This is an optimization exercise on Yosys and OpenROAD, whose aim is small area, a short achievable clock period and few clock cycles, not a production implementation.
No functional check of the RTL was part of this run.
Power figures rest on the tool's default switching activity, not on a simulated workload.

$ cat design/flow/run.sh
#!/bin/bash
# synth_recipe.tcl (not shown) runs the flow's synth.tcl, then flattens the netlist and writes it again
# the make line also repeats each setting of config.mk as NAME=value (left out here)
make -C /OpenROAD-flow-scripts/flow DESIGN_CONFIG=/design/flow/config.mk WORK_HOME=/design/flow/orfs CLKGATE_MAP_FILE= SYNTH_SCRIPT=/design/flow/synth_recipe.tcl finish
$ cat design/flow/config.mk
export PLATFORM = sky130hd
export DESIGN_NAME = ucrv32
export DESIGN_NICKNAME = ucrv32
export VERILOG_FILES = /design/flow/design.v
export SDC_FILE = /design/flow/constraint.sdc
export NUM_CORES = 4
export LEC_CHECK = 0
export CAP_MARGIN = 20
export CORE_MARGIN = 2
export CORE_UTILIZATION = 30
export PLACE_DENSITY = 0.42
export SLEW_MARGIN = 20
$ cat design/flow/constraint.sdc
create_clock -name core_clock -period 25.0 [get_ports {clk}]
set_input_delay 5.0000 -clock core_clock [delete_from_list [all_inputs] [get_ports {clk}]]
set_output_delay 5.0000 -clock core_clock [all_outputs]
set_load 0.01 [all_outputs]
$ cat design/flow/design.v
module full_adder (
  input a,
  input b,
  input cin,
  output sum,
  output cout
);
  assign sum = a ^ b ^ cin;
  assign cout = (a & b) | (a & cin) | (b & cin);
endmodule
module ripple_carry_adder_32 (
  input [31:0] a,
  input [31:0] b,
  input cin,
  output [31:0] sum,
  output cout
);
  wire [30:0] carry;
  full_adder fa0 (.a(a[0]), .b(b[0]), .cin(cin), .sum(sum[0]), .cout(carry[0]));
  full_adder fa1 (.a(a[1]), .b(b[1]), .cin(carry[0]), .sum(sum[1]), .cout(carry[1]));
  full_adder fa2 (.a(a[2]), .b(b[2]), .cin(carry[1]), .sum(sum[2]), .cout(carry[2]));
  full_adder fa3 (.a(a[3]), .b(b[3]), .cin(carry[2]), .sum(sum[3]), .cout(carry[3]));
  full_adder fa4 (.a(a[4]), .b(b[4]), .cin(carry[3]), .sum(sum[4]), .cout(carry[4]));
  full_adder fa5 (.a(a[5]), .b(b[5]), .cin(carry[4]), .sum(sum[5]), .cout(carry[5]));
  full_adder fa6 (.a(a[6]), .b(b[6]), .cin(carry[5]), .sum(sum[6]), .cout(carry[6]));
  full_adder fa7 (.a(a[7]), .b(b[7]), .cin(carry[6]), .sum(sum[7]), .cout(carry[7]));
  full_adder fa8 (.a(a[8]), .b(b[8]), .cin(carry[7]), .sum(sum[8]), .cout(carry[8]));
  full_adder fa9 (.a(a[9]), .b(b[9]), .cin(carry[8]), .sum(sum[9]), .cout(carry[9]));
  full_adder fa10 (.a(a[10]), .b(b[10]), .cin(carry[9]), .sum(sum[10]), .cout(carry[10]));
  full_adder fa11 (.a(a[11]), .b(b[11]), .cin(carry[10]), .sum(sum[11]), .cout(carry[11]));
  full_adder fa12 (.a(a[12]), .b(b[12]), .cin(carry[11]), .sum(sum[12]), .cout(carry[12]));
  full_adder fa13 (.a(a[13]), .b(b[13]), .cin(carry[12]), .sum(sum[13]), .cout(carry[13]));
  full_adder fa14 (.a(a[14]), .b(b[14]), .cin(carry[13]), .sum(sum[14]), .cout(carry[14]));
  full_adder fa15 (.a(a[15]), .b(b[15]), .cin(carry[14]), .sum(sum[15]), .cout(carry[15]));
  full_adder fa16 (.a(a[16]), .b(b[16]), .cin(carry[15]), .sum(sum[16]), .cout(carry[16]));
  full_adder fa17 (.a(a[17]), .b(b[17]), .cin(carry[16]), .sum(sum[17]), .cout(carry[17]));
  full_adder fa18 (.a(a[18]), .b(b[18]), .cin(carry[17]), .sum(sum[18]), .cout(carry[18]));
  full_adder fa19 (.a(a[19]), .b(b[19]), .cin(carry[18]), .sum(sum[19]), .cout(carry[19]));
  full_adder fa20 (.a(a[20]), .b(b[20]), .cin(carry[19]), .sum(sum[20]), .cout(carry[20]));
  full_adder fa21 (.a(a[21]), .b(b[21]), .cin(carry[20]), .sum(sum[21]), .cout(carry[21]));
  full_adder fa22 (.a(a[22]), .b(b[22]), .cin(carry[21]), .sum(sum[22]), .cout(carry[22]));
  full_adder fa23 (.a(a[23]), .b(b[23]), .cin(carry[22]), .sum(sum[23]), .cout(carry[23]));
  full_adder fa24 (.a(a[24]), .b(b[24]), .cin(carry[23]), .sum(sum[24]), .cout(carry[24]));
  full_adder fa25 (.a(a[25]), .b(b[25]), .cin(carry[24]), .sum(sum[25]), .cout(carry[25]));
  full_adder fa26 (.a(a[26]), .b(b[26]), .cin(carry[25]), .sum(sum[26]), .cout(carry[26]));
  full_adder fa27 (.a(a[27]), .b(b[27]), .cin(carry[26]), .sum(sum[27]), .cout(carry[27]));
  full_adder fa28 (.a(a[28]), .b(b[28]), .cin(carry[27]), .sum(sum[28]), .cout(carry[28]));
  full_adder fa29 (.a(a[29]), .b(b[29]), .cin(carry[28]), .sum(sum[29]), .cout(carry[29]));
  full_adder fa30 (.a(a[30]), .b(b[30]), .cin(carry[29]), .sum(sum[30]), .cout(carry[30]));
  full_adder fa31 (.a(a[31]), .b(b[31]), .cin(carry[30]), .sum(sum[31]), .cout(cout));
endmodule
module barrel_shifter (
  input [31:0] data_in,
  input [4:0] shift_amt,
  input shift_left,
  input arithmetic,
  output [31:0] data_out
);
  wire [31:0] stage0, stage1, stage2, stage3, stage4;
  wire [31:0] reversed_data, final_data;
  wire fill_bit;
  assign reversed_data[0] = data_in[31];
  assign reversed_data[1] = data_in[30];
  assign reversed_data[2] = data_in[29];
  assign reversed_data[3] = data_in[28];
  assign reversed_data[4] = data_in[27];
  assign reversed_data[5] = data_in[26];
  assign reversed_data[6] = data_in[25];
  assign reversed_data[7] = data_in[24];
  assign reversed_data[8] = data_in[23];
  assign reversed_data[9] = data_in[22];
  assign reversed_data[10] = data_in[21];
  assign reversed_data[11] = data_in[20];
  assign reversed_data[12] = data_in[19];
  assign reversed_data[13] = data_in[18];
  assign reversed_data[14] = data_in[17];
  assign reversed_data[15] = data_in[16];
  assign reversed_data[16] = data_in[15];
  assign reversed_data[17] = data_in[14];
  assign reversed_data[18] = data_in[13];
  assign reversed_data[19] = data_in[12];
  assign reversed_data[20] = data_in[11];
  assign reversed_data[21] = data_in[10];
  assign reversed_data[22] = data_in[9];
  assign reversed_data[23] = data_in[8];
  assign reversed_data[24] = data_in[7];
  assign reversed_data[25] = data_in[6];
  assign reversed_data[26] = data_in[5];
  assign reversed_data[27] = data_in[4];
  assign reversed_data[28] = data_in[3];
  assign reversed_data[29] = data_in[2];
  assign reversed_data[30] = data_in[1];
  assign reversed_data[31] = data_in[0];
  wire [31:0] shift_data;
  assign shift_data = shift_left ? reversed_data : data_in;
  assign fill_bit = (arithmetic & ~shift_left) ? shift_data[31] : 1'b0;
  assign stage0 = shift_amt[0] ? {fill_bit, shift_data[31:1]} : shift_data;
  assign stage1 = shift_amt[1] ? {{2{fill_bit}}, stage0[31:2]} : stage0;
  assign stage2 = shift_amt[2] ? {{4{fill_bit}}, stage1[31:4]} : stage1;
  assign stage3 = shift_amt[3] ? {{8{fill_bit}}, stage2[31:8]} : stage2;
  assign stage4 = shift_amt[4] ? {{16{fill_bit}}, stage3[31:16]} : stage3;
  assign final_data[0] = stage4[31];
  assign final_data[1] = stage4[30];
  assign final_data[2] = stage4[29];
  assign final_data[3] = stage4[28];
  assign final_data[4] = stage4[27];
  assign final_data[5] = stage4[26];
  assign final_data[6] = stage4[25];
  assign final_data[7] = stage4[24];
  assign final_data[8] = stage4[23];
  assign final_data[9] = stage4[22];
  assign final_data[10] = stage4[21];
  assign final_data[11] = stage4[20];
  assign final_data[12] = stage4[19];
  assign final_data[13] = stage4[18];
  assign final_data[14] = stage4[17];
  assign final_data[15] = stage4[16];
  assign final_data[16] = stage4[15];
  assign final_data[17] = stage4[14];
  assign final_data[18] = stage4[13];
  assign final_data[19] = stage4[12];
  assign final_data[20] = stage4[11];
  assign final_data[21] = stage4[10];
  assign final_data[22] = stage4[9];
  assign final_data[23] = stage4[8];
  assign final_data[24] = stage4[7];
  assign final_data[25] = stage4[6];
  assign final_data[26] = stage4[5];
  assign final_data[27] = stage4[4];
  assign final_data[28] = stage4[3];
  assign final_data[29] = stage4[2];
  assign final_data[30] = stage4[1];
  assign final_data[31] = stage4[0];
  assign data_out = shift_left ? final_data : stage4;
endmodule
module alu (
  input [31:0] op1,
  input [31:0] op2,
  input [3:0] alu_ctrl,
  output reg [31:0] alu_out,
  output zero
);
  wire [31:0] addsub_result;
  wire [31:0] shift_result;
  wire addsub_cout;
  wire [31:0] op2_modified;
  wire subtract;
  wire slt_result, sltu_result;
  wire shift_left, shift_arith;
  assign subtract = (alu_ctrl == 4'b0001) | (alu_ctrl == 4'b1000) | (alu_ctrl == 4'b1001);
  assign op2_modified = subtract ? ~op2 : op2;
  ripple_carry_adder_32 adder_subtractor (
    .a(op1),
    .b(op2_modified),
    .cin(subtract ? 1'b1 : 1'b0),
    .sum(addsub_result),
    .cout(addsub_cout)
  );
  assign shift_left = (alu_ctrl == 4'b0101);   
  assign shift_arith = (alu_ctrl == 4'b0111);  
  barrel_shifter shifter (
    .data_in(op1),
    .shift_amt(op2[4:0]),
    .shift_left(shift_left),
    .arithmetic(shift_arith),
    .data_out(shift_result)
  );
  assign slt_result = (op1[31] == op2[31]) ? addsub_result[31] : op1[31];
  assign sltu_result = ~addsub_cout;
  always @(*) begin
    case (alu_ctrl)
      4'b0000: alu_out = addsub_result;         
      4'b0001: alu_out = addsub_result;         
      4'b0010: alu_out = op1 & op2;            
      4'b0011: alu_out = op1 | op2;            
      4'b0100: alu_out = op1 ^ op2;            
      4'b0101: alu_out = shift_result;         
      4'b0110: alu_out = shift_result;         
      4'b0111: alu_out = shift_result;         
      4'b1000: alu_out = {31'b0, slt_result};  
      4'b1001: alu_out = {31'b0, sltu_result}; 
      default: alu_out = 32'b0;
    endcase
  end
  assign zero = (alu_out == 32'b0);
endmodule
module decoder_control (
  input [31:0] insn,
  output [4:0]  rd,
  output [4:0]  rs1,
  output [4:0]  rs2,
  output [31:0] imm,
  output reg [3:0]  alu_ctrl,
  output            alu_src2_sel,     
  output            mem_write,
  output            mem_read,
  output            wb_from_mem,
  output reg [31:0] mem_mask,
  output            mem_sign_extend,
  output            is_branch,
  output            branch_if_set,
  output            is_branch_compare,
  output            is_jal,
  output            is_jalr,
  output            is_auipc,
  output            is_lui,
  output            reg_write,
  output            ebreak_hit,
  output is_vmac,
  output reg [1:0] vmac_ctrl,
  output            is_rdwrctr,
  output            rdwrctr_wen,
  output [1:0]      rdwrctr_ctr_id,
  output is_vec_op,
  output reg [2:0] vec_op,
  output reg [1:0] vec_sew,  
  output is_vec_load,
  output is_vec_store,
  output vec_reg_write,
  output is_vec_vmac   
);
  wire [6:0] opcode = insn[6:0];
  wire [2:0] funct3 = insn[14:12];
  wire [6:0] funct7 = insn[31:25];
  wire is_r_type = (opcode == 7'b0110011);
  wire is_i_type = (opcode == 7'b0010011) || (opcode == 7'b0000011) ||
                   (opcode == 7'b1100111) || (opcode == 7'b1110011);
  wire is_s_type = (opcode == 7'b0100011);
  wire is_b_type = (opcode == 7'b1100011);
  wire is_u_type = (opcode == 7'b0110111) || (opcode == 7'b0010111);
  wire is_j_type = (opcode == 7'b1101111);
  wire is_vmac_type = (opcode == 7'b1011011) && (funct3 == 3'b001);   
  wire is_rdwrctr_type = (opcode == 7'b1011011) && (funct3 == 3'b000);   
  wire is_vec_type = (opcode == 7'b1011011) && (funct3 == 3'b010);
  localparam VOP_VADD = 5'b00000;
  localparam VOP_VSUB = 5'b00001;
  localparam VOP_VMUL = 5'b00010;
  localparam VOP_VMAC = 5'b00011;      
  localparam VOP_VLD = 5'b00100;
  localparam VOP_VST = 5'b00101;
  localparam VOP_VMOV_S2V = 5'b01000;  
  localparam VOP_VMOV_V2S = 5'b01001;  
  assign rd  = insn[11:7];
  assign rs1 = is_u_type ? 5'b00000 : insn[19:15];
  assign rs2 = insn[24:20];
  wire [31:0] imm_i = {{20{insn[31]}}, insn[31:20]};
  wire [31:0] imm_s = {{20{insn[31]}}, insn[31:25], insn[11:7]};
  wire [31:0] imm_b = {{19{insn[31]}}, insn[31], insn[7], insn[30:25], insn[11:8], 1'b0};
  wire [31:0] imm_u = {insn[31:12], 12'b0};
  wire [31:0] imm_j = {{11{insn[31]}}, insn[31], insn[19:12], insn[20], insn[30:21], 1'b0};
  assign imm = is_i_type ? imm_i :
               is_s_type ? imm_s :
               is_b_type ? imm_b :
               is_u_type ? imm_u :
               is_j_type ? imm_j :
               32'd0;
  always @(*) begin
    if (is_r_type) begin
      case ({funct7, funct3})
        10'b0000000_000: alu_ctrl = 4'b0000;  
        10'b0100000_000: alu_ctrl = 4'b0001;  
        10'b0000000_111: alu_ctrl = 4'b0010;  
        10'b0000000_110: alu_ctrl = 4'b0011;  
        10'b0000000_100: alu_ctrl = 4'b0100;  
        10'b0000000_001: alu_ctrl = 4'b0101;  
        10'b0000000_101: alu_ctrl = 4'b0110;  
        10'b0100000_101: alu_ctrl = 4'b0111;  
        10'b0000000_010: alu_ctrl = 4'b1000;  
        10'b0000000_011: alu_ctrl = 4'b1001;  
        default:         alu_ctrl = 4'bxxxx;
      endcase
    end else if (is_i_type && opcode == 7'b0010011) begin  
      case (funct3)
        3'b000: alu_ctrl = 4'b0000;  
        3'b111: alu_ctrl = 4'b0010;  
        3'b110: alu_ctrl = 4'b0011;  
        3'b100: alu_ctrl = 4'b0100;  
        3'b010: alu_ctrl = 4'b1000;  
        3'b011: alu_ctrl = 4'b1001;  
        3'b001: alu_ctrl = 4'b0101;  
        3'b101: alu_ctrl = (funct7 == 7'b0000000) ? 4'b0110 :  
                           (funct7 == 7'b0100000) ? 4'b0111 :  
                           4'bxxxx;
        default: alu_ctrl = 4'bxxxx;
      endcase
    end else if (is_b_type) begin
      case (funct3)
        3'b000, 3'b001: alu_ctrl = 4'b0001;  
        3'b100, 3'b101: alu_ctrl = 4'b1000;  
        3'b110, 3'b111: alu_ctrl = 4'b1001;  
        default:        alu_ctrl = 4'bxxxx;
      endcase
    end else if (is_vmac_type || is_vec_type) begin
      alu_ctrl = 4'bxxxx;  
    end else begin
      alu_ctrl = 4'b0000;  
    end
  end
  always @(*) begin
    if (is_vec_type) begin
      vec_sew = funct7[6:5];  
    end else begin
      vec_sew = 2'b00;
    end
  end
  always @(*) begin
    if (is_vec_type) begin
      case (funct7[4:0])
        VOP_VADD: vec_op = 3'b000;  
        VOP_VSUB: vec_op = 3'b001;  
        VOP_VMUL: vec_op = 3'b010;  
        VOP_VMAC: vec_op = 3'b011;  
        VOP_VLD:  vec_op = 3'b100;  
        VOP_VST:  vec_op = 3'b101;  
        VOP_VMOV_S2V: vec_op = 3'b110;  
        VOP_VMOV_V2S: vec_op = 3'b111;  
        default: vec_op = 3'b000;
      endcase
    end else begin
      vec_op = 3'b000;
    end
  end
  assign is_vec_op = is_vec_type;
  assign is_vec_load = is_vec_type && (funct7[4:0] == VOP_VLD);
  assign is_vec_store = is_vec_type && (funct7[4:0] == VOP_VST);
  assign is_vec_vmac = is_vec_type && (funct7[4:0] == VOP_VMAC);
  assign vec_reg_write = is_vec_type &&
                          (funct7[4:0] == VOP_VADD ||
                           funct7[4:0] == VOP_VSUB ||
                           funct7[4:0] == VOP_VMUL ||
                           funct7[4:0] == VOP_VLD ||
                           funct7[4:0] == VOP_VMOV_S2V);
  always @(*) begin
    case (funct3)
      3'b000: mem_mask = 32'h000000FF;  
      3'b001: mem_mask = 32'h0000FFFF;  
      3'b010: mem_mask = 32'hFFFFFFFF;  
      3'b100: mem_mask = 32'h000000FF;  
      3'b101: mem_mask = 32'h0000FFFF;  
      default: mem_mask = 32'd0;
    endcase
  end
  always @(*) begin
    if (is_vmac_type) begin
      case (funct7)
        7'b0000000: vmac_ctrl = 2'b00;  
        7'b0000001: vmac_ctrl = 2'b01;  
        7'b0000010: vmac_ctrl = 2'b10;  
        7'b0000011: vmac_ctrl = 2'b11;  
        default:    vmac_ctrl = 2'bxx;
      endcase
    end else begin
      vmac_ctrl = 2'b00;
    end
  end
  assign alu_src2_sel = is_i_type || is_s_type || is_u_type;
  assign mem_write = is_s_type;
  assign mem_read  = (is_i_type && opcode == 7'b0000011);
  assign wb_from_mem = mem_read;
  assign mem_sign_extend = mem_read && !funct3[2];
  assign is_branch = is_b_type;
  assign branch_if_set = funct3[0];
  assign is_branch_compare = is_b_type && funct3[2];
  assign is_jal  = is_j_type;
  assign is_jalr = (is_i_type && opcode == 7'b1100111);
  assign is_auipc = (is_u_type && opcode == 7'b0010111);
  assign is_lui   = (is_u_type && opcode == 7'b0110111);
  assign reg_write = (!is_b_type && !is_s_type && !is_vec_type) || is_vmac_type || (is_rdwrctr_type && !insn[31]) || is_vec_vmac;
  assign ebreak_hit = (is_i_type && opcode == 7'b1110011) && (funct3 == 3'b000);
  assign is_vmac = is_vmac_type;
  assign is_rdwrctr = is_rdwrctr_type;
  assign rdwrctr_wen = is_rdwrctr_type && insn[31];   
  assign rdwrctr_ctr_id = insn[21:20];   
endmodule
module vmac(
    input wire clk,
    input wire rst_n,  
    input wire [1:0] ctrl,
    input wire [31:0] a,
    input wire [31:0] b,
    input wire valid_in,
    output reg valid_out,
    output reg [31:0] result
);
    wire [7:0] a0 = a[7:0];
    wire [7:0] a1 = a[15:8];
    wire [7:0] a2 = a[23:16];
    wire [7:0] a3 = a[31:24];
    wire [7:0] b0 = b[7:0];
    wire [7:0] b1 = b[15:8];
    wire [7:0] b2 = b[23:16];
    wire [7:0] b3 = b[31:24];
    wire [15:0] a0_signed = {{8{a0[7]}}, a0};
    wire [15:0] a1_signed = {{8{a1[7]}}, a1};
    wire [15:0] a2_signed = {{8{a2[7]}}, a2};
    wire [15:0] a3_signed = {{8{a3[7]}}, a3};
    wire [15:0] b0_signed = {{8{b0[7]}}, b0};
    wire [15:0] b1_signed = {{8{b1[7]}}, b1};
    wire [15:0] b2_signed = {{8{b2[7]}}, b2};
    wire [15:0] b3_signed = {{8{b3[7]}}, b3};
    wire [15:0] sum0 = a0_signed + b0_signed;
    wire [15:0] sum1 = a1_signed + b1_signed;
    wire [15:0] sum2 = a2_signed + b2_signed;
    wire [15:0] sum3 = a3_signed + b3_signed;
    reg [2:0] cycle_counter;  
    reg computing;  
    reg [15:0] mult_results [0:3];
    always @(posedge clk) begin
        if (!rst_n) begin
            cycle_counter <= 3'b0;
            computing <= 1'b0;
            result <= 32'b0;
            valid_out <= 1'b0;
        end else if (valid_in && !computing) begin
            case (ctrl)
                2'b00, 2'b01, 2'b10, 2'b11: begin
                    computing <= 1'b1;
                    cycle_counter <= 3'b0;
                end
            endcase
        end
        else if (computing) begin  
            case (ctrl)
                2'b00: begin  
                    result[7:0]   <= sum0[7:0];
                    result[15:8]  <= sum1[7:0];
                    result[23:16] <= sum2[7:0];
                    result[31:24] <= sum3[7:0];
                    valid_out <= 1'b1;
                    computing <= 1'b0;
                end
                2'b01: begin  
                    case (cycle_counter)
                        3'd0: begin
                            mult_results[0] <= a0_signed * b0_signed;
                            mult_results[1] <= a1_signed * b1_signed;
                            cycle_counter <= cycle_counter + 1'b1;
                        end
                        3'd1: begin
                            result[15:0] <= mult_results[0];
                            result[31:16] <= mult_results[1];
                            valid_out <= 1'b1;
                            computing <= 1'b0;
                            cycle_counter <= 3'b0;
                        end
                        default: begin
                        end
                    endcase
                end
                2'b10: begin  
                    case (cycle_counter)
                        3'd0: begin
                            mult_results[0] <= a0_signed * b0_signed;
                            mult_results[1] <= a1_signed * b1_signed;
                            mult_results[2] <= a2_signed * b2_signed;
                            mult_results[3] <= a3_signed * b3_signed;
                            cycle_counter <= cycle_counter + 1'b1;
                        end
                        3'd1: begin
                            result <= {mult_results[0][15] ? 16'hFFFF : 16'h0000, mult_results[0]} +
                                      {mult_results[1][15] ? 16'hFFFF : 16'h0000, mult_results[1]} +
                                      {mult_results[2][15] ? 16'hFFFF : 16'h0000, mult_results[2]} +
                                      {mult_results[3][15] ? 16'hFFFF : 16'h0000, mult_results[3]};
                            valid_out <= 1'b1;
                            computing <= 1'b0;
                            cycle_counter <= 3'b0;
                        end
                        default: begin
                        end
                    endcase
                end
                2'b11: begin  
                    case (cycle_counter)
                        3'd0: begin
                            mult_results[0] <= a2_signed * b2_signed;
                            mult_results[1] <= a3_signed * b3_signed;
                            cycle_counter <= cycle_counter + 1'b1;
                        end
                        3'd1: begin
                            result[15:0] <= mult_results[0];
                            result[31:16] <= mult_results[1];
                            valid_out <= 1'b1;
                            computing <= 1'b0;
                            cycle_counter <= 3'b0;
                        end
                        default: begin
                        end
                    endcase
                end
            endcase
        end 
        else begin if (valid_out) 
            begin
            valid_out <= 1'b0;
            end
        end
    end
endmodule
module valu(
    input wire clk,
    input wire rst_n,
    input wire [1:0] op,  
    input wire [1:0] sew,  
    input wire [63:0] vs1_data,  
    input wire [63:0] vs2_data,  
    input wire valid_in,  
    output reg valid_out,  
    output reg [63:0] result  
);
    localparam OP_VADD = 2'b00;
    localparam OP_VSUB = 2'b01;
    localparam OP_VMUL = 2'b10;
    localparam OP_VMAC = 2'b11;   
    localparam SEW_8 = 2'b00;
    localparam SEW_16 = 2'b01;
    localparam SEW_32 = 2'b10;
    wire signed [7:0] a8 [0:7];
    wire signed [7:0] b8 [0:7];
    genvar i;
    generate
        for (i = 0; i < 8; i = i + 1) begin: gen_lanes_8
            assign a8[i] = vs1_data[i*8 +: 8];
            assign b8[i] = vs2_data[i*8 +:8];
        end
    endgenerate
    wire signed [15:0] a16 [0:3];
    wire signed [15:0] b16 [0:3];
    genvar j;
    generate
        for (j = 0; j < 4; j = j + 1) begin: gen_lanes_16
            assign a16[j] = vs1_data[j*16 +: 16];
            assign b16[j] = vs2_data[j*16 +: 16];
        end
    endgenerate
    wire signed [31:0] a32 [0:1];
    wire signed [31:0] b32 [0:1];
    genvar k;
    generate
        for (k = 0; k < 2; k = k + 1) begin: gen_lanes_32
            assign a32[k] = vs1_data[k*32 +: 32];
            assign b32[k] = vs2_data[k*32 +: 32];
        end
    endgenerate
    wire [7:0] add8 [0:7];
    wire [7:0] sub8 [0:7];
    generate
        for (i = 0; i < 8; i = i + 1) begin: gen_addsub_8
            assign add8[i] = a8[i] + b8[i];
            assign sub8[i] = a8[i] - b8[i];
        end
    endgenerate
    wire [15:0] add16 [0:3];
    wire [15:0] sub16 [0:3];
    generate
        for (j = 0; j < 4; j = j + 1) begin: gen_addsub_16
            assign add16[j] = a16[j] + b16[j];
            assign sub16[j] = a16[j] - b16[j];
        end
    endgenerate
    wire [31:0] add32 [0:1];
    wire [31:0] sub32 [0:1];
    generate
        for (k = 0; k < 2; k = k + 1) begin: gen_addsub_32
            assign add32[k] = a32[k] + b32[k];
            assign sub32[k] = a32[k] - b32[k];
        end
    endgenerate
    wire [63:0] vadd_result;
    wire [63:0] vsub_result;
    assign vadd_result = (sew == SEW_8) ? {add8[7], add8[6], add8[5], add8[4],
                                             add8[3], add8[2], add8[1], add8[0]} :
                        (sew == SEW_16) ? {add16[3], add16[2], add16[1], add16[0]} :
                                        {add32[1], add32[0]};
    assign vsub_result = (sew == SEW_8) ? {sub8[7], sub8[6], sub8[5], sub8[4],
                                             sub8[3], sub8[2], sub8[1], sub8[0]} :
                        (sew == SEW_16) ? {sub16[3], sub16[2], sub16[1], sub16[0]} :
                                        {sub32[1], sub32[0]};
    wire signed [15:0] prod8_mac [0:7];
    generate
        for (i = 0; i < 8; i = i + 1) begin: gen_vmac_prod8
            assign prod8_mac[i] = $signed(a8[i]) * $signed(b8[i]);
        end
    endgenerate
    wire signed [31:0] vmac_sum_8;
    assign vmac_sum_8 = {{16{prod8_mac[0][15]}}, prod8_mac[0]} + {{16{prod8_mac[1][15]}}, prod8_mac[1]} + 
                        {{16{prod8_mac[2][15]}}, prod8_mac[2]} + {{16{prod8_mac[3][15]}}, prod8_mac[3]} +
                        {{16{prod8_mac[4][15]}}, prod8_mac[4]} + {{16{prod8_mac[5][15]}}, prod8_mac[5]} + 
                        {{16{prod8_mac[6][15]}}, prod8_mac[6]} + {{16{prod8_mac[7][15]}}, prod8_mac[7]};
    wire signed [31:0] prod16_mac [0:3];
    generate
        for (j = 0; j < 4; j = j + 1) begin: gen_vmac_prod16
            assign prod16_mac[j] = $signed(a16[j]) * $signed(b16[j]);
        end
    endgenerate
    wire signed [31:0] vmac_sum_16;
    assign vmac_sum_16 = prod16_mac[0] + prod16_mac[1] + prod16_mac[2] + prod16_mac[3];
    wire signed [63:0] prod32_mac [0:1];
    generate
        for (k = 0; k < 2; k = k + 1) begin: gen_vmac_prod32
            assign prod32_mac[k] = $signed(a32[k]) * $signed(b32[k]);
        end
    endgenerate
    wire signed [31:0] vmac_sum_32;
    assign vmac_sum_32 = prod32_mac[0][31:0] + prod32_mac[1][31:0];
    wire signed [31:0] vmac_sum;
    assign vmac_sum = (sew == SEW_8)  ? vmac_sum_8  :
                      (sew == SEW_16) ? vmac_sum_16 :
                                        vmac_sum_32;
    reg [2:0] mul_counter;
    reg computing;
    reg [7:0] mul8 [0:7];
    reg [15:0] mul16 [0:3];
    reg [31:0] mul32 [0:1];
    reg signed [15:0] mac8_prod [0:7];    
    reg signed [31:0] mac16_prod [0:3];   
    reg signed [63:0] mac32_prod [0:1];   
    always @(posedge clk) begin
        if (!rst_n) begin
            mul_counter <= 3'b0;
            computing <= 1'b0;
            result <= 64'b0;
            valid_out <= 1'b0;
        end else if (valid_in && !computing) begin
            computing <= 1'b1;
            mul_counter <= 3'b0;
            valid_out <= 1'b0;
        end else if (computing) begin
            case (op)
                OP_VADD: begin
                    result <= vadd_result;
                    valid_out <= 1'b1;
                    computing <= 1'b0;
                end
                OP_VSUB: begin
                    result <= vsub_result;
                    valid_out <= 1'b1;
                    computing <= 1'b0;
                end
                OP_VMAC: begin
                    case (sew)
                        SEW_8: begin  
                            case (mul_counter)
                                3'd0: begin
                                    mac8_prod[0] <= $signed(a8[0]) * $signed(b8[0]);
                                    mac8_prod[1] <= $signed(a8[1]) * $signed(b8[1]);
                                    mac8_prod[2] <= $signed(a8[2]) * $signed(b8[2]);
                                    mac8_prod[3] <= $signed(a8[3]) * $signed(b8[3]);
                                    mul_counter <= mul_counter + 1'b1;
                                end
                                3'd1: begin
                                    mac8_prod[4] <= $signed(a8[4]) * $signed(b8[4]);
                                    mac8_prod[5] <= $signed(a8[5]) * $signed(b8[5]);
                                    mac8_prod[6] <= $signed(a8[6]) * $signed(b8[6]);
                                    mac8_prod[7] <= $signed(a8[7]) * $signed(b8[7]);
                                    mul_counter <= mul_counter + 1'b1;
                                end
                                3'd2: begin
                                    result <= {32'd0, 
                                        {{16{mac8_prod[0][15]}}, mac8_prod[0]} + 
                                        {{16{mac8_prod[1][15]}}, mac8_prod[1]} + 
                                        {{16{mac8_prod[2][15]}}, mac8_prod[2]} + 
                                        {{16{mac8_prod[3][15]}}, mac8_prod[3]} +
                                        {{16{mac8_prod[4][15]}}, mac8_prod[4]} + 
                                        {{16{mac8_prod[5][15]}}, mac8_prod[5]} + 
                                        {{16{mac8_prod[6][15]}}, mac8_prod[6]} + 
                                        {{16{mac8_prod[7][15]}}, mac8_prod[7]}};
                                    valid_out <= 1'b1;
                                    computing <= 1'b0;
                                    mul_counter <= 3'd0;
                                end
                                default: mul_counter <= 3'd0;
                            endcase
                        end
                        SEW_16: begin  
                            case (mul_counter)
                                3'd0: begin
                                    mac16_prod[0] <= $signed(a16[0]) * $signed(b16[0]);
                                    mac16_prod[1] <= $signed(a16[1]) * $signed(b16[1]);
                                    mac16_prod[2] <= $signed(a16[2]) * $signed(b16[2]);
                                    mac16_prod[3] <= $signed(a16[3]) * $signed(b16[3]);
                                    mul_counter <= mul_counter + 1'b1;
                                end
                                3'd1: begin
                                    result <= {32'd0, mac16_prod[0] + mac16_prod[1] + 
                                                      mac16_prod[2] + mac16_prod[3]};
                                    valid_out <= 1'b1;
                                    computing <= 1'b0;
                                    mul_counter <= 3'd0;
                                end
                                default: mul_counter <= 3'd0;
                            endcase
                        end
                        SEW_32: begin  
                            case (mul_counter)
                                3'd0: begin
                                    mac32_prod[0] <= $signed(a32[0]) * $signed(b32[0]);
                                    mac32_prod[1] <= $signed(a32[1]) * $signed(b32[1]);
                                    mul_counter <= mul_counter + 1'b1;
                                end
                                3'd1: begin
                                    result <= {32'd0, mac32_prod[0][31:0] + mac32_prod[1][31:0]};
                                    valid_out <= 1'b1;
                                    computing <= 1'b0;
                                    mul_counter <= 3'd0;
                                end
                                default: mul_counter <= 3'd0;
                            endcase
                        end
                        default: begin
                            valid_out <= 1'b1;
                            computing <= 1'b0;
                        end
                    endcase
                end
                OP_VMUL: begin
                    case (sew)
                        SEW_8: begin  
                            case (mul_counter)
                                3'd0: begin
                                    mul8[0] <= a8[0] * b8[0];
                                    mul8[1] <= a8[1] * b8[1];
                                    mul8[2] <= a8[2] * b8[2];
                                    mul8[3] <= a8[3] * b8[3];
                                    mul_counter <= mul_counter + 1'b1;
                                end
                                3'd1: begin
                                    mul8[4] <= a8[4] * b8[4];
                                    mul8[5] <= a8[5] * b8[5];
                                    mul8[6] <= a8[6] * b8[6];
                                    mul8[7] <= a8[7] * b8[7];
                                    mul_counter <= mul_counter + 1'b1;
                                end
                                3'd2: begin
                                    result <= {mul8[7], mul8[6], mul8[5], mul8[4],
                                             mul8[3], mul8[2], mul8[1], mul8[0]};
                                    valid_out <= 1'b1;
                                    computing <= 1'b0;
                                    mul_counter <= 3'd0;
                                end
                                default :mul_counter <= 3'd0;
                            endcase
                        end
                        SEW_16: begin  
                            case (mul_counter)
                                3'd0: begin
                                    mul16[0] <= a16[0] * b16[0];
                                    mul16[1] <= a16[1] * b16[1];
                                    mul16[2] <= a16[2] * b16[2];
                                    mul16[3] <= a16[3] * b16[3];
                                    mul_counter <= mul_counter + 1'b1;
                                end
                                3'd1: begin
                                    result <= {mul16[3], mul16[2], mul16[1], mul16[0]};
                                    valid_out <= 1'b1;
                                    computing <= 1'b0;
                                    mul_counter <= 3'd0;
                                end
                                default :mul_counter <= 3'd0;
                            endcase
                        end
                        SEW_32: begin  
                            case (mul_counter)
                                3'd0: begin
                                    mul32[0] <= a32[0] * b32[0];
                                    mul32[1] <= a32[1] * b32[1];
                                    mul_counter <= mul_counter + 1'b1;
                                end
                                3'd1: begin
                                    result <= {mul32[1], mul32[0]};
                                    valid_out <= 1'b1;
                                    computing <= 1'b0;
                                    mul_counter <= 3'd0;
                                end
                                default :mul_counter <= 3'd0;
                            endcase
                        end
                        default : begin
                            valid_out <= 1'b1;
                            computing <= 1'b0;
                        end
                    endcase
                end
                default : begin
                    valid_out <= 1'b0;
                    computing <= 1'b0;
                end
            endcase
        end
        else begin
            if (valid_out) begin
                valid_out <= 1'b0;
            end
        end
    end
endmodule
module vlsu(
    input wire clk,
    input wire rst_n,
    input wire start,
    input wire is_store,  
    input wire [31:0] base_addr,  
    input wire [63:0] store_data,  
    output reg done,
    output reg [63:0] load_data,  
    output reg [31:0] mem_addr,
    output reg [31:0] mem_wdata,
    output reg [3:0] mem_wmask,
    output reg mem_write,
    output reg mem_valid,
    input wire mem_ready,
    input wire mem_resp_valid,
    input wire [31:0] mem_resp_rdata
);
    localparam IDLE = 3'd0;
    localparam REQ_WORD0 = 3'd1;  
    localparam WAIT_WORD0 = 3'd2;  
    localparam REQ_WORD1 = 3'd3;  
    localparam WAIT_WORD1 = 3'd4;  
    localparam COMPLETE = 3'd5;  
    reg [2:0] state;
    reg [31:0] addr_reg;
    reg [63:0] data_reg;
    reg is_store_reg;
    always @(posedge clk) begin
        if (!rst_n) begin
            state <= IDLE;
            done <=1'b0;
            load_data <= 64'b0;
            mem_addr <= 32'b0;
            mem_wdata <= 32'b0;
            mem_wmask <= 4'b0;
            mem_write <= 1'b0;
            mem_valid <= 1'b0;
            addr_reg <= 32'b0;
            data_reg <= 64'b0;
            is_store_reg <= 1'b0;
        end else begin
            case (state)
                IDLE: begin
                    done <= 1'b0;
                    if (start) begin
                        addr_reg <= base_addr;
                        data_reg <= store_data;
                        is_store_reg <= is_store;
                        state <= REQ_WORD0;
                    end
                end
                REQ_WORD0: begin
                    mem_addr <= addr_reg;
                    mem_valid <= 1'b1;
                    mem_write <= is_store_reg;
                    if (is_store_reg) begin
                        mem_wdata <= data_reg[31:0];  
                        mem_wmask <= 4'b1111;
                    end else begin
                        mem_wdata <= 32'd0;
                        mem_wmask <= 4'b0000;
                    end
                    state <= WAIT_WORD0;
                end
                WAIT_WORD0: begin
                    if (mem_ready) begin
                        mem_valid <= 1'b0;
                        if (is_store_reg) begin
                            state <= REQ_WORD1;
                        end else begin
                            if (mem_resp_valid) begin
                                data_reg[31:0] <= mem_resp_rdata;  
                                state <= REQ_WORD1;
                            end
                        end
                    end
                    else if (!is_store_reg && mem_resp_valid) begin
                        data_reg[31:0] <= mem_resp_rdata;
                    end
                end
                REQ_WORD1: begin
                    mem_addr <= addr_reg + 32'd4;  
                    mem_valid <= 1'b1;
                    mem_write <= is_store_reg;
                    if (is_store_reg) begin
                        mem_wdata <= data_reg[63:32];  
                        mem_wmask <= 4'b1111;
                    end else begin
                        mem_wdata <= 32'd0;
                        mem_wmask <= 4'b0000;
                    end
                    state <= WAIT_WORD1;
                end
                WAIT_WORD1: begin
                    if (mem_ready) begin
                        mem_valid <= 1'b0;
                        if (is_store_reg) begin
                            state <= COMPLETE;
                        end else begin
                            if (mem_resp_valid) begin
                                data_reg[63:32] <= mem_resp_rdata;  
                                state <= COMPLETE;
                            end
                        end
                    end
                    else if (!is_store_reg && mem_resp_valid) begin
                        data_reg[63:32] <= mem_resp_rdata;
                    end
                end
                COMPLETE: begin
                    if (!is_store_reg) begin
                        load_data <= data_reg;
                    end
                    done <= 1'b1;
                    state <= IDLE;
                end
                default: begin
                    state <= IDLE;
                end
            endcase
        end
    end
endmodule
module vreg_file(
    input wire clk,
    input wire wen,
    input wire [4:0] vs1,  
    input wire [4:0] vs2,  
    input wire [4:0] vd,  
    input wire [63:0] wdata,
    output wire [63:0] rdata1,
    output wire [63:0] rdata2
);
    reg [63:0] vregs [0:31];
    assign rdata1 = (vs1 != 5'd0) ? vregs[vs1] : 64'd0;
    assign rdata2 = (vs2 != 5'd0) ? vregs[vs2] : 64'd0;
    always @(posedge clk) begin
        if (wen && (vd != 5'd0)) begin
            vregs[vd] <= wdata;
        end
    end
endmodule
module register_file (
  input clk,
  input wen,
  input [4:0] rs1,
  input [4:0] rs2,
  input [4:0] waddr,
  input [31:0] wdata,
  output [31:0] rdata1,
  output [31:0] rdata2
);
  reg [31:0] regs [0:31];
  assign rdata1 = (rs1 != 0) ? regs[rs1] : 32'd0;
  assign rdata2 = (rs2 != 0) ? regs[rs2] : 32'd0;
  always @(posedge clk) begin
    if (wen && (waddr != 0)) begin
      regs[waddr] <= wdata;
    end
  end
endmodule
module ucrv32 (
  input clk, resetn,
  output [31:0] imem_addr,
  input [31:0] imem_rdata,
  output wire [31:0] dmem_req_addr,
  output wire [31:0] dmem_req_wdata,
  output wire [3:0]  dmem_req_wmask,
  output wire        dmem_req_write,
  output wire        dmem_req_valid,
  input  wire        dmem_req_ready,
  input              dmem_resp_valid,
  output wire        dmem_resp_ready,
  input       [31:0] dmem_resp_rdata,
  output wire ebreak_hit,
  output [31:0] trace_pc,
  output [31:0] trace_insn
);
  localparam STATE_FETCH  = 3'd0;
  localparam STATE_DECODE = 3'd1;
  localparam STATE_EXEC   = 3'd2;
  localparam STATE_MEM    = 3'd3;
  localparam STATE_WB     = 3'd4;
  reg [2:0] cpu_state;
  reg [31:0] pc_reg;
  reg [31:0] pc_saved;   
  reg [31:0] insn_reg;
  reg [31:0] rdata1_reg;
  reg [31:0] rdata2_reg;
  reg [31:0] imm_reg;
  reg [31:0] alu_out_reg;
  reg [31:0] mem_data_reg;
  reg [31:0] mtvec;
  reg [31:0] mepc;
  reg [31:0] mcause;
  reg [31:0] mstatus;
  wire [11:0] csr_addr;
  assign csr_addr = imm_reg[11:0];
  always @ (posedge clk) begin
    if(!resetn) begin
      mtvec <= 32'd0;
      mepc <= 32'd0;
      mcause <= 32'd0;
      mstatus <= 32'd0;
    end
    else begin
      if(cpu_state == STATE_WB) begin
        case(csr_addr)
          12'h035: mtvec <= rdata1_reg;
          12'h341: mepc <= rdata1_reg;
          12'h342: mcause <= rdata1_reg;
          12'h300: mstatus <= rdata1_reg;
          default: mstatus <= mstatus;
        endcase
      end
    end
  end
  reg [4:0]  rd_reg;
  reg [3:0]  alu_ctrl_reg;
  reg        alu_src2_sel_reg;
  reg        mem_write_reg;
  reg        mem_read_reg;
  reg        wb_from_mem_reg;
  reg [31:0] mem_mask_reg;
  reg        mem_sign_extend_reg;
  reg        is_branch_reg;
  reg        branch_if_set_reg;
  reg        is_branch_compare_reg;
  reg        is_jal_reg;
  reg        is_jalr_reg;
  reg        is_auipc_reg;
  reg        reg_write_reg;
  reg        ebreak_hit_reg;
  reg        is_vmac_reg;
  reg [1:0]  vmac_ctrl_reg;
  reg [31:0] cycle_counter;
  reg [31:0] insn_counter;
  reg [31:0] load_counter;
  reg [31:0] store_counter;
  reg        is_rdwrctr_reg;
  reg        rdwrctr_wen_reg;
  reg [1:0]  rdwrctr_ctr_id_reg;
  reg        is_vec_op_reg;
  reg [2:0]  vec_op_reg;
  reg [1:0]  vec_sew_reg;
  reg        is_vec_load_reg;
  reg        is_vec_store_reg;
  reg        is_vec_vmac_reg;   
  reg        vec_reg_write_reg;
  reg [4:0] vd_reg;  
  reg vec_busy;
  reg vec_valid_in_reg;  
  reg vlsu_start_reg;  
  wire [4:0]  dec_rd;
  wire [4:0]  dec_rs1;
  wire [4:0]  dec_rs2;
  wire [31:0] dec_imm;
  wire [3:0]  dec_alu_ctrl;
  wire        dec_alu_src2_sel;
  wire        dec_mem_write;
  wire        dec_mem_read;
  wire        dec_wb_from_mem;
  wire [31:0] dec_mem_mask;
  wire        dec_mem_sign_extend;
  wire        dec_is_branch;
  wire        dec_branch_if_set;
  wire        dec_is_branch_compare;
  wire        dec_is_jal;
  wire        dec_is_jalr;
  wire        dec_is_auipc;
  wire        dec_is_lui;
  wire        dec_reg_write;
  wire        dec_ebreak_hit;
  wire        dec_is_vmac;
  wire [1:0]  dec_vmac_ctrl;
  wire        dec_is_rdwrctr;
  wire        dec_rdwrctr_wen;
  wire [1:0]  dec_rdwrctr_ctr_id;
  wire        dec_is_vec_op;
  wire [2:0]  dec_vec_op;
  wire [1:0]  dec_vec_sew;
  wire        dec_is_vec_load;
  wire        dec_is_vec_store;
  wire        dec_vec_reg_write;
  wire        dec_is_vec_vmac;
  reg        vmac_valid_in_reg;
  wire       vmac_valid_out;
  wire [31:0] vmac_result_wire;
  reg vmac_busy;  
  decoder_control decoder_control_inst(
    .insn(insn_reg),
    .rd(dec_rd),
    .rs1(dec_rs1),
    .rs2(dec_rs2),
    .imm(dec_imm),
    .alu_ctrl(dec_alu_ctrl),
    .alu_src2_sel(dec_alu_src2_sel),
    .mem_write(dec_mem_write),
    .mem_read(dec_mem_read),
    .wb_from_mem(dec_wb_from_mem),
    .mem_mask(dec_mem_mask),
    .mem_sign_extend(dec_mem_sign_extend),
    .is_branch(dec_is_branch),
    .branch_if_set(dec_branch_if_set),
    .is_branch_compare(dec_is_branch_compare),
    .is_jal(dec_is_jal),
    .is_jalr(dec_is_jalr),
    .is_auipc(dec_is_auipc),
    .is_lui(dec_is_lui),
    .reg_write(dec_reg_write),
    .ebreak_hit(dec_ebreak_hit),
    .is_vmac(dec_is_vmac),
    .vmac_ctrl(dec_vmac_ctrl),
    .is_rdwrctr(dec_is_rdwrctr),
    .rdwrctr_wen(dec_rdwrctr_wen),
    .rdwrctr_ctr_id(dec_rdwrctr_ctr_id),
    .is_vec_op(dec_is_vec_op),
    .vec_op(dec_vec_op),
    .vec_sew(dec_vec_sew),
    .is_vec_load(dec_is_vec_load),
    .is_vec_store(dec_is_vec_store),
    .vec_reg_write(dec_vec_reg_write),
    .is_vec_vmac(dec_is_vec_vmac)
  );
  vmac vmac_inst (
    .clk(clk),
    .rst_n(resetn),
    .ctrl(vmac_ctrl_reg),
    .a(rdata1_reg),         
    .b(rdata2_reg),
    .valid_in(vmac_valid_in_reg),
    .valid_out(vmac_valid_out),
    .result(vmac_result_wire)
  );
  wire [63:0] vrf_rdata1, vrf_rdata2;
  wire [63:0] vrf_wdata;
  wire vrf_wen;
  vreg_file vreg_file_inst(
    .clk(clk),
    .wen(vrf_wen),
    .vs1(dec_rs1),
    .vs2(dec_rs2),
    .vd(vd_reg),
    .wdata(vrf_wdata),
    .rdata1(vrf_rdata1),
    .rdata2(vrf_rdata2)
  );
  wire valu_valid_out;
  wire [63:0] valu_result;
  reg [63:0] vs1_data_reg;
  reg [63:0] vs2_data_reg;
  valu valu_inst(
    .clk(clk),
    .rst_n(resetn),
    .op(vec_op_reg[1:0]),  
    .sew(vec_sew_reg),
    .vs1_data(vs1_data_reg),
    .vs2_data(vs2_data_reg),
    .valid_in(vec_valid_in_reg && !is_vec_load_reg && !is_vec_store_reg),
    .valid_out(valu_valid_out),
    .result(valu_result)
  );
  wire vlsu_done;
  wire [63:0] vlsu_load_data;
  wire [31:0] vlsu_mem_addr;
  wire [31:0] vlsu_mem_wdata;
  wire [3:0] vlsu_mem_wmask;
  wire vlsu_mem_write;
  wire vlsu_mem_valid;
  vlsu vlsu_inst(
    .clk(clk),
    .rst_n(resetn),
    .start(vlsu_start_reg),
    .is_store(is_vec_store_reg),
    .base_addr(rdata1_reg),
    .store_data(vs2_data_reg),
    .done(vlsu_done),
    .load_data(vlsu_load_data),
    .mem_addr(vlsu_mem_addr),
    .mem_wdata(vlsu_mem_wdata),
    .mem_wmask(vlsu_mem_wmask),
    .mem_write(vlsu_mem_write),
    .mem_valid(vlsu_mem_valid),
    .mem_ready(dmem_req_ready),
    .mem_resp_valid(dmem_resp_valid),
    .mem_resp_rdata(dmem_resp_rdata)
  );
  reg [63:0] vec_result_reg;
  wire [31:0] rf_rdata1, rf_rdata2;
  wire [31:0] wb_data;
  wire        wb_enable;
  register_file regfile(
    .clk(clk),
    .wen(wb_enable),
    .rs1(dec_rs1),
    .rs2(dec_rs2),
    .waddr(rd_reg),
    .wdata(wb_data),
    .rdata1(rf_rdata1),
    .rdata2(rf_rdata2)
  );
  wire [31:0] alu_op1, alu_op2;
  wire [31:0] alu_out;
  wire        alu_zero;
  assign alu_op1 = is_auipc_reg ? pc_saved : rf_rdata1;
  assign alu_op2 = alu_src2_sel_reg ? imm_reg : rf_rdata2;
  alu alu_inst(
    .op1(alu_op1),
    .op2(alu_op2),
    .alu_ctrl(alu_ctrl_reg),
    .alu_out(alu_out),
    .zero(alu_zero)
  );
  reg dmem_req_valid_reg;
  reg dmem_req_write_reg;
  reg [31:0] dmem_req_addr_reg;
  reg [31:0] dmem_req_wdata_reg;
  reg [3:0]  dmem_req_wmask_reg;
  wire vec_mem_active = (is_vec_load_reg || is_vec_store_reg) && vec_busy;
  assign dmem_req_valid = vec_mem_active ? vlsu_mem_valid : dmem_req_valid_reg;
  assign dmem_req_write = vec_mem_active ? vlsu_mem_write : dmem_req_write_reg;
  assign dmem_req_addr  = vec_mem_active ? vlsu_mem_addr : dmem_req_addr_reg;
  assign dmem_req_wdata = vec_mem_active ? vlsu_mem_wdata : dmem_req_wdata_reg;
  assign dmem_req_wmask = vec_mem_active ? vlsu_mem_wmask : dmem_req_wmask_reg;
  assign dmem_resp_ready = 1'b1;
  assign vrf_wen = (cpu_state == STATE_WB) && vec_reg_write_reg;
  assign vrf_wdata = vec_result_reg;
  assign imem_addr = pc_reg;
  wire branch_condition;
  assign branch_condition = is_branch_compare_reg ?
                            (alu_out[0] ^ branch_if_set_reg) :
                            (alu_zero ^ branch_if_set_reg);
  wire take_branch;
  assign take_branch = is_branch_reg && branch_condition;
  wire [7:0]  mem_byte;
  wire [15:0] mem_half;
  assign mem_byte = (alu_out_reg[1:0] == 2'b00) ? mem_data_reg[7:0] :
                    (alu_out_reg[1:0] == 2'b01) ? mem_data_reg[15:8] :
                    (alu_out_reg[1:0] == 2'b10) ? mem_data_reg[23:16] :
                    mem_data_reg[31:24];
  assign mem_half = (alu_out_reg[1] == 1'b0) ? mem_data_reg[15:0] :
                    mem_data_reg[31:16];
  wire [31:0] mem_data_extended;
  assign mem_data_extended = mem_sign_extend_reg ?
    (mem_mask_reg == 32'h000000FF ? {{24{mem_byte[7]}}, mem_byte} :
     mem_mask_reg == 32'h0000FFFF ? {{16{mem_half[15]}}, mem_half} :
     mem_data_reg) :
    (mem_mask_reg == 32'h000000FF ? {24'h0, mem_byte} :
     mem_mask_reg == 32'h0000FFFF ? {16'h0, mem_half} :
     mem_data_reg);
  wire [31:0] pc_plus_4;
  ripple_carry_adder_32 pc_plus_4_adder (
    .a(pc_saved),
    .b(32'd4),
    .cin(1'b0),
    .sum(pc_plus_4),
    .cout()
  );
  wire [31:0] pc_plus_imm;
  ripple_carry_adder_32 branch_target_adder (
    .a(pc_saved),
    .b(imm_reg),
    .cin(1'b0),
    .sum(pc_plus_imm),
    .cout()
  );
  assign wb_data = (is_jal_reg || is_jalr_reg) ? pc_plus_4 :
                   wb_from_mem_reg ? mem_data_extended :
                   is_vmac_reg ? alu_out_reg :   
                   is_rdwrctr_reg ? alu_out_reg :   
                   is_vec_vmac_reg ? alu_out_reg :   
                   alu_out_reg;
  assign wb_enable = (cpu_state == STATE_WB) && reg_write_reg;
  assign ebreak_hit = ebreak_hit_reg && (cpu_state == STATE_WB);
  reg [31:0] trace_pc_reg;
  reg [31:0] trace_insn_reg;
  assign trace_pc = trace_pc_reg;
  assign trace_insn = trace_insn_reg;
  always @(posedge clk) begin
    if (!resetn) begin
      cpu_state <= STATE_FETCH;
      pc_reg <= 32'h00000000;
      dmem_req_valid_reg <= 1'b0;
      reg_write_reg <= 1'b0;
      ebreak_hit_reg <= 1'b0;
      vmac_busy <= 1'b0;
      vmac_valid_in_reg <= 1'b0;
      is_vmac_reg <= 1'b0;
      vmac_ctrl_reg <= 2'b00;
      cycle_counter <= 32'd0;
      insn_counter <= 32'd0;
      load_counter <= 32'd0;
      store_counter <= 32'd0;
      is_rdwrctr_reg <= 1'b0;
      rdwrctr_wen_reg <= 1'b0;
      rdwrctr_ctr_id_reg <= 2'b00;
      is_vec_op_reg <= 1'b0;
      vec_op_reg <= 3'b000;
      vec_sew_reg <= 2'b00;
      is_vec_load_reg <= 1'b0;
      is_vec_store_reg <= 1'b0;
      is_vec_vmac_reg <= 1'b0;
      vec_reg_write_reg <= 1'b0;
      vd_reg <= 5'd0;
      vec_busy <= 1'b0;
      vec_valid_in_reg <= 1'b0;
      vlsu_start_reg <= 1'b0;
      vs1_data_reg <= 64'd0;
      vs2_data_reg <= 64'd0;
      vec_result_reg <= 64'd0;
    end else begin
      cycle_counter <= cycle_counter + 32'd1;
      case (cpu_state)
        STATE_FETCH: begin
          insn_reg <= imem_rdata;
          pc_saved <= pc_reg;   
          trace_pc_reg <= pc_reg;
          trace_insn_reg <= imem_rdata;
          cpu_state <= STATE_DECODE;
        end
        STATE_DECODE: begin
          rd_reg <= dec_rd;
          rdata1_reg <= rf_rdata1;
          rdata2_reg <= rf_rdata2;
          imm_reg <= dec_imm;
          alu_ctrl_reg <= dec_alu_ctrl;
          alu_src2_sel_reg <= dec_alu_src2_sel;
          mem_write_reg <= dec_mem_write;
          mem_read_reg <= dec_mem_read;
          wb_from_mem_reg <= dec_wb_from_mem;
          mem_mask_reg <= dec_mem_mask;
          mem_sign_extend_reg <= dec_mem_sign_extend;
          is_branch_reg <= dec_is_branch;
          branch_if_set_reg <= dec_branch_if_set;
          is_branch_compare_reg <= dec_is_branch_compare;
          is_jal_reg <= dec_is_jal;
          is_jalr_reg <= dec_is_jalr;
          is_auipc_reg <= dec_is_auipc;
          reg_write_reg <= dec_reg_write;
          ebreak_hit_reg <= dec_ebreak_hit;
          is_vmac_reg <= dec_is_vmac;
          vmac_ctrl_reg <= dec_vmac_ctrl;
          is_rdwrctr_reg <= dec_is_rdwrctr;
          rdwrctr_wen_reg <= dec_rdwrctr_wen;
          rdwrctr_ctr_id_reg <= dec_rdwrctr_ctr_id;
          is_vec_op_reg <= dec_is_vec_op;
          vec_op_reg <= dec_vec_op;
          vec_sew_reg <= dec_vec_sew;
          is_vec_load_reg <= dec_is_vec_load;
          is_vec_store_reg <= dec_is_vec_store;
          is_vec_vmac_reg <= dec_is_vec_vmac;
          vec_reg_write_reg <= dec_vec_reg_write;
          vd_reg <= dec_rd;
          vs1_data_reg <= vrf_rdata1;  
          vs2_data_reg <= vrf_rdata2;
          cpu_state <= STATE_EXEC;
        end
        STATE_EXEC: begin
          if (is_rdwrctr_reg) begin
            if (rdwrctr_wen_reg) begin
              case (rdwrctr_ctr_id_reg)
                2'b00: cycle_counter <= rdata1_reg;
                2'b01: insn_counter <= rdata1_reg;
                2'b10: load_counter <= rdata1_reg;
                2'b11: store_counter <= rdata1_reg;
              endcase
            end else begin
              case (rdwrctr_ctr_id_reg)
                2'b00: alu_out_reg <= cycle_counter;
                2'b01: alu_out_reg <= insn_counter;
                2'b10: alu_out_reg <= load_counter;
                2'b11: alu_out_reg <= store_counter;
                default: alu_out_reg <= 32'h0;
              endcase
            end
            pc_reg <= pc_plus_4;
            cpu_state <= STATE_WB;
          end else if (is_vec_op_reg) begin
            if (!vec_busy) begin
              vec_busy <= 1'b1;
              if (is_vec_load_reg || is_vec_store_reg) begin
                vlsu_start_reg <= 1'b1;
              end else begin
                vec_valid_in_reg <= 1'b1;
              end
            end else begin
              vlsu_start_reg <= 1'b0;
              vec_valid_in_reg <= 1'b0;
            end
            if (is_vec_load_reg || is_vec_store_reg) begin
              if (vlsu_done) begin
                if (is_vec_load_reg) begin
                  vec_result_reg <= vlsu_load_data;
                end
                pc_reg <= pc_plus_4;
                vec_busy <= 1'b0;
                vlsu_start_reg <= 1'b0;
                cpu_state <= STATE_WB;
              end else begin
                cpu_state <= STATE_EXEC;
              end
            end else begin
              if (valu_valid_out) begin
                if (is_vec_vmac_reg) begin
                  alu_out_reg <= valu_result[31:0];
                end else begin
                  vec_result_reg <= valu_result;
                end
                pc_reg <= pc_plus_4;
                vec_busy <= 1'b0;
                vec_valid_in_reg <= 1'b0;
                cpu_state <= STATE_WB;
              end else begin
                cpu_state <= STATE_EXEC;
              end
            end
          end
          else if (is_vmac_reg) begin
            if (!vmac_busy) begin 
              vmac_valid_in_reg <= 1'b1;  
              vmac_busy <= 1'b1;
            end else begin
              vmac_valid_in_reg <= 1'b0;  
            end
            if (vmac_valid_out) begin  
              alu_out_reg <= vmac_result_wire;  
              pc_reg <= pc_plus_4;  
              vmac_busy <= 1'b0;  
              vmac_valid_in_reg <= 1'b0;  
              cpu_state <= STATE_WB;  
            end else begin
              cpu_state <= STATE_EXEC;
            end
          end else begin
            alu_out_reg <= alu_out;
            if (is_jal_reg) begin
              pc_reg <= pc_plus_imm;
            end else if (is_jalr_reg) begin
              pc_reg <= {alu_out[31:1], 1'b0};
            end else if (take_branch) begin
              pc_reg <= pc_plus_imm;
            end else if (!mem_read_reg && !mem_write_reg) begin
              pc_reg <= pc_plus_4;
            end
            if (mem_read_reg || mem_write_reg) begin
              dmem_req_valid_reg <= 1'b1;
              dmem_req_write_reg <= mem_write_reg;
              dmem_req_addr_reg <= alu_out;
              if (mem_write_reg) begin
                if (mem_mask_reg == 32'h000000FF) begin
                  dmem_req_wdata_reg <= {4{rdata2_reg[7:0]}};
                  dmem_req_wmask_reg <= (alu_out[1:0] == 2'b00) ? 4'b0001 :
                                        (alu_out[1:0] == 2'b01) ? 4'b0010 :
                                        (alu_out[1:0] == 2'b10) ? 4'b0100 : 4'b1000;
                end else if (mem_mask_reg == 32'h0000FFFF) begin
                  dmem_req_wdata_reg <= {2{rdata2_reg[15:0]}};
                  dmem_req_wmask_reg <= alu_out[1] ? 4'b1100 : 4'b0011;
                end else begin
                  dmem_req_wdata_reg <= rdata2_reg;
                  dmem_req_wmask_reg <= 4'b1111;
                end
              end
              cpu_state <= STATE_MEM;
            end else begin
              cpu_state <= STATE_WB;
            end
          end
        end
        STATE_MEM: begin
          if (dmem_req_valid_reg && dmem_req_ready) begin
            dmem_req_valid_reg <= 1'b0;
            if (!mem_read_reg) begin
              pc_reg <= pc_plus_4;
              cpu_state <= STATE_WB;
              store_counter <= store_counter + 32'd1;
            end
          end else if (!dmem_req_valid_reg && mem_read_reg) begin
            if (dmem_resp_valid) begin
              mem_data_reg <= dmem_resp_rdata;
              pc_reg <= pc_plus_4;
              cpu_state <= STATE_WB;
              load_counter <= load_counter + 32'd1;
            end
          end
        end
        STATE_WB: begin
          reg_write_reg <= 1'b0;
          vec_reg_write_reg <= 1'b0;
          cpu_state <= STATE_FETCH;
          insn_counter <= insn_counter + 32'd1;
        end
        default: begin
          cpu_state <= STATE_FETCH;
        end
      endcase
    end
  end
endmodule
==> results.json <==
{
  "dr.pass1.iters": 6,
  "p_leak_nw": 141.1,
  "startpoint_type": "register",
  "hold_violations": 0,
  "drtIter0Drc": 26730,
  "postCtsResizedCells": 0,
  "yosysSeqAreaShare_pct": 41.06,
  "cpMaxStageDelayCell": "dfxtp_4",
  "synthTopCellsByCount": "edfxtp_1 (3,963), inv_1 (3,687), nand2_1 (2,915)",
  "top_register": "vreg_file_inst.vregs",
  "hpwl_um": 1033000,
  "yosysUniqueCellTypes": 110,
  "grt_max_degree": 123,
  "cts_root_buf": "clkbuf_16",
  "io_buffers": 234,
  "ys_async_sr_fraction_pct": 0,
  "synth_xor_area_share_pct": 2.103,
  "synthAdderAreaFrac_pct": 21.75,
  "cp_max_fo": 39,
  "grt_pass1_vias": 237500,
  "met2_usage_pct": 40.72,
  "largest_reg_flops": 2048,
  "timing.setup.tns_ns": 0,
  "cap_violations": 0,
  "utilization_pct": 33.93,
  "crit_top_cell": "fa_1",
  "crit_required_ns": 26.01,
  "total_power_mw": 24.85,
  "top_regs": "vreg_file_inst.vregs: 2048 flops, regfile.regs: 1024 flops",
  "tightest_slew_ns": 1.377,
  "num_rows": 382,
  "yosysWarnings": 15,
  "clock_path_buffers": 5,
  "clock_sinks": 4691,
  "ys_ff_latch": 4691,
  "grt_pass1_wl_um": 2002000,
  "p_per_area_mw_per_mm2": 67.71,
  "maxSlewHeadroom_pct": 7.861,
  "fin_crit_sh_pct": 89.52,
  "yosys.area.top_type": "edfxtp_1",
  "grt_use_met1_pct": 35.74,
  "synth_compound_area_share_pct": 8.726,
  "grt-ovfl-total": 0,
  "htreeDepth": 6,
  "period_needed_ns": 22.38,
  "cts_tree": "done",
  "fp.dieArea_sq_mm": 1.093,
  "die_x_um": 1045,
  "synthFlopType": "edfxtp_1",
  "synth_top_area_share_pct": 36.58,
  "syn_area_per_cell_sq_um": 11.62,
  "avgViaCountPerCell": 5.475,
  "status": "no timing/DRC/antenna violations",
  "drv_slew": 0,
  "die_y_um": 1045,
  "coreArea_sq_mm": 1.082,
  "crit_type": "register to register",
  "clkLatencyLatePin_ns": 1.21,
  "end_kind": "register",
  "r2r_setup_slack_ns": 2.62,
  "yosys.cell_count.top_type": "edfxtp_1",
  "cts_buffers": 588,
  "pin_count": 236,
  "final_nets": 32220,
  "synth-simple-area-share_pct": 9.309,
  "synthesis.instances": 28000,
  "ir_worst_vdd_v": 0.00006683,
  "start_util_pct": 30.08,
  "rsz0062_at_grt": "no",
  "wl_um": 1465000,
  "antenna_found_initial": 166,
  "synth-edff-count": 3963,
  "cts_hold_buffers": 0,
  "area_growth_pct": 12.82,
  "fin_worst_skew_ns": 0.1402,
  "drc": 0,
  "postCtsSetupRepairBufs": 0,
  "drtAntennaViolNets": 0,
  "vias": 235800,
  "cp.arrival_ns": 23.39
}
worst max-delay path, delay by kind of cell, from the launching register on:
family | cells | cell delay, ns
adders and majority gates | 30 | 13.97
AOI/OAI and AO/OA | 8 | 2.87
buffers and inverters | 7 | 2.11
and+or+nand+nor | 7 | 1.84
DFF | 1 | 0.84
muxes | 1 | 0.32
xor gates and xnor gates | 1 | 0.21
final cells by class:
type                             count  area, sq um
Fill cell                       108100       714600
Multi-Input combinational cell   18000       172800
Sequential cell                   4691       133700
Tap cell                         14400        18020
Clock buffer                       759        15780
Inverter                          3730        14020
Timing Repair Buffer              1106         9366
Clock inverter                     294         3137
Antenna cell                        89        222.7
power by group:
group          total [mW]  internal (mW)  switching, mW
Sequential           8.87           8.71          0.169
Clock                8.65           4.92           3.73
Combinational        7.33           2.44           4.89
how the worst min path moves through the flow:
stage          cells after the start                            startpoint                                   end
2_1_floorplan                      2           ebreak_hit_reg$_SDFFE_PN0P_           ebreak_hit_reg$_SDFFE_PN0P_
3_3_place_gp                       2  vlsu_inst.load_data[14]$_SDFFE_PN0P_  vlsu_inst.load_data[14]$_SDFFE_PN0P_
3_5_place_dp                       2        valu_inst.computing$_SDFF_PN0_      valu_inst.valid_out$_SDFFE_PP0P_
4_1_cts                            2   vlsu_inst.load_data[3]$_SDFFE_PN0P_   vlsu_inst.load_data[3]$_SDFFE_PN0P_
5_1_grt                            2  vlsu_inst.load_data[35]$_SDFFE_PN0P_  vlsu_inst.load_data[35]$_SDFFE_PN0P_
6_report                           2    vlsu_inst.addr_reg[1]$_SDFFE_PN0P_    vlsu_inst.addr_reg[1]$_SDFFE_PN0P_
cells in the final DEF, fill, tap and decap left out, types with 73 or more instances in the layout:
master	synthesis	layout
clkbuf_16	0	596
a31oi_1	79	79
clkinv_1	29	133
nand2_1	2915	2905
a21o_1	147	146
clkinv_2	0	73
clkdlybuf4s50_1	0	233
clkbuf_1	1312	138
xnor2_1	598	592
a221o_1	154	154
inv_1	3687	3684
diode_2	0	89
a211oi_1	440	435
nor3_1	292	285
and3_1	248	248
a311oi_1	203	203
o21bai_1	145	145
nor2_4	1	80
ha_1	1351	1346
fa_1	2689	2689
nor2_1	1709	1627
buf_4	56	835
dfxtp_1	728	665
o22ai_1	110	110
nand3_1	560	560
conb_1	2	97
mux4_2	1101	1101
mux2_2	214	214
o21ai_0	600	578
edfxtp_1	3963	3963
mux2i_1	748	738
a22oi_1	180	178
nor2b_1	120	114
a221oi_1	287	287
a21oi_1	1192	1184
nand2b_1	136	132
xor2_1	183	183
and2_1	621	619
layer usage:
layer  routed length (um)  share of wire (%)
met5                  204              0.014
met4                79400                5.4
met3               111900                7.6
met2               653800                 45
met1               619600                 42
metrics by stage:
stage          hold WS, ns  instances  instance area [sq um]  setup WS, ns
2_1_floorplan       0.4276      28090                 325700         6.464
3_3_place_gp        0.4423      41910                 347500         2.566
3_5_place_dp        0.4428      41910                 347700         2.678
4_1_cts             0.4551      42970                 366600         2.609
5_1_grt             0.4723      43010                 366900         1.948
6_report            0.4545      43060                 367000         2.620
logic make-up after synthesis:
family          after synthesis
compound gates             4186
fa+ha+maj                  4042
buf+inv                    5404
simple gates               6825
other cells                   2
mux                        2064
xor+xnor                    781
flops                      4691
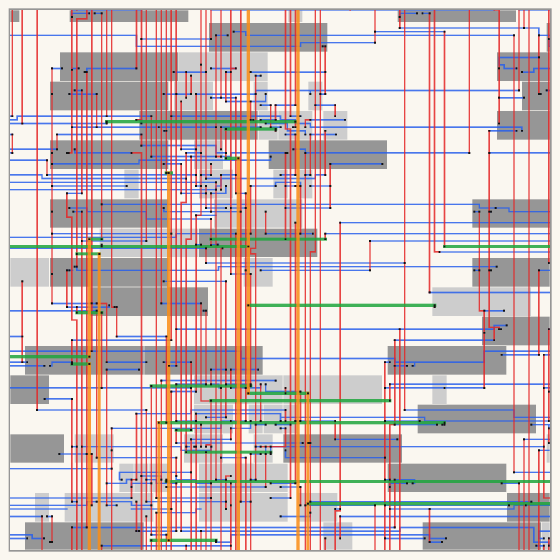
zoom.png
Region (236, 759) to (286, 809) um. Cells in gray, sequential cells in the stronger gray; small squares are vias.
legend:
  met1:
    color: blue
  met2:
    color: red
  met3:
    color: green
  met4:
    color: orange
cells with their middle in the window: 56
most frequent: edfxtp_1 (21), nand2_1 (8), mux4_2 (6)
sequential cells in the window: 21
netlist names of flops here include: `vreg_file_inst.vregs` (21)

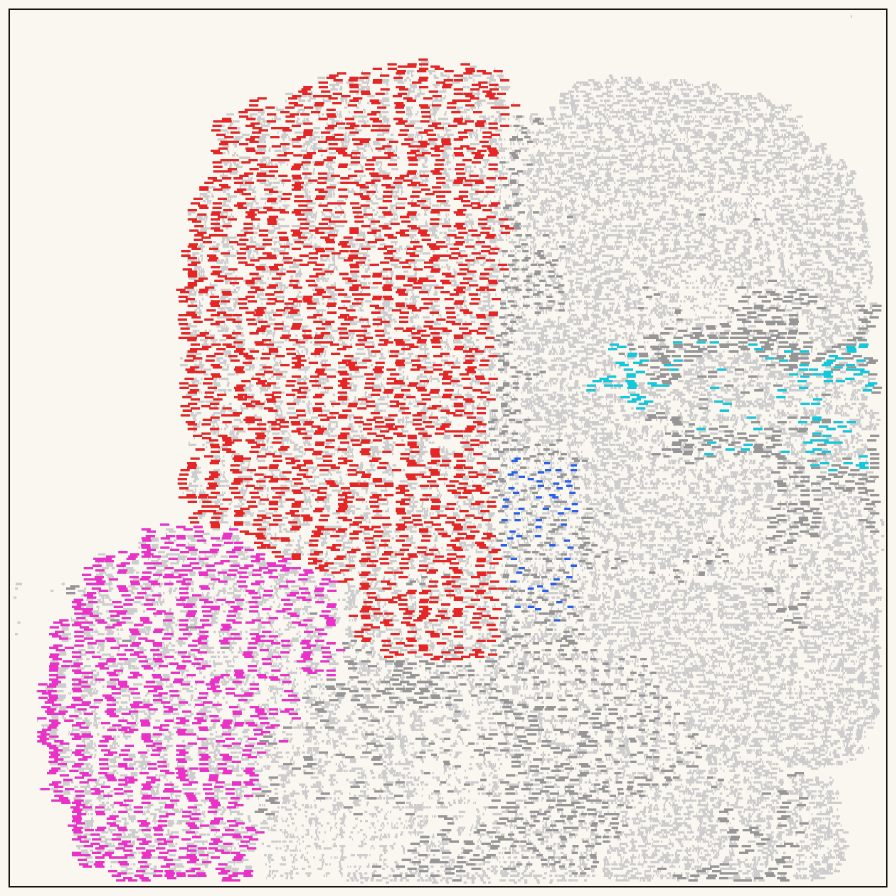
registers.png
Other sequential cells in the stronger gray, the rest of the logic in the fainter gray.
legend:
  `valu_inst.mac16_prod`:
    color: cyan
    placed_flops: 128
    where: east
  `vlsu_inst.data_reg`:
    color: blue
    placed_flops: 64
    where: center
  `vreg_file_inst.vregs`:
    color: red
    placed_flops: 2,048
  `regfile.regs`:
    color: magenta
    placed_flops: 1,024
    where: south-west

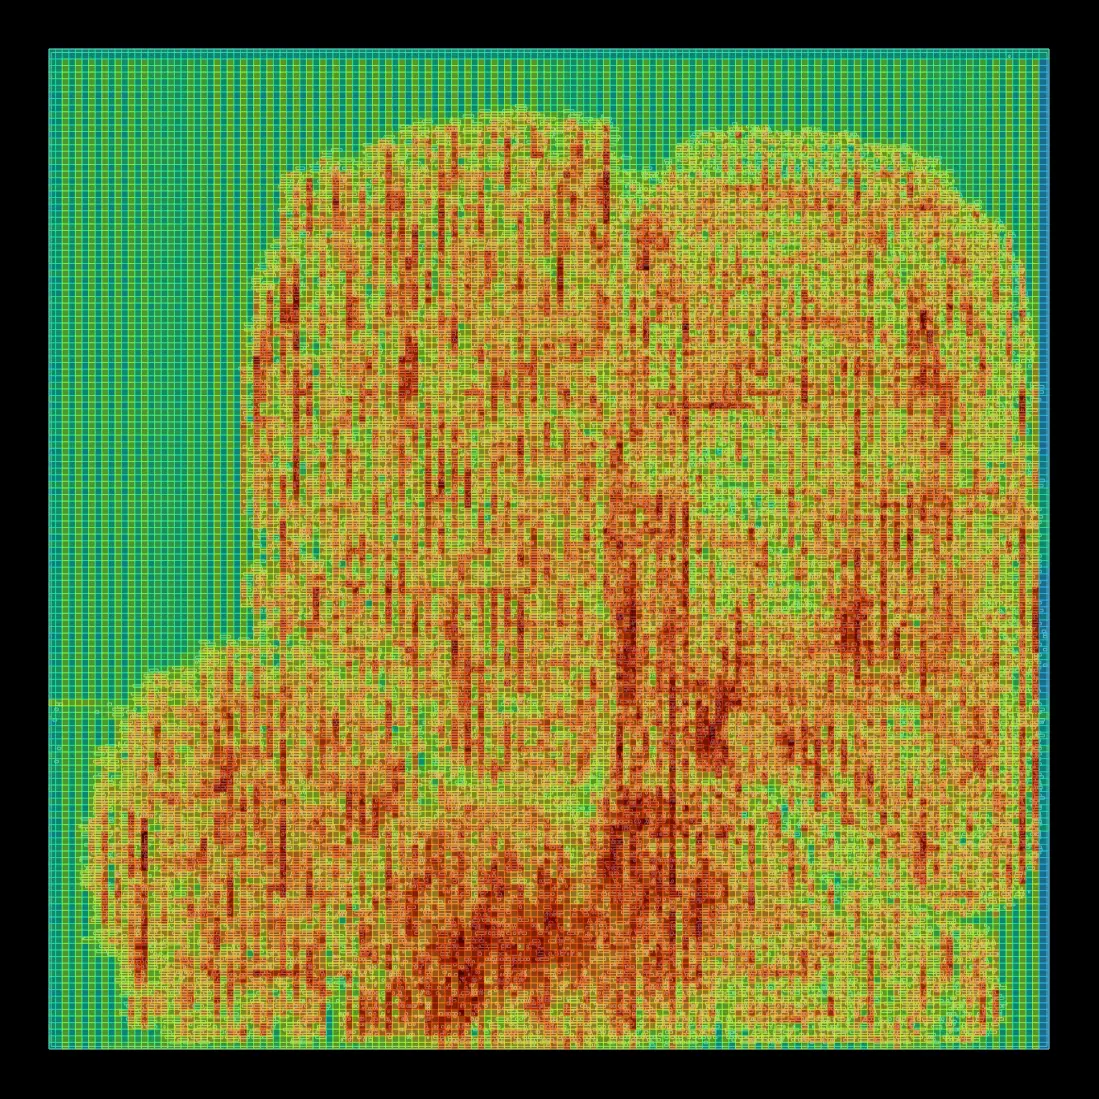
final_congestion.png
Tot GR Track Use: 26.22%
wire length per cell: 34.02 um
busiest grt layer: met2
grt met3 use: 4.748%

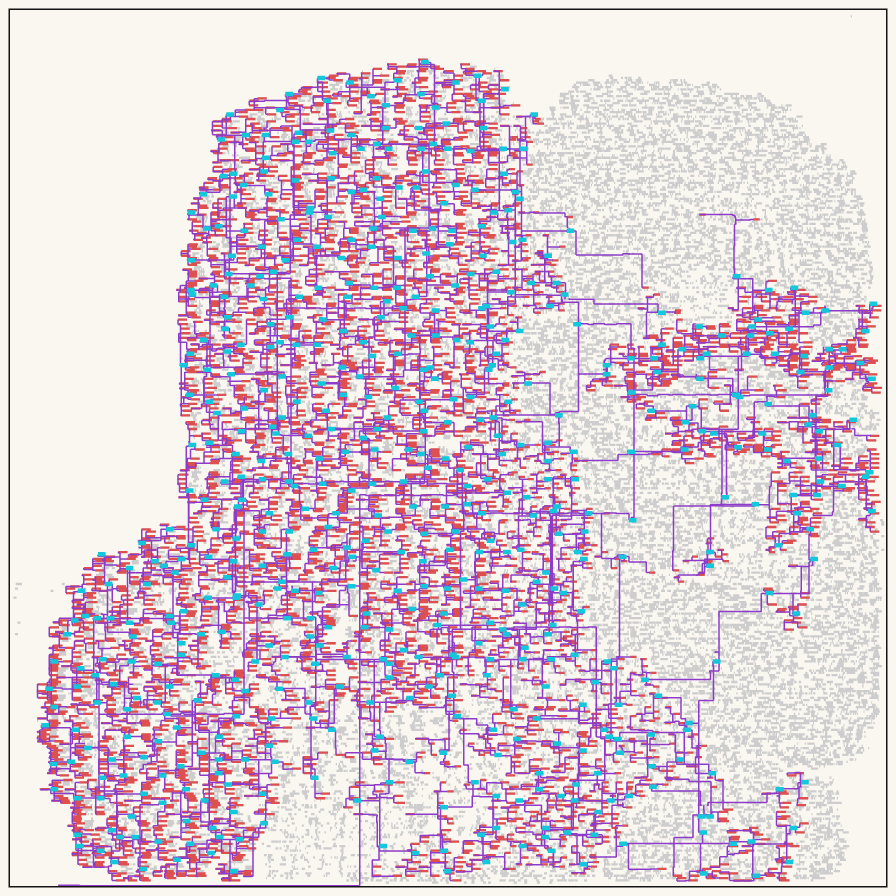
clock_map.png
legend:
  clock wires:
    color: purple
    length: 75.6 mm
  cells driving clock nets:
    color: cyan
    count: 588
  flip-flops:
    color: red
    count: 4,691
routed clock nets: 589
flops lie: all over the die

[afterwards: timing with drivers on the ports]
No port has a modelled driver above. Below, the same layout with a new extraction and two added sets of constraints.
Step 1 (the two cells are an assumption about what drives the block):
set clk [get_ports {clk}]
set_driving_cell -lib_cell sky130_fd_sc_hd__clkbuf_16 $clk
set_driving_cell -lib_cell sky130_fd_sc_hd__buf_2 [delete_from_list [all_inputs] $clk]
Step 2 also shifts input and output timing later by t, the mid clock arrival at the registers, as if the neighbouring blocks saw the same clock.
Three values: ideal, step 1, step 2; two values: the first two.
shift t [ns]: 1.298
setup WS [ns]: 2.620 / 2.620 / 2.620
latest minus earliest clock arrival (ns): 0.156 / 0.157
worst register clock-pin slew, ns: 0.08 / 0.08
After both steps this run still meets setup and hold. The setup slack of this run moves by 0.000 ns with the drivers and by 0.000 ns with both steps.
